What follows belongs to an exercise in optimizing a design on an open flow for small area, a short achievable clock period and few clock cycles per item; a production flow would make more cautious choices.
At most, simulation tests tie the RTL to the original design; equivalence was not proved.
Some runs may be left out. An edit can pass the tests and still lose a function that they never use.
For runs 3 to 5 and 7, only the layout was checked, not whether the RTL still works.

--- flow/design.v ---
module thv_top(clk, reset, valid, fp_value, log_value);
input  wire        clk, reset;
input  wire [31:0] fp_value;
output wire [32:0] log_value;
output wire        valid;
wire acc_in = ~fp_value[31] & (|fp_value[22:0]) & (|fp_value[30:23]) & ~(&fp_value[30:23]);
reg [9:0] v;
always @(posedge clk, posedge reset)
    if (reset) v <= 10'd0;
    else       v <= {v[8:0], acc_in};
reg [7:0] e0;
reg [16:0] dl0;
always @(posedge clk) begin
    e0  <= fp_value[30:23];
    dl0 <= ~fp_value[22:6];
end
wire acc1 = dl0 >= 17'd87382;
wire [16:0] s1 = dl0[16:0] + dl0[16:1];
wire [16:0] nd1 = acc1 ? s1 : dl0[16:0];
reg [7:0] e1;
reg [16:0] dl1;
reg [0:0] d1;
always @(posedge clk) begin
    e1  <= e0;
    dl1 <= nd1;
    d1  <= acc1;
end
wire acc2 = dl1 >= 17'd52429;
wire [15:0] s2 = dl1[15:0] + dl1[16:2];
wire [15:0] nd2 = acc2 ? s2 : dl1[15:0];
reg [7:0] e2;
reg [15:0] dl2;
reg [1:0] d2;
always @(posedge clk) begin
    e2  <= e1;
    dl2 <= nd2;
    d2  <= {d1, acc2};
end
wire acc3 = dl2 >= 16'd29128;
wire [14:0] s3 = dl2[14:0] + dl2[15:3];
wire [14:0] nd3 = acc3 ? s3 : dl2[14:0];
reg [7:0] e3;
reg [14:0] dl3;
reg [2:0] d3;
always @(posedge clk) begin
    e3  <= e2;
    dl3 <= nd3;
    d3  <= {d2, acc3};
end
wire acc4 = dl3 >= 15'd15421;
wire [13:0] s4 = dl3[13:0] + dl3[14:4];
wire [13:0] nd4 = acc4 ? s4 : dl3[13:0];
reg [7:0] e4;
reg [13:0] dl4;
reg [3:0] d4;
always @(posedge clk) begin
    e4  <= e3;
    dl4 <= nd4;
    d4  <= {d3, acc4};
end
wire acc5 = dl4 >= 14'd7944;
wire [12:0] s5 = dl4[12:0] + dl4[13:5];
wire [12:0] nd5 = acc5 ? s5 : dl4[12:0];
reg [7:0] e5;
reg [12:0] dl5;
reg [4:0] d5;
always @(posedge clk) begin
    e5  <= e4;
    dl5 <= nd5;
    d5  <= {d4, acc5};
end
wire acc6 = dl5 >= 13'd4033;
wire [11:0] s6 = dl5[11:0] + dl5[12:6];
wire [11:0] nd6 = acc6 ? s6 : dl5[11:0];
reg [7:0] e6;
reg [11:0] dl6;
reg [5:0] d6;
always @(posedge clk) begin
    e6  <= e5;
    dl6 <= nd6;
    d6  <= {d5, acc6};
end
wire acc7 = dl6 >= 12'd2033;
wire [10:0] s7 = dl6[10:0] + dl6[11:7];
wire [10:0] nd7 = acc7 ? s7 : dl6[10:0];
reg [7:0] e7;
reg [10:0] dl7;
reg [6:0] d7;
always @(posedge clk) begin
    e7  <= e6;
    dl7 <= nd7;
    d7  <= {d6, acc7};
end
reg [17:0] ta, tb;
always @(*)
    case ({d7[3], d7[4], d7[5], d7[6]})
    4'd0: ta = 18'd262021;
    4'd1: ta = 18'd153221;
    4'd2: ta = 18'd84269;
    4'd3: ta = 18'd237613;
    4'd4: ta = 18'd44422;
    4'd5: ta = 18'd197766;
    4'd6: ta = 18'd128813;
    4'd7: ta = 18'd20014;
    4'd8: ta = 18'd22805;
    4'd9: ta = 18'd176149;
    4'd10: ta = 18'd107196;
    4'd11: ta = 18'd260541;
    4'd12: ta = 18'd67350;
    4'd13: ta = 18'd220694;
    4'd14: ta = 18'd151741;
    4'd15: ta = 18'd42942;
    endcase
always @(*)
    case ({d7[0], d7[1], d7[2]})
    3'd0: tb = 18'd0;
    3'd1: tb = 18'd11638;
    3'd2: tb = 18'd5864;
    3'd3: tb = 18'd17501;
    3'd4: tb = 18'd2943;
    3'd5: tb = 18'd14581;
    3'd6: tb = 18'd8807;
    3'd7: tb = 18'd20444;
    endcase
wire [17:0] zs = ta + tb;
wire [11:0] ys = ({dl7, 1'b0} >> 1) + ({dl7, 1'b0} >> 2);
wire [7:0] yr = 8'd128 - ({dl7, 1'b0} >> 5) + ({dl7, 1'b0} >> 8);
reg [7:0] ea;
reg [17:0] za;
reg [11:0] ya;
reg [7:0] yb;
always @(posedge clk) begin
    ea <= e7;
    za <= zs;
    ya <= ys;
    yb <= yr;
end
wire [17:0] g = za + ya + yb;
wire        neg   = ~ea[7] & ~(&ea[6:0]);         
wire [7:0]  ep1   = ea + 8'd1;
wire [6:0]  ipart = ep1[6:0] ^ {7{neg}};
reg        o_sign;
reg [6:0]  o_int;
reg [17:0] o_frac;
always @(posedge clk) begin
    o_sign <= neg;
    o_int  <= ipart;
    o_frac <= g ^ {18{~neg}};
end
assign valid = v[9];
assign log_value = {o_sign, o_int, o_frac, 7'd64};
endmodule
--- flow/run.sh ---
#!/bin/bash
# synth_recipe.tcl (not shown) runs the flow's synth.tcl, then flattens the netlist and writes it again
# the make line also repeats each setting of config.mk as NAME=value (left out here)
make -C /OpenROAD-flow-scripts/flow DESIGN_CONFIG=/design/flow/config.mk WORK_HOME=/design/flow/orfs CLKGATE_MAP_FILE= SYNTH_SCRIPT=/design/flow/synth_recipe.tcl finish
--- flow/config.mk ---
export PLATFORM = sky130hd
export DESIGN_NAME = thv_top
export DESIGN_NICKNAME = thv_top
export VERILOG_FILES = /design/flow/design.v
export SDC_FILE = /design/flow/constraint.sdc
export NUM_CORES = 8
export LEC_CHECK = 0
export CAP_MARGIN = 20
export CORE_MARGIN = 2
export CORE_UTILIZATION = 55
export SETUP_SLACK_MARGIN = 3.2
export SLEW_MARGIN = 20
--- flow/constraint.sdc ---
create_clock -name core_clock -period 5.5 [get_ports {clk}]
set_input_delay 1.1000 -clock core_clock [delete_from_list [all_inputs] [get_ports {clk}]]
set_output_delay 1.1000 -clock core_clock [all_outputs]
set_load 0.01 [all_outputs]
Run 1, nets reached from selected ports:
Bar = 50 um.
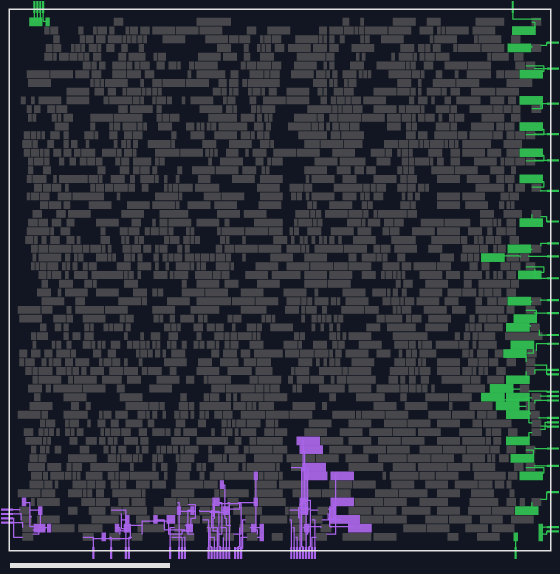
legend:
  purple:
    port: fp_value
    direction: input
    edge: 28 bottom, 4 left
    end_cells: 36
    buffers: 32
    wire: 681 um
  green:
    port: log_value
    direction: output
    edge: 27 right, 5 top, 1 bottom
    end_cells: 33
    buffers: 26
    wire: 262 um
Port Buffers: 60
Ports: 68

Run 1, supply network:
Pins as bars on the die edge. Tap cells in grey.
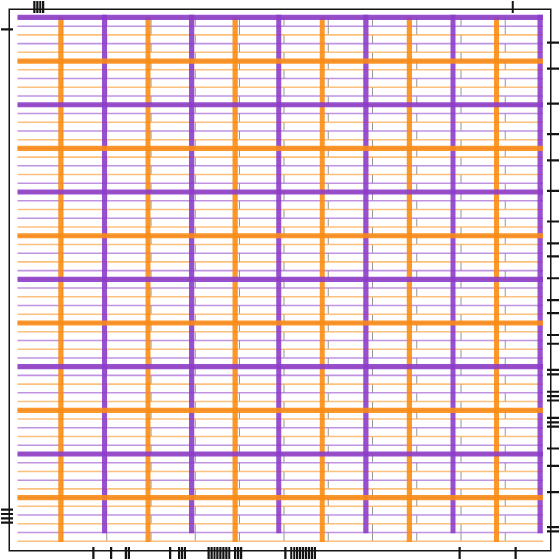
legend:
  orange:
    net: VSS
  purple:
    net: VDD
met1 rails: 61
rows: 60
tap cells: 341
met5 straps: 12
signal pins: 68
core footprint: 26700 um^2
chip height: 168 um

Run 1, wiring heat map:
34 x 34 tiles, from dark blue (low) to red (high), scaled to the fullest tile. Values are wire area over tile area, all layers added.
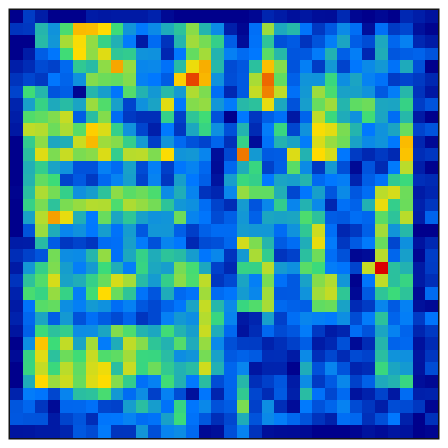
emptiest ninth of the die: lower right
fullest tile: 0.52
mean over tiles: 0.16
tiles over half the peak: 19%
nearly empty tiles: 4.8%
Vias: 10900
WL per Instance: 14.3 um
final WL: 28700 um

==> impl_results.md, run 1 <==
- Fill count: approximately 2200
- Kind of critical path: flop to flop
- Most common cell in the netlist: dfxtp_1
- Worst r2r src: za[1]
- Met3 Routed Length: between 900 and 1000 um
- Post-CTS Resized: 77
- Tot GR Track Use: between 20% and 30%
- Post-DRT Antenna Nets: 0
- CTS Root Cell: clkbuf_16
- Mux cell area share after synthesis: 0.734%
- Post-synth EDFFs: 0
- Setup TNS: 0 ns
- Clock Path Buffers: 3
- Worst Max-Slew Pin Slew: 0.721 ns
- CP peak stage delay: 0.48 ns
- Hold Crit Depth: 0
- Core Rows: 60
- Mapped Area: 14800 um^2
- Placed instance area: about 16000 um^2
- Initial Util: 55.5%
- Worst reg2reg endpoint: o_frac[17]
- CP Data Arrival Time: 2.98 ns
- Largest family of logic cells by synthesized area: compound AO/OA/AOI/OAI gates
- Final non-filler cell total: 2003
- Nonclk buf count: 87
- Register area: 6310 um^2
- Clock net sink count: about 310
- CTS clk-pin slew, worst paths: 0.06 ns
- Synth top area share: 40.6%
- Total of max-cap violations: 0
- Netlist cell types: 80
- Commonest cells post-synth: dfxtp_1, ha_1, nand2_1, inv_1, a21oi_1
- NonClk Buf Share: between 4 and 5%
- First-pass GRT wire length: 48000 um
- Worst R2R Path Depth: 9
- Top Layer Used: met4
- Worst slew margin: 51.9%
- Leading cell types in the layout, fill and taps excluded: dfxtp_1, ha_1, nand2_1
- Yosys top cell by area: dfxtp_1
- DR WL met2: 13700 um
- Adder-Cell Fraction of Synth Area: between 10% and 20%
- Crit. End Element: flop
- DRT Pass-1 Iters: 5
- Critical Path End: o_frac[17]
- Cts bufs inserted: 35
- Commonest non-fill, non-tap cell in the layout: dfxtp_1
- Vias in the first global route: ~10000
- Initial antenna violation count: 0
- Syn. warnings: 1
- WP data required: 5.90 ns
- Skew-Pair Late Insertion Delay: about 0.52 ns
- Pins Over Slew Limit: 0
- Final Cycle Share: 46.9%
- Die extent in x: 168 um
- Grt met2 use: a little over a third
- CTS Hold Bufs: 0
- Setup violations, final: 0
- Worst slack, placed: 2.83 ns
- Die area: 28300 um^2
- Design area: ~18000 um^2
- Status: no timing/DRC/antenna violations
- Xor/xnor share of the synthesized area: 7.08%
- HP Class: flop to flop
- Grt met1 use: 25.9%
- Seq cells post-synth: 311
- M3 GR Usage: between 2 and 3%
- Critical path peak fanout: 3
- Area-dominant class: multi-input combinational cells
- Pin count of the biggest net entering global routing: 27
- CP startpoint kind: flop
Testbench counts for the RTL of run 1, summed over its fixed seeds: cycles 16,072, items 15,013.
Run 1, metal 2:
Bar = 50 um.
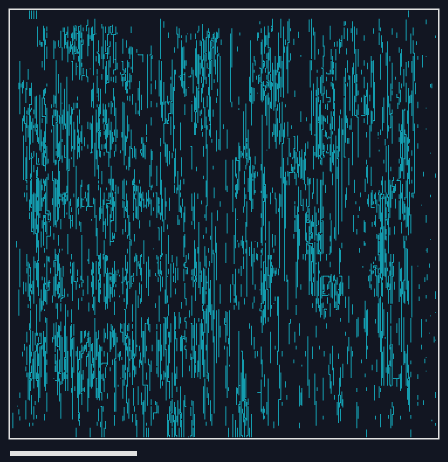

--- run 2 (diff from run 1) ---
--- a/flow/config.mk
+++ b/flow/config.mk
@@ -8,5 +8,4 @@
 export CAP_MARGIN = 20
 export CORE_MARGIN = 2
 export CORE_UTILIZATION = 55
-export SETUP_SLACK_MARGIN = 3.2
 export SLEW_MARGIN = 20
Run 2, metal 2:
Bar = 50 um.
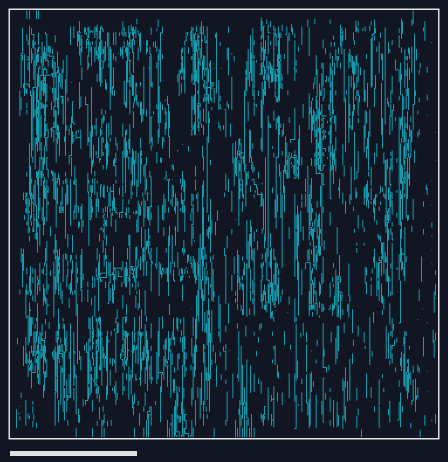
nets with wire on the layer: 1465
share of all routed wire: 47%
longest straight run: 55.4 um
final WL: 26800 um
Vias: 10600

Run 2, nets reached from selected ports:
Bar = 50 um.
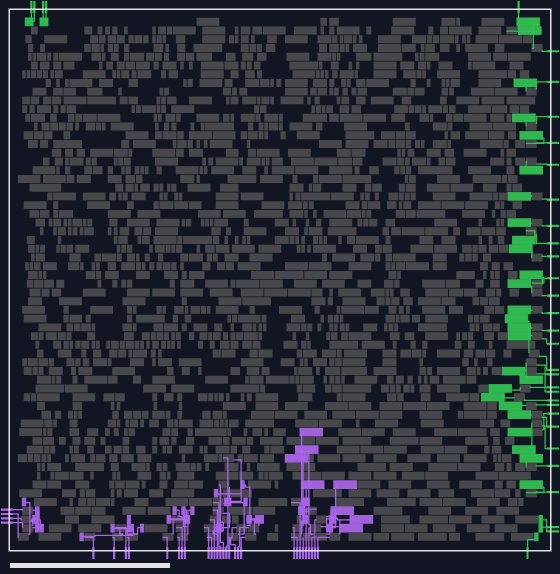
legend:
  purple:
    port: fp_value
    direction: input
    edge: 28 bottom, 4 left
    end_cells: 36
    buffers: 32
    wire: 643 um
  green:
    port: log_value
    direction: output
    edge: 27 right, 5 top, 1 bottom
    end_cells: 33
    buffers: 26
    wire: 277 um

==> run 2 against run 1 <==
- worst setup slack worse by 0.53 ns
- critical endpoint unchanged
- via count down 2.6%
- hold slack lost 0.0013 ns
- sequential share of layout area grew 1.3 points
- count of clock-buffer cells in the layout up 9
- maximum frequency shrank 17%
- routed wire length down 6.5%
- still clean on timing, DRC and antenna
==> impl_results.md, run 2 <==
- Status: no timing/DRC/antenna violations
- CTS clk-pin slew, worst paths: 0.06 ns
- Worst reg2reg endpoint: o_frac[17]
- Kind of critical path: flop to flop
- Top Layer Used: met4
- Setup violations, final: 0
- Initial antenna violation count: 0
- Most common cell in the netlist: dfxtp_1
- Worst Max-Slew Pin Slew: 0.927 ns
- Grt met2 use: 33.6%
- Total of max-cap violations: 0
- Clock net sink count: 311
- Area-dominant class: multi-input combinational cells
- Post-CTS Resized: 0
- Placed instance area: approximately 16000 um^2
- Mapped Area: between 10000 and 15000 um^2
- Leading cell types in the layout, fill and taps excluded: dfxtp_1, ha_1, nand2_1
- Commonest cells post-synth: dfxtp_1, ha_1, nand2_1, inv_1, a21oi_1
- Ports: a little under 70
- Register area: 6280 um^2
- Initial Util: 55.5%
- Crit. End Element: flop
- DR WL met2: 12600 um
- Core footprint: approximately 27000 um^2
- Final non-filler cell total: 1981
- Synth top area share: between 40% and 50%
- Design area: 17000 um^2
- First-pass GRT wire length: 46700 um
- CTS Root Cell: clkbuf_16
- CP startpoint kind: flop
- HP Class: flop to flop
- Tot GR Track Use: 19.5%
- Skew-Pair Late Insertion Delay: around 0.51 ns
- Clock Path Buffers: 3
- M3 GR Usage: roughly 3.3%
- Syn. warnings: 1
- Pin count of the biggest net entering global routing: 27
- Worst r2r src: za[1]
- Critical Path End: o_frac[17]
- Final Cycle Share: 56.4%
- Worst R2R Path Depth: 9
- Worst slack, placed: 2.34 ns
- Pins Over Slew Limit: 0
- WP data required: approximately 5.9 ns
- Die area: 28300 um^2
- Critical path peak fanout: 3
- Post-synth EDFFs: 0
- NonClk Buf Share: 3.76%
- Port Buffers: 60
- Hold Crit Depth: 0
- Seq cells post-synth: 311
Run 2, supply network:
Pins as bars on the die edge. Tap cells in grey.
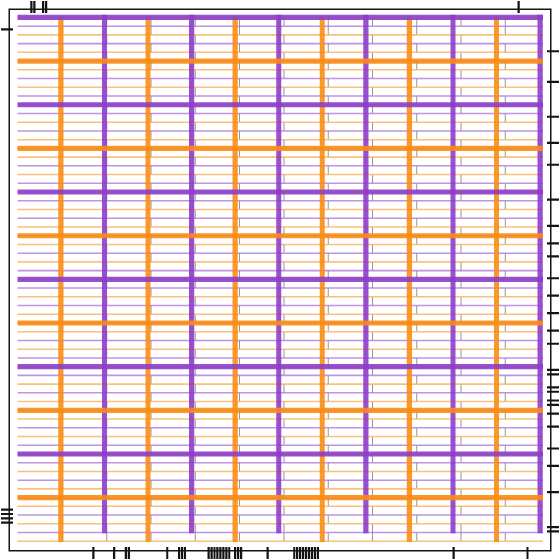
legend:
  purple:
    net: VDD
  orange:
    net: VSS
tap cells: 341
met1 rails: 61
met5 straps: 12
met4 straps: 12
die extent in x: 168 um

Run 2, wiring heat map:
34 x 34 tiles, from dark blue (low) to red (high), scaled to the fullest tile. Values are wire area over tile area, all layers added.
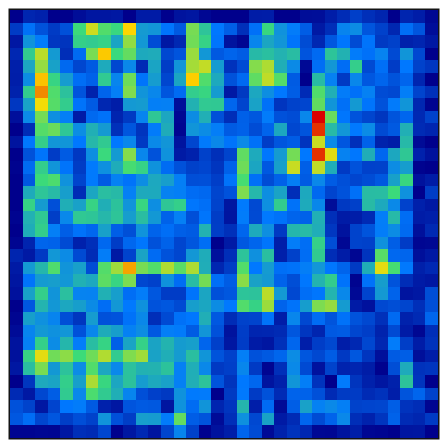

--- run 3 (diff from run 2) ---
==> flow/design.v (replaced) <==
module thv_top(clk, reset, valid, fp_value, log_value);
input  wire        clk, reset;
input  wire [31:0] fp_value;
output wire [32:0] log_value;
output wire        valid;
wire acc_in = ~fp_value[31] & (|fp_value[22:0]) & (|fp_value[30:23]) & ~(&fp_value[30:23]);
reg [8:0] v;
always @(posedge clk, posedge reset)
    if (reset) v <= 9'd0;
    else       v <= {v[7:0], acc_in};
wire [16:0] dl0 = ~fp_value[22:6];
wire [17:0] s1 = dl0 + (dl0 >> 1);
wire acc1 = s1[17];
wire [16:0] nd1 = acc1 ? s1[16:0] : dl0[16:0];
reg [7:0] e1;
reg [16:0] dl1;
reg d1;
always @(posedge clk) begin
    e1  <= fp_value[30:23];
    dl1 <= nd1;
    d1  <= acc1;
end
wire [16:0] s2 = dl1 + (dl1 >> 2);
wire acc2 = s2[16];
wire [15:0] nd2 = acc2 ? s2[15:0] : dl1[15:0];
reg [7:0] e2;
reg [15:0] dl2;
reg [1:0] d2;
always @(posedge clk) begin
    e2  <= e1;
    dl2 <= nd2;
    d2  <= {d1, acc2};
end
wire [15:0] s3 = dl2 + (dl2 >> 3);
wire acc3 = s3[15];
wire [14:0] nd3 = acc3 ? s3[14:0] : dl2[14:0];
reg [7:0] e3;
reg [14:0] dl3;
reg [2:0] d3;
always @(posedge clk) begin
    e3  <= e2;
    dl3 <= nd3;
    d3  <= {d2, acc3};
end
wire [14:0] s4 = dl3 + (dl3 >> 4);
wire acc4 = s4[14];
wire [13:0] nd4 = acc4 ? s4[13:0] : dl3[13:0];
reg [7:0] e4;
reg [13:0] dl4;
reg [3:0] d4;
always @(posedge clk) begin
    e4  <= e3;
    dl4 <= nd4;
    d4  <= {d3, acc4};
end
wire [13:0] s5 = dl4 + (dl4 >> 5);
wire acc5 = s5[13];
wire [12:0] nd5 = acc5 ? s5[12:0] : dl4[12:0];
reg [7:0] e5;
reg [12:0] dl5;
reg [4:0] d5;
always @(posedge clk) begin
    e5  <= e4;
    dl5 <= nd5;
    d5  <= {d4, acc5};
end
wire [12:0] s6 = dl5 + (dl5 >> 6);
wire acc6 = s6[12];
wire [11:0] nd6 = acc6 ? s6[11:0] : dl5[11:0];
reg [7:0] e6;
reg [11:0] dl6;
reg [5:0] d6;
always @(posedge clk) begin
    e6  <= e5;
    dl6 <= nd6;
    d6  <= {d5, acc6};
end
wire [11:0] s7 = dl6 + (dl6 >> 7);
wire acc7 = s7[11];
wire [10:0] nd7 = acc7 ? s7[10:0] : dl6[10:0];
reg [7:0] e7;
reg [10:0] dl7;
reg [6:0] d7;
always @(posedge clk) begin
    e7  <= e6;
    dl7 <= nd7;
    d7  <= {d6, acc7};
end
reg [17:0] ta, tb;
always @(*)
    case ({d7[3], d7[4], d7[5], d7[6]})
    4'd0: ta = 18'd5;
    4'd1: ta = 18'd153349;
    4'd2: ta = 18'd84397;
    4'd3: ta = 18'd237741;
    4'd4: ta = 18'd44550;
    4'd5: ta = 18'd197894;
    4'd6: ta = 18'd128941;
    4'd7: ta = 18'd20142;
    4'd8: ta = 18'd22933;
    4'd9: ta = 18'd176277;
    4'd10: ta = 18'd107324;
    4'd11: ta = 18'd260669;
    4'd12: ta = 18'd67478;
    4'd13: ta = 18'd220822;
    4'd14: ta = 18'd151869;
    4'd15: ta = 18'd43070;
    endcase
always @(*)
    case ({d7[0], d7[1], d7[2]})
    3'd0: tb = 18'd0;
    3'd1: tb = 18'd11638;
    3'd2: tb = 18'd5864;
    3'd3: tb = 18'd17501;
    3'd4: tb = 18'd2943;
    3'd5: tb = 18'd14581;
    3'd6: tb = 18'd8807;
    3'd7: tb = 18'd20444;
    endcase
wire [17:0] zs = ta + tb;
wire [11:0] ys = ({dl7, 1'b0} >> 1) + ({dl7, 1'b0} >> 2) - ({dl7, 1'b0} >> 5) + ({dl7, 1'b0} >> 8);
reg [7:0] ea;
reg [17:0] za;
reg [11:0] ya;
always @(posedge clk) begin
    ea <= e7;
    za <= zs;
    ya <= ys;
end
wire [17:0] g = za + ya;
wire        neg   = ~ea[7] & ~(&ea[6:0]);         
wire [7:0]  ep1   = ea + 8'd1;
wire [6:0]  ipart = ep1[6:0] ^ {7{neg}};
reg        o_sign;
reg [6:0]  o_int;
reg [17:0] o_frac;
always @(posedge clk) begin
    o_sign <= neg;
    o_int  <= ipart;
    o_frac <= g ^ {18{~neg}};
end
assign valid = v[8];
assign log_value = {o_sign, o_int, o_frac, 7'd64};
endmodule
--- a/flow/config.mk
+++ b/flow/config.mk
@@ -5,7 +5,9 @@
 export SDC_FILE = /design/flow/constraint.sdc
 export NUM_CORES = 8
 export LEC_CHECK = 0
+export ABC_CLOCK_PERIOD_IN_PS = 2000
 export CAP_MARGIN = 20
 export CORE_MARGIN = 2
 export CORE_UTILIZATION = 55
+export SETUP_SLACK_MARGIN = 3.4
 export SLEW_MARGIN = 20
Run 3, wiring heat map:
32 x 32 tiles, from dark blue (low) to red (high), scaled to the fullest tile. Values are wire area over tile area, all layers added.
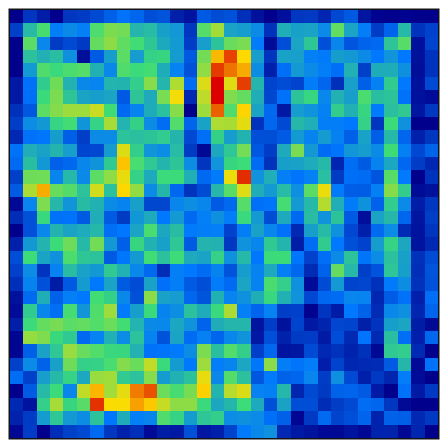
emptiest ninth of the die: lower right
mean over tiles: 0.17
fullest tile: 0.55
tiles over half the peak: 15%
final WL: 27900 um
Vias: 9972

Run 3, nets reached from selected ports:
Bar = 50 um.
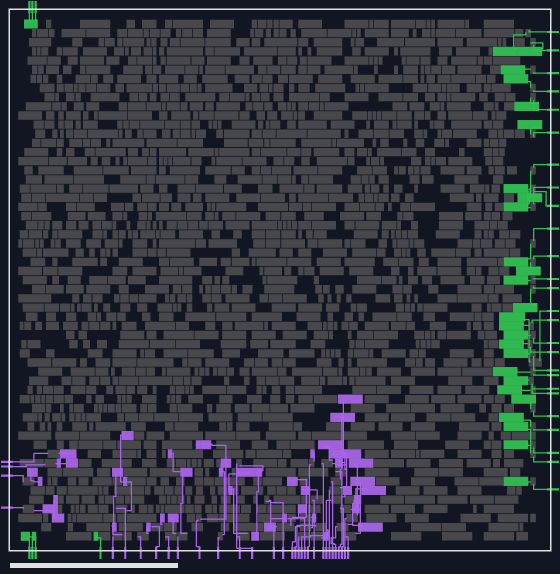
legend:
  purple:
    port: fp_value
    direction: input
    edge: 28 bottom, 4 left
    end_cells: 47
    buffers: 33
    wire: 822 um
  green:
    port: log_value
    direction: output
    edge: 26 right, 4 bottom, 3 top
    end_cells: 33
    buffers: 26
    wire: 318 um

Run 3, metal 2:
Bar = 50 um.
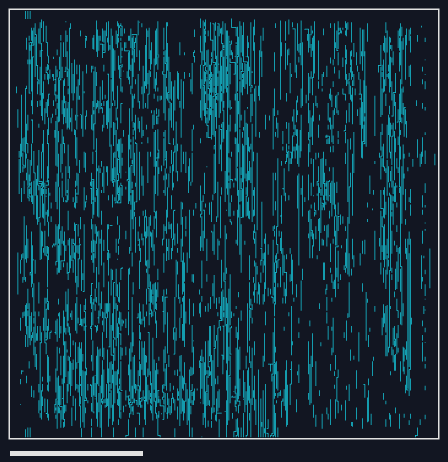
wire length on this layer: 14000 um
main direction: vertical
longest straight run: 56.1 um
nets with wire on the layer: 1489
grt met2 use: 37.4%

==> run 3 against run 2 <==
- still clean on timing, DRC and antenna
- hold slack better by 0.0014 ns
- sequential share of layout area decreased by 6.0 points
- count of clock-buffer cells in the layout decreased by 16
- non-clock buffer count up 138
- worst setup slack gained 0.069 ns
- utilization up 12 points
- flip-flop and latch count decreased by 34
- maximum frequency up 2.3%
- register-to-register slack improved by 0.07 ns
- first-iteration DRC count down 33%
- critical path type unchanged
- critical endpoint is now ya[11]
==> impl_results.md, run 3 <==
- Yosys top cell by area: dfxtp_1
- Kind of critical path: flop to flop
- Top Layer Used: met4
- Syn. warnings: 1
- Post-DRT Antenna Nets: 0
- Synth top area share: 39.8%
- Design area: 18300 um^2
- Hold Crit Depth: 0
- Initial Util: 55.8%
- Crit. End Element: flop
- Leading cell types in the layout, fill and taps excluded: dfxtp_1, ha_1, xnor2_1
- CP Data Arrival Time: around 3.5 ns
- Final non-filler cell total: 1919
- Fill count: 1612
- CP startpoint kind: flop
- Total of max-cap violations: 0
- Placed instance area: 14800 um^2
- Pin count of the biggest net entering global routing: 22
- Adder-Cell Fraction of Synth Area: 16.0%
- Post-CTS Resized: about 350
- Critical path peak fanout: 2
- Worst R2R Path Depth: 15
- Ports: 68
- Mux cell area share after synthesis: ~4%
- Post-synth EDFFs: 0
- Core footprint: 24200 um^2
- Clock net sink count: about 280
- WL per Instance: 14.6 um
- Cts bufs inserted: 28
- Netlist cell types: around 70
- Area-dominant class: multi-input combinational cells
- Mapped Area: around 13000 um^2
- Worst Max-Slew Pin Slew: 0.609 ns
- First-pass GRT wire length: 45500 um
- Vias in the first global route: about 9800
- M3 GR Usage: between 2 and 3%
- Die extent in x: 161 um
- Status: no timing/DRC/antenna violations
- Largest family of logic cells by synthesized area: adder cells
- CTS clk-pin slew, worst paths: 0.06 ns
- Worst reg2reg endpoint: ya[11]
- Setup violations, final: 0
- Final Cycle Share: a little under three fifths
- Worst r2r src: dl7[2]
- Nonclk buf count: a little over 200
- HP Class: flop to flop
- CTS Root Cell: clkbuf_16
- Clock Path Buffers: 3
- Pins Over Slew Limit: 0
- Port Buffers: 60
- Die area: about 26000 um^2
- Skew-Pair Late Insertion Delay: 0.54 ns
- Initial antenna violation count: 0
- Chip height: 161 um
- Seq cells post-synth: about 280
Run 3, clock routing:
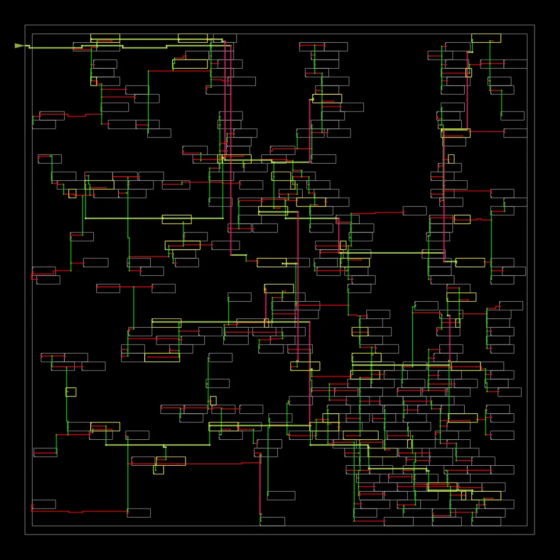

--- run 4 (diff from run 3) ---
--- a/flow/design.v
+++ b/flow/design.v
@@ -4,19 +4,24 @@
 output wire [32:0] log_value;
 output wire        valid;
 wire acc_in = ~fp_value[31] & (|fp_value[22:0]) & (|fp_value[30:23]) & ~(&fp_value[30:23]);
-reg [8:0] v;
+reg [9:0] v;
 always @(posedge clk, posedge reset)
-    if (reset) v <= 9'd0;
-    else       v <= {v[7:0], acc_in};
-wire [16:0] dl0 = ~fp_value[22:6];
+    if (reset) v <= 10'd0;
+    else       v <= {v[8:0], acc_in};
+reg [7:0] e0;
+reg [16:0] dl0;
+always @(posedge clk) begin
+    e0  <= fp_value[30:23];
+    dl0 <= ~fp_value[22:6];
+end
 wire [17:0] s1 = dl0 + (dl0 >> 1);
 wire acc1 = s1[17];
 wire [16:0] nd1 = acc1 ? s1[16:0] : dl0[16:0];
 reg [7:0] e1;
 reg [16:0] dl1;
-reg d1;
+reg [0:0] d1;
 always @(posedge clk) begin
-    e1  <= fp_value[30:23];
+    e1  <= e0;
     dl1 <= nd1;
     d1  <= acc1;
 end
@@ -139,6 +144,6 @@
     o_int  <= ipart;
     o_frac <= g ^ {18{~neg}};
 end
-assign valid = v[8];
+assign valid = v[9];
 assign log_value = {o_sign, o_int, o_frac, 7'd64};
 endmodule
Run 4, clock routing:
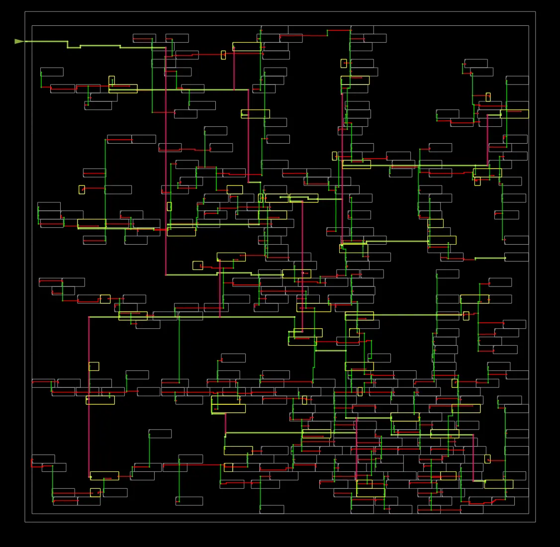
clock net sink count: 303

Run 4, metal 2:
Bar = 50 um.
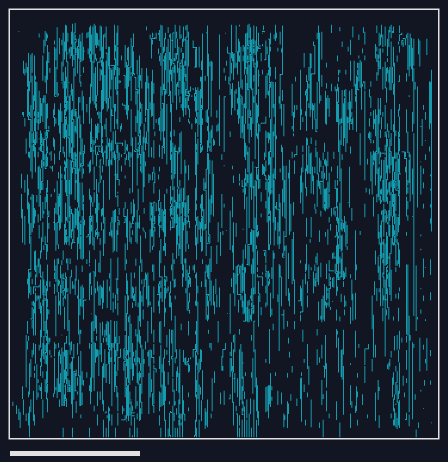
main direction: vertical
share of all routed wire: 50%
nets with wire on the layer: 1521
final WL: 30100 um
grt met2 use: 37.6%

==> run 4 against run 3 <==
- still clean on timing, DRC and antenna
- maximum frequency rose by 1.8%
- synthesized cell count is 4.8% higher
- hold slack worse by 0.0012 ns
- critical path depth shrank 1
- utilization fell by 0.11 points
- largest cell class unchanged
- final cell count up 3.2%
- synthesized area rose by 5.8%
==> impl_results.md, run 4 <==
- CP startpoint kind: flop
- Yosys top cell by area: dfxtp_1
- Area of the multi-input gates: 9300 um^2
- Fill count: 1711
- CTS Root Cell: clkbuf_16
- HPWL after DPL: 18400 um
- Worst slew margin: 57.8%
- Total of max-cap violations: 0
- DR WL met2: 15200 um
- Cells after DPL: 1793
- Setup violations, final: 0
- Mux cell area share after synthesis: 3.66%
- CTS Hold Bufs: 0
- M3 GR Usage: 2.99%
- Vias: roughly 11000
- Post-CTS Resized: around 340
- Adder-Cell Fraction of Synth Area: between 10% and 20%
- CLK BUF: 42
- Final Cycle Share: 54.2%
- Grt met1 use: 26.0%
- Pins Over Slew Limit: 0
- Worst Max-Slew Pin Slew: 0.633 ns
- Area-dominant class: multi-input combinational cells
- WP buf/inv: 3
- Placed instance area: 15400 um^2
- CP Data Arrival Time: 3.47 ns
- CP peak stage delay: 0.53 ns
- Mapped Cells: 1426
- FF-to-FF setup slack: 2.52 ns
- Setup TNS: 0 ns
- Compound-gate portion of the synthesized area: 15.1%
- Synthesized area per cell: 10.0 um^2
- Commonest cells post-synth: dfxtp_1, ha_1, inv_1, a21oi_1, xnor2_1
- Mapped Area: 14300 um^2
- Post-DRT Antenna Nets: 0
- Worst R2R Path Depth: 14
- GPL Wtd Cong: 0.804
- Multi-input gates: 994
- Design area: 19200 um^2
- Commonest non-fill, non-tap cell in the layout: dfxtp_1
- Syn. warnings: 1
- HP Class: flop to flop
- Top Layer Used: met4
- Pin count of the biggest net entering global routing: 20
- Post-route setup slack: between 2 and 3 ns
- Xor/xnor share of the synthesized area: 8.59%
- Core Rows: 58
- Delay-heaviest family, CP: adder cells
- Critical path peak fanout: 2
- Kind of critical path: flop to flop
- Status: no timing/DRC/antenna violations
- Register area: 6270 um^2
- Fin util: 75.7%
- Cts bufs inserted: 31
- Initial Util: between 50% and 60%
- Vias in the first global route: roughly 10000
- WL met1: 13400 um
- WP data required: about 6 ns
- Final hold vios: 0
- Die area: approximately 27000 um^2
- Post-synth EDFFs: 0
- Port Buffers: 60
- Clock Path Buffers: 3
- Nonclk buf count: 185
- Synth top area share: about two fifths
- Skew-Pair Late Insertion Delay: 0.56 ns
- Met3 Routed Length: roughly 1000 um
- First-pass GRT wire length: 47200 um
- Area contributors post-synth: dfxtp_1, ha_1, xnor2_1
- Worst slack, placed: 2.37 ns
- Netlist cell types: 80
- # DRC: 0
- WL per Instance: 15.2 um
- Most common cell in the netlist: dfxtp_1
- CTS clk-pin slew, worst paths: 0.07 ns
- Critical Path End: ya[11]
- NonClk Buf Share: 9.04%
- Ports: 68
- Tot GR Track Use: 20.9%
- DRT Pass-1 Iters: 5
- Final non-filler cell total: 1980
- Leading cell types in the layout, fill and taps excluded: dfxtp_1, inv_1, ha_1
- Worst r2r src: dl7[1]
- Hold Crit Depth: 0
- Seq cells post-synth: 303
- Initial antenna violation count: 0
- Largest family of logic cells by synthesized area: adder cells
- Fraction of area in registers: 32.7%
- Crit. End Element: flop
- Worst reg2reg endpoint: ya[11]
Run 4, supply network:
Pins as bars on the die edge. Tap cells in grey.
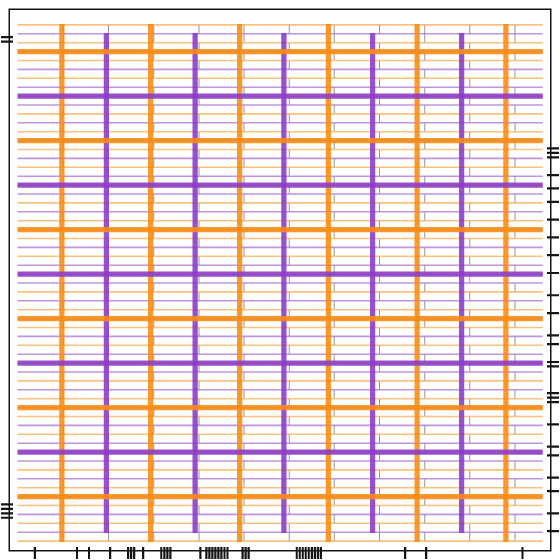
legend:
  purple:
    net: VDD
  orange:
    net: VSS
met5 straps: 11
signal pins: 68
tap cells: 330
core footprint: 25300 um^2
chip height: 165 um
die extent in x: 165 um

Run 4, nets reached from selected ports:
Bar = 50 um.
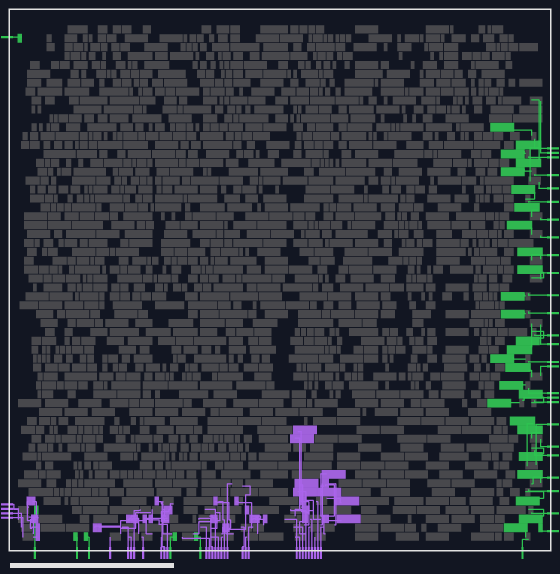

--- run 5 (changed files replaced; the others as in run 4) ---
==> flow/design.v <==
module thv_top(clk, reset, valid, fp_value, log_value);
input  wire        clk, reset;
input  wire [31:0] fp_value;
output wire [32:0] log_value;
output wire        valid;
wire acc_in = ~fp_value[31] & (|fp_value[22:0]) & (|fp_value[30:23]) & ~(&fp_value[30:23]);
reg [8:0] v;             
always @(posedge clk, posedge reset)
    if (reset) v <= {(8+1){1'b0}};
    else       v <= {v[8-1:0], acc_in};
reg [7:0]  e0;
reg [16:0] dl0;
always @(posedge clk) begin
    e0  <= fp_value[30:23];
    dl0 <= ~fp_value[22:6];
end
wire signed [18:0] t1 = $signed({2'b00, dl0}) + $signed({2'b00, dl0 >> 1}) - $signed(19'd131072);
wire acc1 = ~t1[18];
reg [16:0] dl1;
reg [7:0] e1;
reg [0:0] d1;
always @(posedge clk) begin
    dl1 <= acc1 ? t1[16:0] : dl0[16:0];
    e1  <= e0;
    d1  <= acc1;
end
wire signed [18:0] t2 = $signed({2'b00, dl1}) + $signed({2'b00, dl1 >> 2}) - $signed(19'd65536);
wire acc2 = ~t2[18];
reg [15:0] dl2;
reg [7:0] e2;
reg [1:0] d2;
always @(posedge clk) begin
    dl2 <= acc2 ? t2[15:0] : dl1[15:0];
    e2  <= e1;
    d2  <= {d1, acc2};
end
wire signed [17:0] t3 = $signed({2'b00, dl2}) + $signed({2'b00, dl2 >> 3}) - $signed(18'd32768);
wire acc3 = ~t3[17];
reg [14:0] dl3;
reg [7:0] e3;
reg [2:0] d3;
always @(posedge clk) begin
    dl3 <= acc3 ? t3[14:0] : dl2[14:0];
    e3  <= e2;
    d3  <= {d2, acc3};
end
wire signed [16:0] t4 = $signed({2'b00, dl3}) + $signed({2'b00, dl3 >> 4}) - $signed(17'd16384);
wire acc4 = ~t4[16];
reg [13:0] dl4;
reg [7:0] e4;
reg [3:0] d4;
always @(posedge clk) begin
    dl4 <= acc4 ? t4[13:0] : dl3[13:0];
    e4  <= e3;
    d4  <= {d3, acc4};
end
wire signed [15:0] t5 = $signed({2'b00, dl4}) + $signed({2'b00, dl4 >> 5}) - $signed(16'd8192);
wire acc5 = ~t5[15];
reg [12:0] dl5;
reg [7:0] e5;
reg [4:0] d5;
always @(posedge clk) begin
    dl5 <= acc5 ? t5[12:0] : dl4[12:0];
    e5  <= e4;
    d5  <= {d4, acc5};
end
wire signed [14:0] t6 = $signed({2'b00, dl5}) + $signed({2'b00, dl5 >> 6}) - $signed(15'd4096);
wire acc6 = ~t6[14];
reg [11:0] dl6;
reg [7:0] e6;
reg [5:0] d6;
always @(posedge clk) begin
    dl6 <= acc6 ? t6[11:0] : dl5[11:0];
    e6  <= e5;
    d6  <= {d5, acc6};
end
wire signed [13:0] t7 = $signed({2'b00, dl6}) + $signed({2'b00, dl6 >> 7}) - $signed(14'd2048);
wire acc7 = ~t7[13];
reg [10:0] dl7;
reg [7:0] e7;
reg [6:0] d7;
always @(posedge clk) begin
    dl7 <= acc7 ? t7[10:0] : dl6[10:0];
    e7  <= e6;
    d7  <= {d6, acc7};
end
reg [17:0] tab_a, tab_b;
always @(*) begin
    case ({d7[3], d7[4], d7[5], d7[6]})
    4'd0: tab_a = 18'd0;
    4'd1: tab_a = 18'd153344;
    4'd2: tab_a = 18'd84392;
    4'd3: tab_a = 18'd237736;
    4'd4: tab_a = 18'd44545;
    4'd5: tab_a = 18'd197889;
    4'd6: tab_a = 18'd128936;
    4'd7: tab_a = 18'd282281;
    4'd8: tab_a = 18'd22928;
    4'd9: tab_a = 18'd176272;
    4'd10: tab_a = 18'd107319;
    4'd11: tab_a = 18'd260664;
    4'd12: tab_a = 18'd67473;
    4'd13: tab_a = 18'd220817;
    4'd14: tab_a = 18'd151864;
    4'd15: tab_a = 18'd305209;
    endcase
    case ({d7[0], d7[1], d7[2]})
    3'd0: tab_b = 18'd0;
    3'd1: tab_b = 18'd11638;
    3'd2: tab_b = 18'd5864;
    3'd3: tab_b = 18'd17501;
    3'd4: tab_b = 18'd2943;
    3'd5: tab_b = 18'd14581;
    3'd6: tab_b = 18'd8807;
    3'd7: tab_b = 18'd20444;
    endcase
end
wire [20:0] gsum = tab_a + tab_b + (({9'b0, {dl7, 1'b0}} >> 1) + ({9'b0, {dl7, 1'b0}} >> 2) - ({9'b0, {dl7, 1'b0}} >> 5) + ({9'b0, {dl7, 1'b0}} >> 8)) + 21'd5;
wire [17:0] g = gsum[17:0];
wire        neg  = ~e7[7] & ~(&e7[6:0]);           
wire [7:0]  ep1  = e7 + 8'd1;
wire [6:0]  ipart = ep1[6:0] ^ {7{neg}};
reg        o_sign;
reg [6:0]  o_int;
reg [17:0] o_frac;
always @(posedge clk) begin
    o_sign <= neg;
    o_int  <= ipart;
    o_frac <= g ^ {18{~neg}};
end
assign valid = v[8];
assign log_value = {o_sign, o_int, o_frac, 7'd64};
endmodule
==> flow/config.mk <==
export PLATFORM = sky130hd
export DESIGN_NAME = thv_top
export DESIGN_NICKNAME = thv_top
export VERILOG_FILES = /design/flow/design.v
export SDC_FILE = /design/flow/constraint.sdc
export NUM_CORES = 8
export LEC_CHECK = 0
export CAP_MARGIN = 20
export CORE_MARGIN = 2
export CORE_UTILIZATION = 40
export SLEW_MARGIN = 20
Run 5, nets reached from selected ports:
Bar = 50 um.
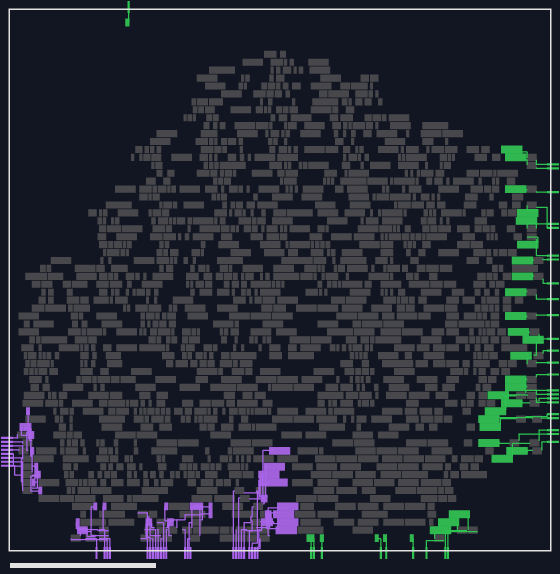
legend:
  green:
    port: log_value
    direction: output
    edge: 23 right, 9 bottom, 1 top
    end_cells: 33
    buffers: 26
    wire: 305 um
  purple:
    port: fp_value
    direction: input
    edge: 24 bottom, 8 left
    end_cells: 36
    buffers: 32
    wire: 640 um

Run 5, supply network:
Pins as bars on the die edge. Tap cells in grey.
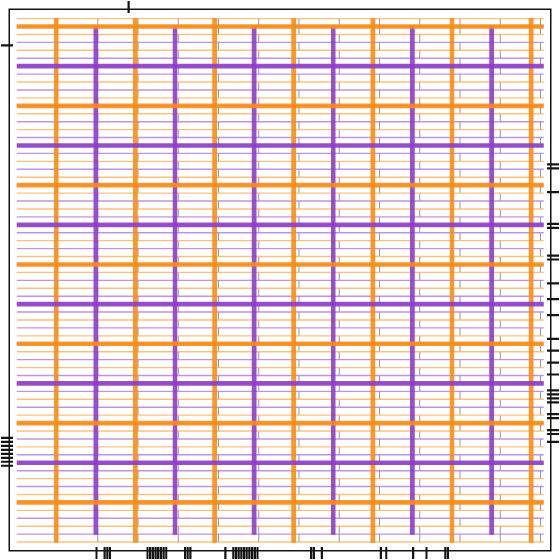
legend:
  purple:
    net: VDD
  orange:
    net: VSS
tap cells: 442
met5 straps: 13
die extent in x: 185 um

==> run 5 against run 4 <==
- still clean
- flip-flop and latch count fell by 38
- register-to-register slack got worse by 2.3 ns
- via count fell by 17%
- first-iteration DRC count fell by 50%
- global-route usage fell by 7.8 points
- synthesized cell count fell by 7.8%
- non-clock buffer count fell by 120
- sequential share of layout area rose by 2.5 points
- critical path depth rose by 7
- synthesized area fell by 7.9%
- die area rose by 26%
==> impl_results.md, run 5 <==
- Cells after DPL: between 1500 and 2000
- Skew-Pair Late Insertion Delay: roughly 0.55 ns
- Fill count: 3057
- CP Cell Sequence: inv_1 > fa_1 > buf_4 > fa_1 > nor2b_1 > o2111ai_1 > a31oi_1 > a21o_1 > a21o_1 > xnor2_1 > fa_1 > ha_1 > ha_1 > ha_4 > or2_2 > a21oi_1 > a31oi_1 > a31o_2 > a21o_1 > a21oi_1 > xnor2_1
- Multi-input gates: 917
- Initial antenna violation count: 0
- Critical Path End: o_frac[16]
- Nonclk buf count: 65
- Total of max-cap violations: 0
- Initial Util: roughly two fifths
- Cts bufs inserted: 29
- Fraction of area in registers: between 30% and 40%
- Pins Over Slew Limit: 0
- NonClk Buf Share: 4.19%
- Worst slew margin: roughly 36%
- DR WL met2: around 10000 um
- WL per Instance: around 12 um
- Ports: 68
- Core footprint: 32500 um^2
- Worst slack, placed: -0.0409 ns
- Synth top area share: 39.0%
- Post-route setup slack: 0.239 ns
- DRT Pass-1 Iters: 4
- Mapped Area: about 13000 um^2
- Design area: 15200 um^2
- Delay-heaviest family, CP: adder cells
- Most common cell in the netlist: dfxtp_1
- Total gr overflow: 0
- Vias in the first global route: 8568
- Die area: 34300 um^2
- GPL Wtd Cong: 0.826
- Top Layer Used: met4
- Worst Max-Slew Pin Slew: 0.958 ns
- CTS Root Cell: clkbuf_16
- FF-to-FF setup slack: 0.24 ns
- Final non-filler cell total: 1851
- Setup violations, final: 0
- CP startpoint kind: flop
- Hold Crit Depth: 0
- Worst r2r src: dl7[2]
- Compound-gate portion of the synthesized area: 14.1%
- Post-synth EDFFs: 0
- Status: no timing/DRC/antenna violations
- Critical path peak fanout: 5
- Xor/xnor share of the synthesized area: 8.40%
- CLK BUF: 40
- First-pass GRT wire length: between 30000 and 40000 um
- Commonest non-fill, non-tap cell in the layout: dfxtp_1
- HPWL after DPL: 16900 um
- Core Rows: 66
- Mux cell area share after synthesis: 2.53%
- Post-CTS Resized: 1
- Fin util: a little under half
- Crit. End Element: flop
- Tot GR Track Use: a little over an eighth
- Worst R2R Path Depth: 21
- Kind of critical path: flop to flop
- Area contributors post-synth: dfxtp_1, ha_1, xnor2_1
- Syn. warnings: 3
- WP buf/inv: 2
- CTS clk-pin slew, worst paths: 0.06 ns
- CP peak stage delay: 0.48 ns
- Worst reg2reg endpoint: o_frac[16]
- Diode count: 0
- CTS Hold Bufs: 0
- Adder-Cell Fraction of Synth Area: approximately a fifth
- Yosys top cell by area: dfxtp_1
- Seq cells post-synth: ~270
- M3 GR Usage: 2.08%
- Largest family of logic cells by synthesized area: adder cells
- Register area: between 5000 and 6000 um^2
- Leading cell types in the layout, fill and taps excluded: dfxtp_1, ha_1, inv_1
- Final hold vios: 0
- HP Class: flop to flop
- Area-dominant class: multi-input combinational cells
- Setup TNS: 0 ns
- Commonest cells post-synth: dfxtp_1, ha_1, inv_1, a21oi_1, xnor2_1
- Clock net sink count: about 270
- Area of the multi-input gates: 7270 um^2
- Met3 Routed Length: 631 um
- Placed instance area: 14200 um^2
- CP Data Arrival Time: 5.74 ns
- WL met1: 10200 um
- Netlist cell types: 71
- WP data required: 5.98 ns
- Mapped Cells: 1315
- Clock Path Buffers: 3
- Post-DRT Antenna Nets: 0
- Synthesized area per cell: 9.99 um^2
- Grt met1 use: around 16%
Run 5, metal 2:
Bar = 50 um.
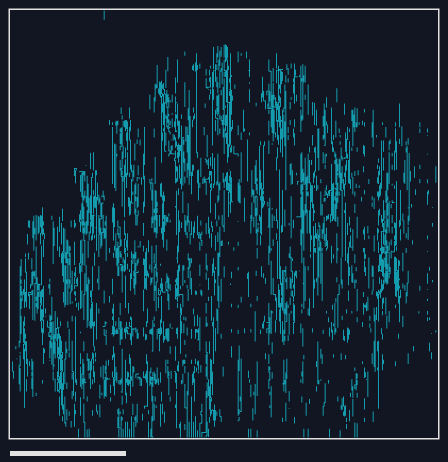
main direction: vertical
share of all routed wire: 48%
wire length on this layer: 10500 um
Vias: 8807
final WL: 21800 um
grt met2 use: 23.9%

Run 5, wiring heat map:
37 x 37 tiles, from dark blue (low) to red (high), scaled to the fullest tile. Values are wire area over tile area, all layers added.
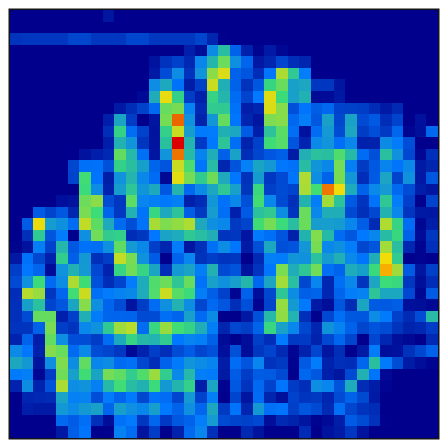

==> run 6: a larger rewrite; changed files in full <==
==> flow/design.v <==
module thv_top(clk, reset, valid, fp_value, log_value);
input  wire        clk, reset;
input  wire [31:0] fp_value;
output wire [32:0] log_value;
output wire        valid;
wire acc_in = ~fp_value[31] & (|fp_value[22:0]) & (|fp_value[30:23]) & ~(&fp_value[30:23]);
reg [9:0] v;
always @(posedge clk, posedge reset)
    if (reset) v <= 10'd0;
    else       v <= {v[8:0], acc_in};
reg [7:0] e0;
reg [16:0] dl0;
always @(posedge clk) begin
    e0  <= fp_value[30:23];
    dl0 <= ~fp_value[22:6];
end
wire acc1;
wire [16:0] nd1;
log2_stage1 u_stage1 (.dl(dl0), .acc(acc1), .nd(nd1));
reg [7:0] e1;
reg [16:0] dl1;
reg [0:0] d1;
always @(posedge clk) begin
    e1  <= e0;
    dl1 <= nd1;
    d1  <= acc1;
end
wire acc2;
wire [15:0] nd2;
log2_stage2 u_stage2 (.dl(dl1), .acc(acc2), .nd(nd2));
reg [7:0] e2;
reg [15:0] dl2;
reg [1:0] d2;
always @(posedge clk) begin
    e2  <= e1;
    dl2 <= nd2;
    d2  <= {d1, acc2};
end
wire acc3;
wire [14:0] nd3;
log2_stage3 u_stage3 (.dl(dl2), .acc(acc3), .nd(nd3));
reg [7:0] e3;
reg [14:0] dl3;
reg [2:0] d3;
always @(posedge clk) begin
    e3  <= e2;
    dl3 <= nd3;
    d3  <= {d2, acc3};
end
wire acc4;
wire [13:0] nd4;
log2_stage4 u_stage4 (.dl(dl3), .acc(acc4), .nd(nd4));
reg [7:0] e4;
reg [13:0] dl4;
reg [3:0] d4;
always @(posedge clk) begin
    e4  <= e3;
    dl4 <= nd4;
    d4  <= {d3, acc4};
end
wire acc5;
wire [12:0] nd5;
log2_stage5 u_stage5 (.dl(dl4), .acc(acc5), .nd(nd5));
reg [7:0] e5;
reg [12:0] dl5;
reg [4:0] d5;
always @(posedge clk) begin
    e5  <= e4;
    dl5 <= nd5;
    d5  <= {d4, acc5};
end
wire acc6;
wire [11:0] nd6;
log2_stage6 u_stage6 (.dl(dl5), .acc(acc6), .nd(nd6));
reg [7:0] e6;
reg [11:0] dl6;
reg [5:0] d6;
always @(posedge clk) begin
    e6  <= e5;
    dl6 <= nd6;
    d6  <= {d5, acc6};
end
wire acc7;
wire [10:0] nd7;
log2_stage7 u_stage7 (.dl(dl6), .acc(acc7), .nd(nd7));
reg [7:0] e7;
reg [10:0] dl7;
reg [6:0] d7;
always @(posedge clk) begin
    e7  <= e6;
    dl7 <= nd7;
    d7  <= {d6, acc7};
end
wire [17:0] zs;
wire [11:0] ys;
wire [7:0] yr;
log2_sums u_sums (.d(d7), .dl(dl7), .zs(zs), .ys(ys), .yr(yr));
reg [7:0] ea;
reg [17:0] za;
reg [11:0] ya;
reg [7:0] yb;
always @(posedge clk) begin
    ea <= e7;
    za <= zs;
    ya <= ys;
    yb <= yr;
end
wire        neg;
wire [6:0]  ipart;
wire [17:0] frac;
log2_out u_out (.za(za), .ya(ya), .yb(yb), .ea(ea), .neg(neg), .ipart(ipart), .frac(frac));
reg        o_sign;
reg [6:0]  o_int;
reg [17:0] o_frac;
always @(posedge clk) begin
    o_sign <= neg;
    o_int  <= ipart;
    o_frac <= frac;
end
assign valid = v[9];
assign log_value = {o_sign, o_int, o_frac, 7'd64};
endmodule
module log2_stage1(input wire [16:0] dl, output wire acc, output wire [16:0] nd);
assign acc = dl >= 17'd87382;
wire [16:0] s = dl[16:0] + dl[16:1];
assign nd = acc ? s : dl[16:0];
endmodule
module log2_stage2(input wire [16:0] dl, output wire acc, output wire [15:0] nd);
assign acc = dl >= 17'd52429;
wire [15:0] s = dl[15:0] + dl[16:2];
assign nd = acc ? s : dl[15:0];
endmodule
module log2_stage3(input wire [15:0] dl, output wire acc, output wire [14:0] nd);
assign acc = dl >= 16'd29128;
wire [14:0] s = dl[14:0] + dl[15:3];
assign nd = acc ? s : dl[14:0];
endmodule
module log2_stage4(input wire [14:0] dl, output wire acc, output wire [13:0] nd);
assign acc = dl >= 15'd15421;
wire [13:0] s = dl[13:0] + dl[14:4];
assign nd = acc ? s : dl[13:0];
endmodule
module log2_stage5(input wire [13:0] dl, output wire acc, output wire [12:0] nd);
assign acc = dl >= 14'd7944;
wire [12:0] s = dl[12:0] + dl[13:5];
assign nd = acc ? s : dl[12:0];
endmodule
module log2_stage6(input wire [12:0] dl, output wire acc, output wire [11:0] nd);
assign acc = dl >= 13'd4033;
wire [11:0] s = dl[11:0] + dl[12:6];
assign nd = acc ? s : dl[11:0];
endmodule
module log2_stage7(input wire [11:0] dl, output wire acc, output wire [10:0] nd);
assign acc = dl >= 12'd2033;
wire [10:0] s = dl[10:0] + dl[11:7];
assign nd = acc ? s : dl[10:0];
endmodule
module log2_sums(input wire [6:0] d, input wire [10:0] dl,
                 output wire [17:0] zs, output wire [11:0] ys, output wire [7:0] yr);
reg [17:0] ta, tb;
always @(*)
    case ({d[3], d[4], d[5], d[6]})
    4'd0: ta = 18'd262021;
    4'd1: ta = 18'd153221;
    4'd2: ta = 18'd84269;
    4'd3: ta = 18'd237613;
    4'd4: ta = 18'd44422;
    4'd5: ta = 18'd197766;
    4'd6: ta = 18'd128813;
    4'd7: ta = 18'd20014;
    4'd8: ta = 18'd22805;
    4'd9: ta = 18'd176149;
    4'd10: ta = 18'd107196;
    4'd11: ta = 18'd260541;
    4'd12: ta = 18'd67350;
    4'd13: ta = 18'd220694;
    4'd14: ta = 18'd151741;
    4'd15: ta = 18'd42942;
    endcase
always @(*)
    case ({d[0], d[1], d[2]})
    3'd0: tb = 18'd0;
    3'd1: tb = 18'd11638;
    3'd2: tb = 18'd5864;
    3'd3: tb = 18'd17501;
    3'd4: tb = 18'd2943;
    3'd5: tb = 18'd14581;
    3'd6: tb = 18'd8807;
    3'd7: tb = 18'd20444;
    endcase
assign zs = ta + tb;
assign ys = ({dl, 1'b0} >> 1) + ({dl, 1'b0} >> 2);
assign yr = 8'd128 - ({dl, 1'b0} >> 5) + ({dl, 1'b0} >> 8);
endmodule
module log2_out(input wire [17:0] za, input wire [11:0] ya, input wire [7:0] yb,
                input wire [7:0] ea, output wire neg, output wire [6:0] ipart, output wire [17:0] frac);
wire [17:0] g = za + ya + yb;
assign neg = ~ea[7] & ~(&ea[6:0]);         
wire [7:0] ep1 = ea + 8'd1;
assign ipart = ep1[6:0] ^ {7{neg}};
assign frac = g ^ {18{~neg}};
endmodule
==> flow/config.mk <==
export PLATFORM = sky130hd
export DESIGN_NAME = thv_top
export DESIGN_NICKNAME = thv_top
export VERILOG_FILES = /design/flow/design.v
export SDC_FILE = /design/flow/constraint.sdc
export NUM_CORES = 8
export LEC_CHECK = 0
export CAP_MARGIN = 20
export CORE_MARGIN = 2
export CORE_UTILIZATION = 55
export SETUP_SLACK_MARGIN = 3.2
export SLEW_MARGIN = 20
export SYNTH_HIERARCHICAL = 1
Run 6, wiring heat map:
34 x 34 tiles, from dark blue (low) to red (high), scaled to the fullest tile. Values are wire area over tile area, all layers added.
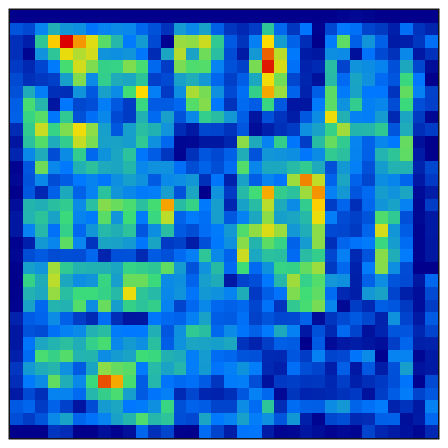
emptiest ninth of the die: lower right
nearly empty tiles: 7.1%
tiles over half the peak: 11%
fullest tile: 0.59
mean over tiles: 0.16
WL per Instance: 14.4 um
Tot GR Track Use: 20.0%
final WL: 28000 um
Vias: 10500

Run 6, supply network:
Pins as bars on the die edge. Tap cells in grey.
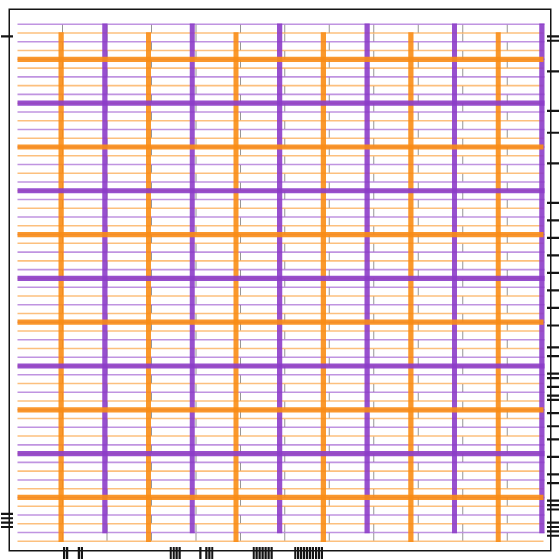
legend:
  orange:
    net: VSS
  purple:
    net: VDD
met4 straps: 12
met5 straps: 11
chip height: 168 um
die extent in x: 168 um

==> run 6 against run 5 <==
- largest cell class unchanged
- first-iteration DRC count increased by 110%
- critical path type unchanged
- global-route usage grew 6.9 points
- worst setup slack improved by 2.7 ns
- highest routed layer unchanged
- clock skew decreased by 0.0060 ns
- die area down 18%
==> impl_results.md, run 6 <==
- Seq cells post-synth: just under 300
- Worst reg2reg endpoint: za[12]
- Netlist cell types: 105
- Ports: between 60 and 70
- DRT Pass-1 Iters: 5
- Commonest cells post-synth: dfxtp_1, ha_1, nand2_1, a21oi_1, inv_1
- DR WL met2: roughly 13000 um
- Commonest non-fill, non-tap cell in the layout: dfxtp_1
- CTS Root Cell: clkbuf_16
- Met3 Routed Length: just over 900 um
- Final non-filler cell total: around 2000
- HPWL after DPL: 20600 um
- Worst Max-Slew Pin Slew: 0.628 ns
- FF-to-FF setup slack: 2.96 ns
- Worst slack, placed: 2.74 ns
- Pin count of the biggest net entering global routing: 31
- Post-CTS Resized: 78
- Post-DRT Antenna Nets: 0
- CP Data Arrival Time: 3.02 ns
- Die area: 28100 um^2
- Status: no timing/DRC/antenna violations
- # DRC: 0
- Final Cycle Share: 46.2%
- CP Cell Sequence: inv_6 > ha_4 > nor2_4 > nor2_2 > a21oi_2 > o21ai_2 > ha_1 > a21o_4 > o311a_4 > o41ai_4 > buf_4 > xnor2_2
- Fill count: about 2100
- Largest family of logic cells by synthesized area: compound AO/OA/AOI/OAI gates
- CTS Hold Bufs: 0
- Kind of critical path: flop to flop
- Worst slew margin: 57.7%
- NonClk Buf Share: under 10%
- Average via count per standard cell: 5.38
- Initial Util: 56.2%
- Nonclk buf count: between 90 and 100
- CLK BUF: 42
- Pins Over Slew Limit: 0
- Core Rows: 59
- Design area: 17400 um^2
- M3 GR Usage: 2.41%
- Critical Path End: za[12]
- Grt met1 use: 26.5%
- Compound-gate portion of the synthesized area: 16.2%
- Placed instance area: approximately 16000 um^2
- Diode count: 0
- CTS clk-pin slew, worst paths: 0.06 ns
- CP peak stage delay: about 0.42 ns
- Top Layer Used: met4
- Delay-heaviest family, CP: compound AO/OA/AOI/OAI gates
- Crit. End Element: flop
- Cells after DPL: 1867
- Area-dominant class: multi-input combinational cells
- WL met1: 13400 um
- Synthesized area per cell: 9.83 um^2
- Xor/xnor share of the synthesized area: 8.30%
- Adder-Cell Fraction of Synth Area: ~16%
- Setup TNS: 0 ns
- HP Class: flop to flop
- Final hold vios: 0
- Yosys top cell by area: dfxtp_1
- Clock Path Buffers: 3
- Worst R2R Path Depth: 12
- Core footprint: 26200 um^2
- Mapped Area: 14700 um^2
- Leading cell types in the layout, fill and taps excluded: dfxtp_1, ha_1, nand2_1
- Multi-input gates: 1080
- Most common cell in the netlist: dfxtp_1
- Total gr overflow: 0
- Setup violations, final: 0
- Fraction of area in registers: 33.8%
- Clock net sink count: just under 300
- Fin util: 66.3%
- Initial antenna violation count: 0
- Mux cell area share after synthesis: between 2 and 3%
- Skew-Pair Late Insertion Delay: 0.56 ns
- Worst r2r src: d7[5]
- Register area: 5870 um^2
- Critical path peak fanout: 5
- GPL Wtd Cong: 0.839
- Post-route setup slack: between 2 and 3 ns
- CP startpoint kind: flop
- WP buf/inv: 2
Run 6, metal 2:
Bar = 50 um.
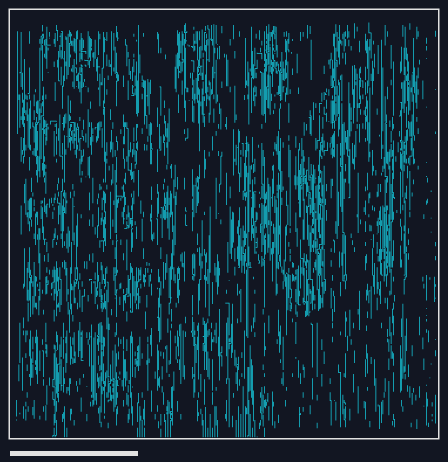
main direction: vertical
longest straight run: 64.6 um
nets with wire on the layer: 1437
wire length on this layer: 13200 um
share of all routed wire: 47%
grt met2 use: 34.9%

Run 6, nets reached from selected ports:
Bar = 50 um.
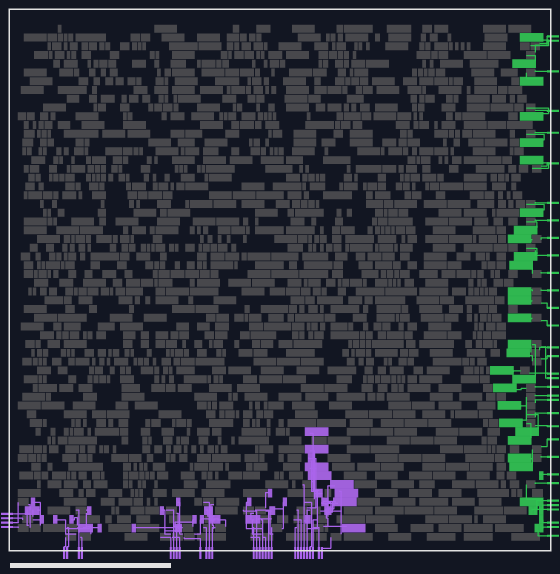

## Run 7: files that changed since run 6, shown whole
==> flow/design.v <==
module shift_add(x_i, y_i, z_i, value, x, y, z);
    parameter STAGE = 16;
    input wire [31:0] x_i, y_i, z_i, value;
    output reg [31:0] x, y, z;
  wire [31:0] x_shift, y_shift;
  assign x_shift = {x_i[31],(x_i[30:0] >> STAGE)};
  assign y_shift = {y_i[31],(y_i[30:0] >> STAGE)};
  reg [31:0] x_p, y_p;
    always @(*) begin
        if (y_i[31]) begin    
            if (x_i[31]) begin 
                x = {1'b1, (x_i[30:0] + y_shift[30:0])};
                y = {1'b1, (y_i[30:0] + x_shift[30:0])}; 
            end else begin
                x = (x_i[29:0] > y_shift[29:0]) ? {2'b00, (x_i[29:0] - y_shift[29:0])} : {2'b10, (y_shift[29:0] - x_i[29:0])};
                y = (y_i[29:0] < x_shift[29:0]) ? {2'b00, (x_shift[29:0] - y_i[29:0])} : {2'b10, (y_i[29:0] - x_shift[29:0])};
            end
        end else begin  
            if (x_i[31]) begin  
              x = {1'b1, (x_i[30:0] + y_shift[30:0])};
              y = {1'b0,(y_i[30:0] + x_shift[30:0]) };
            end else begin
                 x = (x_i[29:0] > y_shift[29:0]) ? {2'b00, (x_i[29:0] - y_shift[29:0])} : {2'b10, (y_shift[29:0] - x_i[29:0])};
                y = (y_i[29:0] > x_shift[29:0]) ? {2'b00, (-x_shift[29:0] + y_i[29:0])} : {2'b10, (-y_i[29:0] + x_shift[29:0])};
            end
        end
    end
    always @(*) begin
        if (y_i[31]) begin
            if (z_i[31]) begin
                z = {1'b1, (z_i[30:0] + value[30:0])};
            end else begin
              z = (z_i[29:0] > value[29:0]) ? (z_i - value) : {1'b1, (value[30:0] - z_i[30:0])};
            end
        end else begin
            if (z_i[31]) begin
                z = (z_i[29:0] > value[29:0]) ? {2'b10, (z_i[29:0] - value[29:0])} : {2'b00, (value[29:0] - z_i[29:0])};
            end else begin
              z = {1'b0, (z_i[30:0] + value[30:0])};
            end
        end
    end
endmodule
module thv_cordic(x,y,clk,x_o,y_o,z_o);
input wire[31:0] x,y;
input wire clk;
output reg [31:0] x_o,y_o,z_o;
wire [31:0] x_1_2_in,x_2_3_in,x_3_4_in,x_4_5_in,x_5_6_in,x_6_7_in,x_7_8_in,x_8_9_in,x_9_10_in,x_10_11_in,x_11_12_in,x_12_13_in,x_13_14_in,x_14_15_in,x_15_16_in,x_16_17_in,x_17_18_in,x_18_out;
reg [31:0] x_0_1_out,x_1_2_out,x_2_3_out,x_3_4_out,x_4_5_out,x_5_6_out,x_6_7_out,x_7_8_out,x_8_9_out,x_9_10_out,x_10_11_out,x_11_12_out,x_12_13_out,x_13_14_out,x_14_15_out,x_15_16_out,x_16_17_out,x_17_18_out;
wire [31:0] y_1_2_in,y_2_3_in,y_3_4_in,y_4_5_in,y_5_6_in,y_6_7_in,y_7_8_in,y_8_9_in,y_9_10_in,y_10_11_in,y_11_12_in,y_12_13_in,y_13_14_in,y_14_15_in,y_15_16_in,y_16_17_in,y_17_18_in,y_18_out;
  reg [31:0] y_0_1_out,y_1_2_out,y_2_3_out,y_3_4_out,y_4_5_out,y_5_6_out,y_6_7_out,y_7_8_out,y_8_9_out,y_9_10_out,y_10_11_out,y_11_12_out,y_12_13_out,y_13_14_out,y_14_15_out,y_15_16_out,y_16_17_out,y_17_18_out;
wire [31:0] z_1_2_in,z_2_3_in,z_3_4_in,z_4_5_in,z_5_6_in,z_6_7_in,z_7_8_in,z_8_9_in,z_9_10_in,z_10_11_in,z_11_12_in,z_12_13_in,z_13_14_in,z_14_15_in,z_15_16_in,z_16_17_in,z_17_18_in,z_18_out;
reg [31:0] z_0_1_out,z_1_2_out,z_2_3_out,z_3_4_out,z_4_5_out,z_5_6_out,z_6_7_out,z_7_8_out,z_8_9_out,z_9_10_out,z_10_11_out,z_11_12_out,z_12_13_out,z_13_14_out,z_14_15_out,z_15_16_out,z_16_17_out,z_17_18_out;
wire [31:0] value_0,value_1,value_2,value_3,value_4,value_5,value_6,value_7,value_8,value_9,value_10,value_11,value_12,value_13,value_14,value_15;
assign value_0 = 32'b00000001100101011100000000100000;
assign value_1 = 32'b00000000101111001010100111000000;
assign value_2 = 32'b00000000010111001101000101100000;
assign value_3 = 32'b00000000001011100011101000000000;
assign value_4 = 32'b00000000000101110001011101000000;
assign value_5 = 32'b00000000000010111000101011100000;
assign value_6 = 32'b00000000000001011100010101100000;
assign value_7 = 32'b00000000000000101110001010100000;
assign value_8 = 32'b00000000000000010111000101100000;
assign value_9 = 32'b00000000000000001011100010100000;
assign value_10= 32'b00000000000000000101110001100000;
assign value_11= 32'b00000000000000000010111000100000;
assign value_12= 32'b00000000000000000001011100100000;
assign value_13= 32'b00000000000000000000101110000000;
assign value_14= 32'b00000000000000000000010111000000;
assign value_15= 32'b00000000000000000000001011100000;
shift_add #(1) stage_1 (.x_i(x_0_1_out), .y_i(y_0_1_out), .z_i(z_0_1_out), .value(value_0), .x(x_1_2_in), .y(y_1_2_in), .z(z_1_2_in));
shift_add #(2) stage_2 (.x_i(x_1_2_out), .y_i(y_1_2_out), .z_i(z_1_2_out), .value(value_1), .x(x_2_3_in), .y(y_2_3_in), .z(z_2_3_in));
shift_add #(3) stage_3 (.x_i(x_2_3_out), .y_i(y_2_3_out), .z_i(z_2_3_out), .value(value_2), .x(x_3_4_in), .y(y_3_4_in), .z(z_3_4_in));
shift_add #(4) stage_4 (.x_i(x_3_4_out), .y_i(y_3_4_out), .z_i(z_3_4_out), .value(value_3), .x(x_4_5_in), .y(y_4_5_in), .z(z_4_5_in));
shift_add #(4) stage_5 (.x_i(x_4_5_out), .y_i(y_4_5_out), .z_i(z_4_5_out), .value(value_3), .x(x_5_6_in), .y(y_5_6_in), .z(z_5_6_in));
shift_add #(5) stage_6 (.x_i(x_5_6_out), .y_i(y_5_6_out), .z_i(z_5_6_out), .value(value_4), .x(x_6_7_in), .y(y_6_7_in), .z(z_6_7_in));
shift_add #(6) stage_7 (.x_i(x_6_7_out), .y_i(y_6_7_out), .z_i(z_6_7_out), .value(value_5), .x(x_7_8_in), .y(y_7_8_in), .z(z_7_8_in));
shift_add #(7) stage_8 (.x_i(x_7_8_out), .y_i(y_7_8_out), .z_i(z_7_8_out), .value(value_6), .x(x_8_9_in), .y(y_8_9_in), .z(z_8_9_in));
shift_add #(8) stage_9 (.x_i(x_8_9_out), .y_i(y_8_9_out), .z_i(z_8_9_out), .value(value_7), .x(x_9_10_in), .y(y_9_10_in), .z(z_9_10_in));
shift_add #(9) stage_10 (.x_i(x_9_10_out), .y_i(y_9_10_out), .z_i(z_9_10_out), .value(value_8), .x(x_10_11_in), .y(y_10_11_in), .z(z_10_11_in));
shift_add #(10) stage_11 (.x_i(x_10_11_out), .y_i(y_10_11_out), .z_i(z_10_11_out), .value(value_9), .x(x_11_12_in), .y(y_11_12_in), .z(z_11_12_in));
shift_add #(11) stage_12 (.x_i(x_11_12_out), .y_i(y_11_12_out), .z_i(z_11_12_out), .value(value_10), .x(x_12_13_in), .y(y_12_13_in), .z(z_12_13_in));
shift_add #(12) stage_13 (.x_i(x_12_13_out), .y_i(y_12_13_out), .z_i(z_12_13_out), .value(value_11), .x(x_13_14_in), .y(y_13_14_in), .z(z_13_14_in));
shift_add #(13) stage_14 (.x_i(x_13_14_out), .y_i(y_13_14_out), .z_i(z_13_14_out), .value(value_12), .x(x_14_15_in), .y(y_14_15_in), .z(z_14_15_in));
shift_add #(13) stage_15 (.x_i(x_14_15_out), .y_i(y_14_15_out), .z_i(z_14_15_out), .value(value_12), .x(x_15_16_in), .y(y_15_16_in), .z(z_15_16_in));
shift_add #(14) stage_16 (.x_i(x_15_16_out), .y_i(y_15_16_out), .z_i(z_15_16_out), .value(value_13), .x(x_16_17_in), .y(y_16_17_in), .z(z_16_17_in));
shift_add #(15) stage_17 (.x_i(x_16_17_out), .y_i(y_16_17_out), .z_i(z_16_17_out), .value(value_14), .x(x_17_18_in), .y(y_17_18_in), .z(z_17_18_in));
shift_add #(16) stage_18 (.x_i(x_17_18_out), .y_i(y_17_18_out), .z_i(z_17_18_out), .value(value_15), .x(x_18_out), .y(y_18_out), .z(z_18_out));
always @(posedge clk)
begin
x_0_1_out <= x;
y_0_1_out <= y;
z_0_1_out <= 32'b0;
x_1_2_out <= x_1_2_in;
y_1_2_out <= y_1_2_in;
z_1_2_out <= z_1_2_in;
x_2_3_out <= x_2_3_in;
y_2_3_out <= y_2_3_in;
z_2_3_out <= z_2_3_in;
x_3_4_out <= x_3_4_in;
y_3_4_out <= y_3_4_in;
z_3_4_out <= z_3_4_in;
x_4_5_out <= x_4_5_in;
y_4_5_out <= y_4_5_in;
z_4_5_out <= z_4_5_in;
x_5_6_out <= x_5_6_in;
y_5_6_out <= y_5_6_in;
z_5_6_out <= z_5_6_in;
x_6_7_out <= x_6_7_in;
y_6_7_out <= y_6_7_in;
z_6_7_out <= z_6_7_in;
x_7_8_out <= x_7_8_in;
y_7_8_out <= y_7_8_in;
z_7_8_out <= z_7_8_in;
x_8_9_out <= x_8_9_in;
y_8_9_out <= y_8_9_in;
z_8_9_out <= z_8_9_in;
x_9_10_out <= x_9_10_in;
y_9_10_out <= y_9_10_in;
z_9_10_out <= z_9_10_in;
x_10_11_out <= x_10_11_in;
y_10_11_out <= y_10_11_in;
z_10_11_out <= z_10_11_in;
x_11_12_out <= x_11_12_in;
y_11_12_out <= y_11_12_in;
z_11_12_out <= z_11_12_in;
x_12_13_out <= x_12_13_in;
y_12_13_out <= y_12_13_in;
z_12_13_out <= z_12_13_in;
x_13_14_out <= x_13_14_in;
y_13_14_out <= y_13_14_in;
z_13_14_out <= z_13_14_in;
x_14_15_out <= x_14_15_in;
y_14_15_out <= y_14_15_in;
z_14_15_out <= z_14_15_in;
x_15_16_out <= x_15_16_in;
y_15_16_out <= y_15_16_in;
z_15_16_out <= z_15_16_in;
x_16_17_out <= x_16_17_in;
y_16_17_out <= y_16_17_in;
z_16_17_out <= z_16_17_in;
x_17_18_out <= x_17_18_in;
y_17_18_out <= y_17_18_in;
z_17_18_out <= z_17_18_in;
x_o <= x_18_out;
y_o <= y_18_out;
z_o <= {z_18_out[31], z_18_out[29:0], 1'b0};
end
endmodule
module is_valid(fp,x,y,exponent,clk,reset,valid);
input wire [31:0] fp;
input wire clk,reset;
output reg [31:0] x,y;
output reg [7:0] exponent;
output reg valid;
always @(posedge clk, posedge reset)
begin
    if(reset)
        begin
        x<= 32'b0;
        y<= 32'b0;
        exponent <= 8'b0;
        valid <= 1'b0;
        end
    else
        begin
        if((fp[31]==0)&&(fp[22:0]!=23'b0)&&(fp[30:23]!=8'd0)&&(fp[30:23]!=8'd255))
            begin
            x <= {(7'b0000010),fp[22:0],2'b0};
            y <= {7'b0,fp[22:0],2'b0};
            exponent <= (fp[30:23]>=7'd127)?(fp[30:23]-7'd127):({1'b1,7'd127-fp[29:23]});
            valid <= 1'b1;
            end
        else
            begin
            x <= x;
            y <= y;
            exponent <= exponent;
            valid <= 1'b0;
            end
        end
end
endmodule
module delay_unit(
    input wire [7:0] exponent,
    input wire valid,
    input wire clk,
    input wire reset,
    output reg [7:0] exponent_out,
    output wire valid_out
);
reg [7:0] exp_0_1_out, exp_1_2_out, exp_2_3_out, exp_3_4_out, exp_4_5_out, 
          exp_5_6_out, exp_6_7_out, exp_7_8_out, exp_8_9_out, exp_9_10_out, 
          exp_10_11_out, exp_11_12_out, exp_12_13_out, exp_13_14_out, 
          exp_14_15_out, exp_15_16_out, exp_16_17_out, exp_17_18_out;
reg [18:0] valid_sr;
assign valid_out = valid_sr[18];
always @(posedge clk, posedge reset) begin
    if (reset)
        valid_sr <= 19'b0;
    else
        valid_sr <= {valid_sr[17:0], valid};
end
always @(posedge clk) begin
    exp_0_1_out  <= exponent;
    exp_1_2_out  <= exp_0_1_out;
    exp_2_3_out  <= exp_1_2_out;
    exp_3_4_out  <= exp_2_3_out;
    exp_4_5_out  <= exp_3_4_out;
    exp_5_6_out  <= exp_4_5_out;
    exp_6_7_out  <= exp_5_6_out;
    exp_7_8_out  <= exp_6_7_out;
    exp_8_9_out  <= exp_7_8_out;
    exp_9_10_out <= exp_8_9_out;
    exp_10_11_out <= exp_9_10_out;
    exp_11_12_out <= exp_10_11_out;
    exp_12_13_out <= exp_11_12_out;
    exp_13_14_out <= exp_12_13_out;
    exp_14_15_out <= exp_13_14_out;
    exp_15_16_out <= exp_14_15_out;
    exp_16_17_out <= exp_15_16_out;
    exp_17_18_out <= exp_16_17_out;
    exponent_out  <= exp_17_18_out;
end
endmodule
module au(clk,value,exponent,log_value,reset,valid_in,valid);
input wire clk,reset;
input wire [7:0] exponent;
input wire [31:0] value;
input wire valid_in;
output reg [32:0] log_value;
output reg valid;
wire [24:0] frac;
assign frac = value[31] ? 25'b0 : ((value[30:25] != 6'b0) ? {25{1'b1}} : value[24:0]);
always @(posedge clk,posedge reset)
begin
   if(reset)
       begin
       log_value <= 33'b0;
       valid <= 1'b0;
       end
   else
       begin
           valid <= valid_in;
           if(exponent[7]==0)
               log_value <= {exponent,frac};
           else
               begin
                log_value <= {1'b1,({exponent[6:0],25'b0}-{7'b0,frac})};
               end
       end
end
endmodule
module thv_top(clk,reset,valid,fp_value,log_value);
input wire clk,reset;
input wire [31:0] fp_value;
output wire [32:0] log_value;
output wire valid;
wire [31:0] x,y;
wire [7:0] exponent_in,exponent_out;
wire [31:0] v_1,v_2,value;
wire valid_in,valid_d;
is_valid is_valid_inst(.fp(fp_value),.clk(clk),.reset(reset),.x(x),.y(y),.exponent(exponent_in),.valid(valid_in));
delay_unit delay_unit_inst(.exponent(exponent_in),.valid(valid_in),.clk(clk),.reset(reset),.exponent_out(exponent_out),.valid_out(valid_d));
thv_cordic thv_cordic_inst(.x(x),.y(y),.clk(clk),.x_o(v_1),.y_o(v_2),.z_o(value));
au au_inst(.clk(clk),.value(value),.reset(reset),.exponent(exponent_out),.log_value(log_value),.valid_in(valid_d),.valid(valid));
endmodule
==> flow/config.mk <==
export PLATFORM = sky130hd
export DESIGN_NAME = thv_top
export DESIGN_NICKNAME = thv_top
export VERILOG_FILES = /design/flow/design.v
export SDC_FILE = /design/flow/constraint.sdc
export NUM_CORES = 8
export LEC_CHECK = 0
export CAP_MARGIN = 20
export CORE_MARGIN = 2
export CORE_UTILIZATION = 40
export SLEW_MARGIN = 20
Run 7, nets reached from selected ports:
Bar = 200 um.
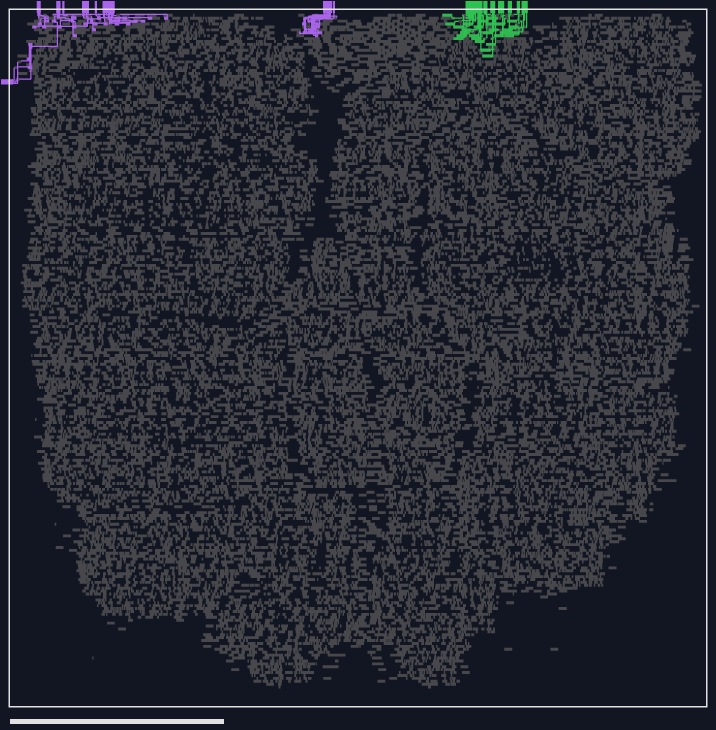
legend:
  green:
    port: log_value
    direction: output
    edge: top
    end_cells: 28
    buffers: 33
    wire: 726 um
  purple:
    port: fp_value
    direction: input
    edge: 29 top, 3 left
    end_cells: 54
    buffers: 32
    wire: 1290 um
Port Buffers: 67

Run 7, wiring heat map:
33 x 33 tiles, from dark blue (low) to red (high), scaled to the fullest tile. Values are wire area over tile area, all layers added.
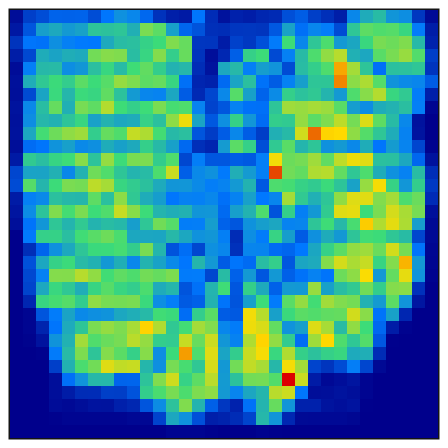
mean over tiles: 0.25
densest ninth of the die: middle right
nearly empty tiles: 12%
tiles over half the peak: 26%
final WL: 630000 um
Tot GR Track Use: 28.1%
WL per Instance: 22.9 um
Vias: 166000

==> run 7 against run 6 <==
- still clean
- utilization fell by 23 points
- final cell count grew to 14 times the previous value
- highest routed layer is now met5
- global-route usage is 8.1 points higher
- largest cell class unchanged
==> impl_results.md, run 7 <==
- Status: no timing/DRC/antenna violations
- Commonest non-fill, non-tap cell in the layout: a21oi_1
- Leading cell types in the layout, fill and taps excluded: a21oi_1, ha_1, nor2_1
- Register area: around 34000 um^2
- Vias in the first global route: between 150k and 200k
- Commonest cells post-synth: a21oi_1, ha_1, nor2_1, inv_1, dfxtp_1
- Fraction of area in registers: between 10% and 20%
- Post-CTS Resized: 0
- GPL Wtd Cong: 1.01
- Post-DRT Antenna Nets: 0
- Initial Util: 40.2%
- FF-to-FF setup slack: 0.33 ns
- CLK BUF: 263
- Post-synth EDFFs: 0
- M3 GR Usage: roughly 5.1%
- Worst r2r src: thv_cordic_inst.x_12_13_out[21]
- WP buf/inv: 2
- Hold Crit Depth: 0
- CP peak stage delay: about 0.85 ns
- Core footprint: 417000 um^2
- Kind of critical path: flop to flop
- Netlist cell types: 115
- Synthesized area per cell: 7.47 um^2
- Setup violations, final: 0
- Syn. warnings: 20
- Average via count per standard cell: 6.00
- Delay-heaviest family, CP: simple AND/OR/NAND/NOR gates
- HP Class: flop to flop
- Die extent in x: roughly 650 um
- DR WL met2: around 260000 um
- Post-route setup slack: 0.326 ns
- WL met1: 292000 um
- Fin util: 43.4%
- Compound-gate portion of the synthesized area: 27.6%
- Largest family of logic cells by synthesized area: compound AO/OA/AOI/OAI gates
- DRT Pass-1 Iters: 7
- Die area: about 420000 um^2
- Iteration-0 DRC Markers: 18600
- HPWL after DPL: between 500000 and 600000 um
- Core Rows: 237
- First-pass GRT wire length: between 900000 and 1000000 um
- Clock Path Buffers: 4
- Fill count: 42700
- Diode count: 12
- Placed instance area: 173000 um^2
- Worst slew margin: 22.7%
- Critical Path End: thv_cordic_inst.y_13_14_out[13]
- Setup TNS: 0 ns
- CP Cell Sequence: inv_1 > ha_1 > and3_1 > nand2_1 > nor4_1 > nand3b_1 > nand2_1 > a31oi_1 > nor2_1 > buf_4 > nand2_1 > mux2_2 > o21ai_0 > xnor2_1
- Most common cell in the netlist: a21oi_1
- Xor/xnor share of the synthesized area: slightly below 7%
- Final hold vios: 0
- Worst slack, placed: 0.571 ns
- # DRC: 0
- CTS Root Cell: clkbuf_16
- CP Data Arrival Time: slightly below 6 ns
- Initial antenna violation count: 25
- Critical path peak fanout: 18
- Pin count of the biggest net entering global routing: 87
- Seq cells post-synth: 1671
- Area of the multi-input gates: 122000 um^2
- Cells after DPL: approximately 27000
- Mapped Area: 167000 um^2
- Top Layer Used: met5
- Total of max-cap violations: 0
- Ports: 68
- Worst reg2reg endpoint: thv_cordic_inst.y_13_14_out[13]
- Met3 Routed Length: 55800 um
- Worst Max-Slew Pin Slew: roughly 1.1 ns
- Chip height: approximately 650 um
- Mapped Cells: around 22000
- Final Cycle Share: between 90 and 100%
- Area contributors post-synth: dfxtp_1, ha_1, a21oi_1
- Multi-input gates: 17700
- Crit. End Element: flop
- Nonclk buf count: about 380
- NonClk Buf Share: 1.67%
- Yosys top cell by area: dfxtp_1
- Adder-Cell Fraction of Synth Area: 18.0%
- CTS clk-pin slew, worst paths: 0.06 ns
- Final non-filler cell total: about 28000
- CTS Hold Bufs: 0
- WP data required: between 6 and 7 ns
- Design area: between 150000 and 200000 um^2
- Grt met2 use: around two fifths
- CP startpoint kind: flop
Run 7, clock routing:
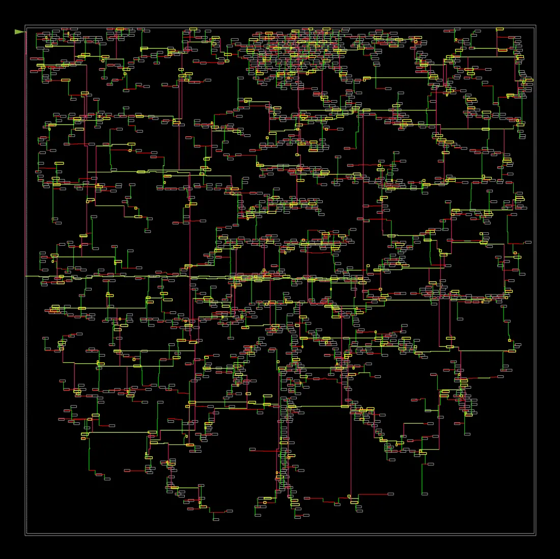
Skew-Pair Late Insertion Delay: 0.98 ns
cts bufs inserted: 212
FFs & Latches: 1671
clock net sink count: 1671


==> notes/layouts.md <==
Pictures saved along the way, in no particular order.

Clock routing.
panel A
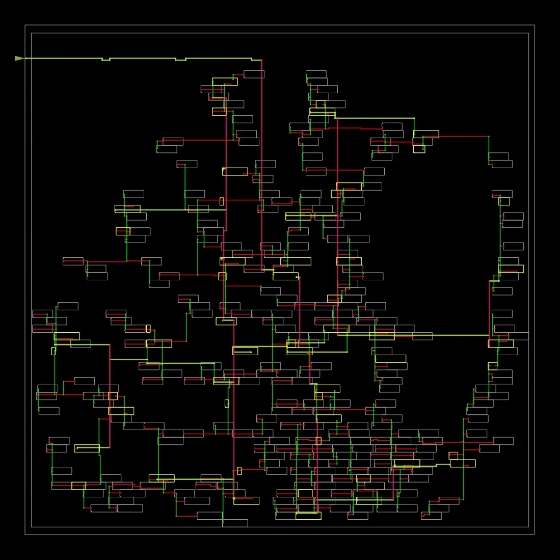
panel B
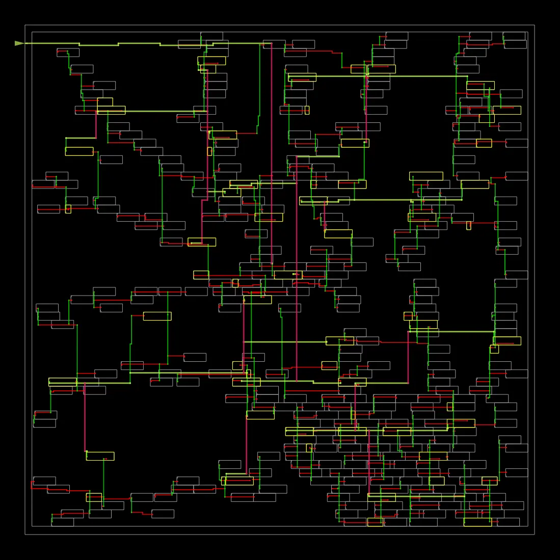
For run 2, see panel B.
For run 5, see panel A.
- most sequential cells: panel B
- most clock buffers: panel B

## what the ideal ports hide
The results above use ideal ports. As a check the final layouts listed here were re-extracted and re-timed, cells and wires unchanged.
Step 1 sets driving cells, clkbuf_16 on the clock port and buf_2 on the other inputs (assumed; they add their load-dependent delay and slew).
Step 2 adds t to the input delays and takes it off the output delays; t is the mean of the earliest and latest rising clock arrival at the registers after step 1. Input paths then give back, and output paths get back, about the clock's delay inside the block.
a / b / c = ideal ports / drivers / drivers and shift; a / b = the first two.
run	t, ns	setup WS [ns]	latest minus earliest clock arrival (ns)
run 1	0.566	2.921 / 2.921 / 2.921	0.024 / 0.023
run 2	0.548	2.396 / 2.396 / 2.396	0.019 / 0.019
run 3	0.584	2.465 / 2.465 / 2.172	0.013 / 0.014
run 4	0.611	2.519 / 2.519 / 2.519	0.012 / 0.011
run 5	0.594	0.239 / 0.239 / 0.239	0.013 / 0.012
run 6	0.601	2.960 / 2.960 / 2.942	0.009 / 0.009
run 7	1.035	0.326 / 0.326 / 0.326	0.114 / 0.114
After both steps every run listed still meets setup and hold. The setup slack of run 3, which loses most, moves by 0.000 ns with the drivers and by -0.293 ns with both steps.
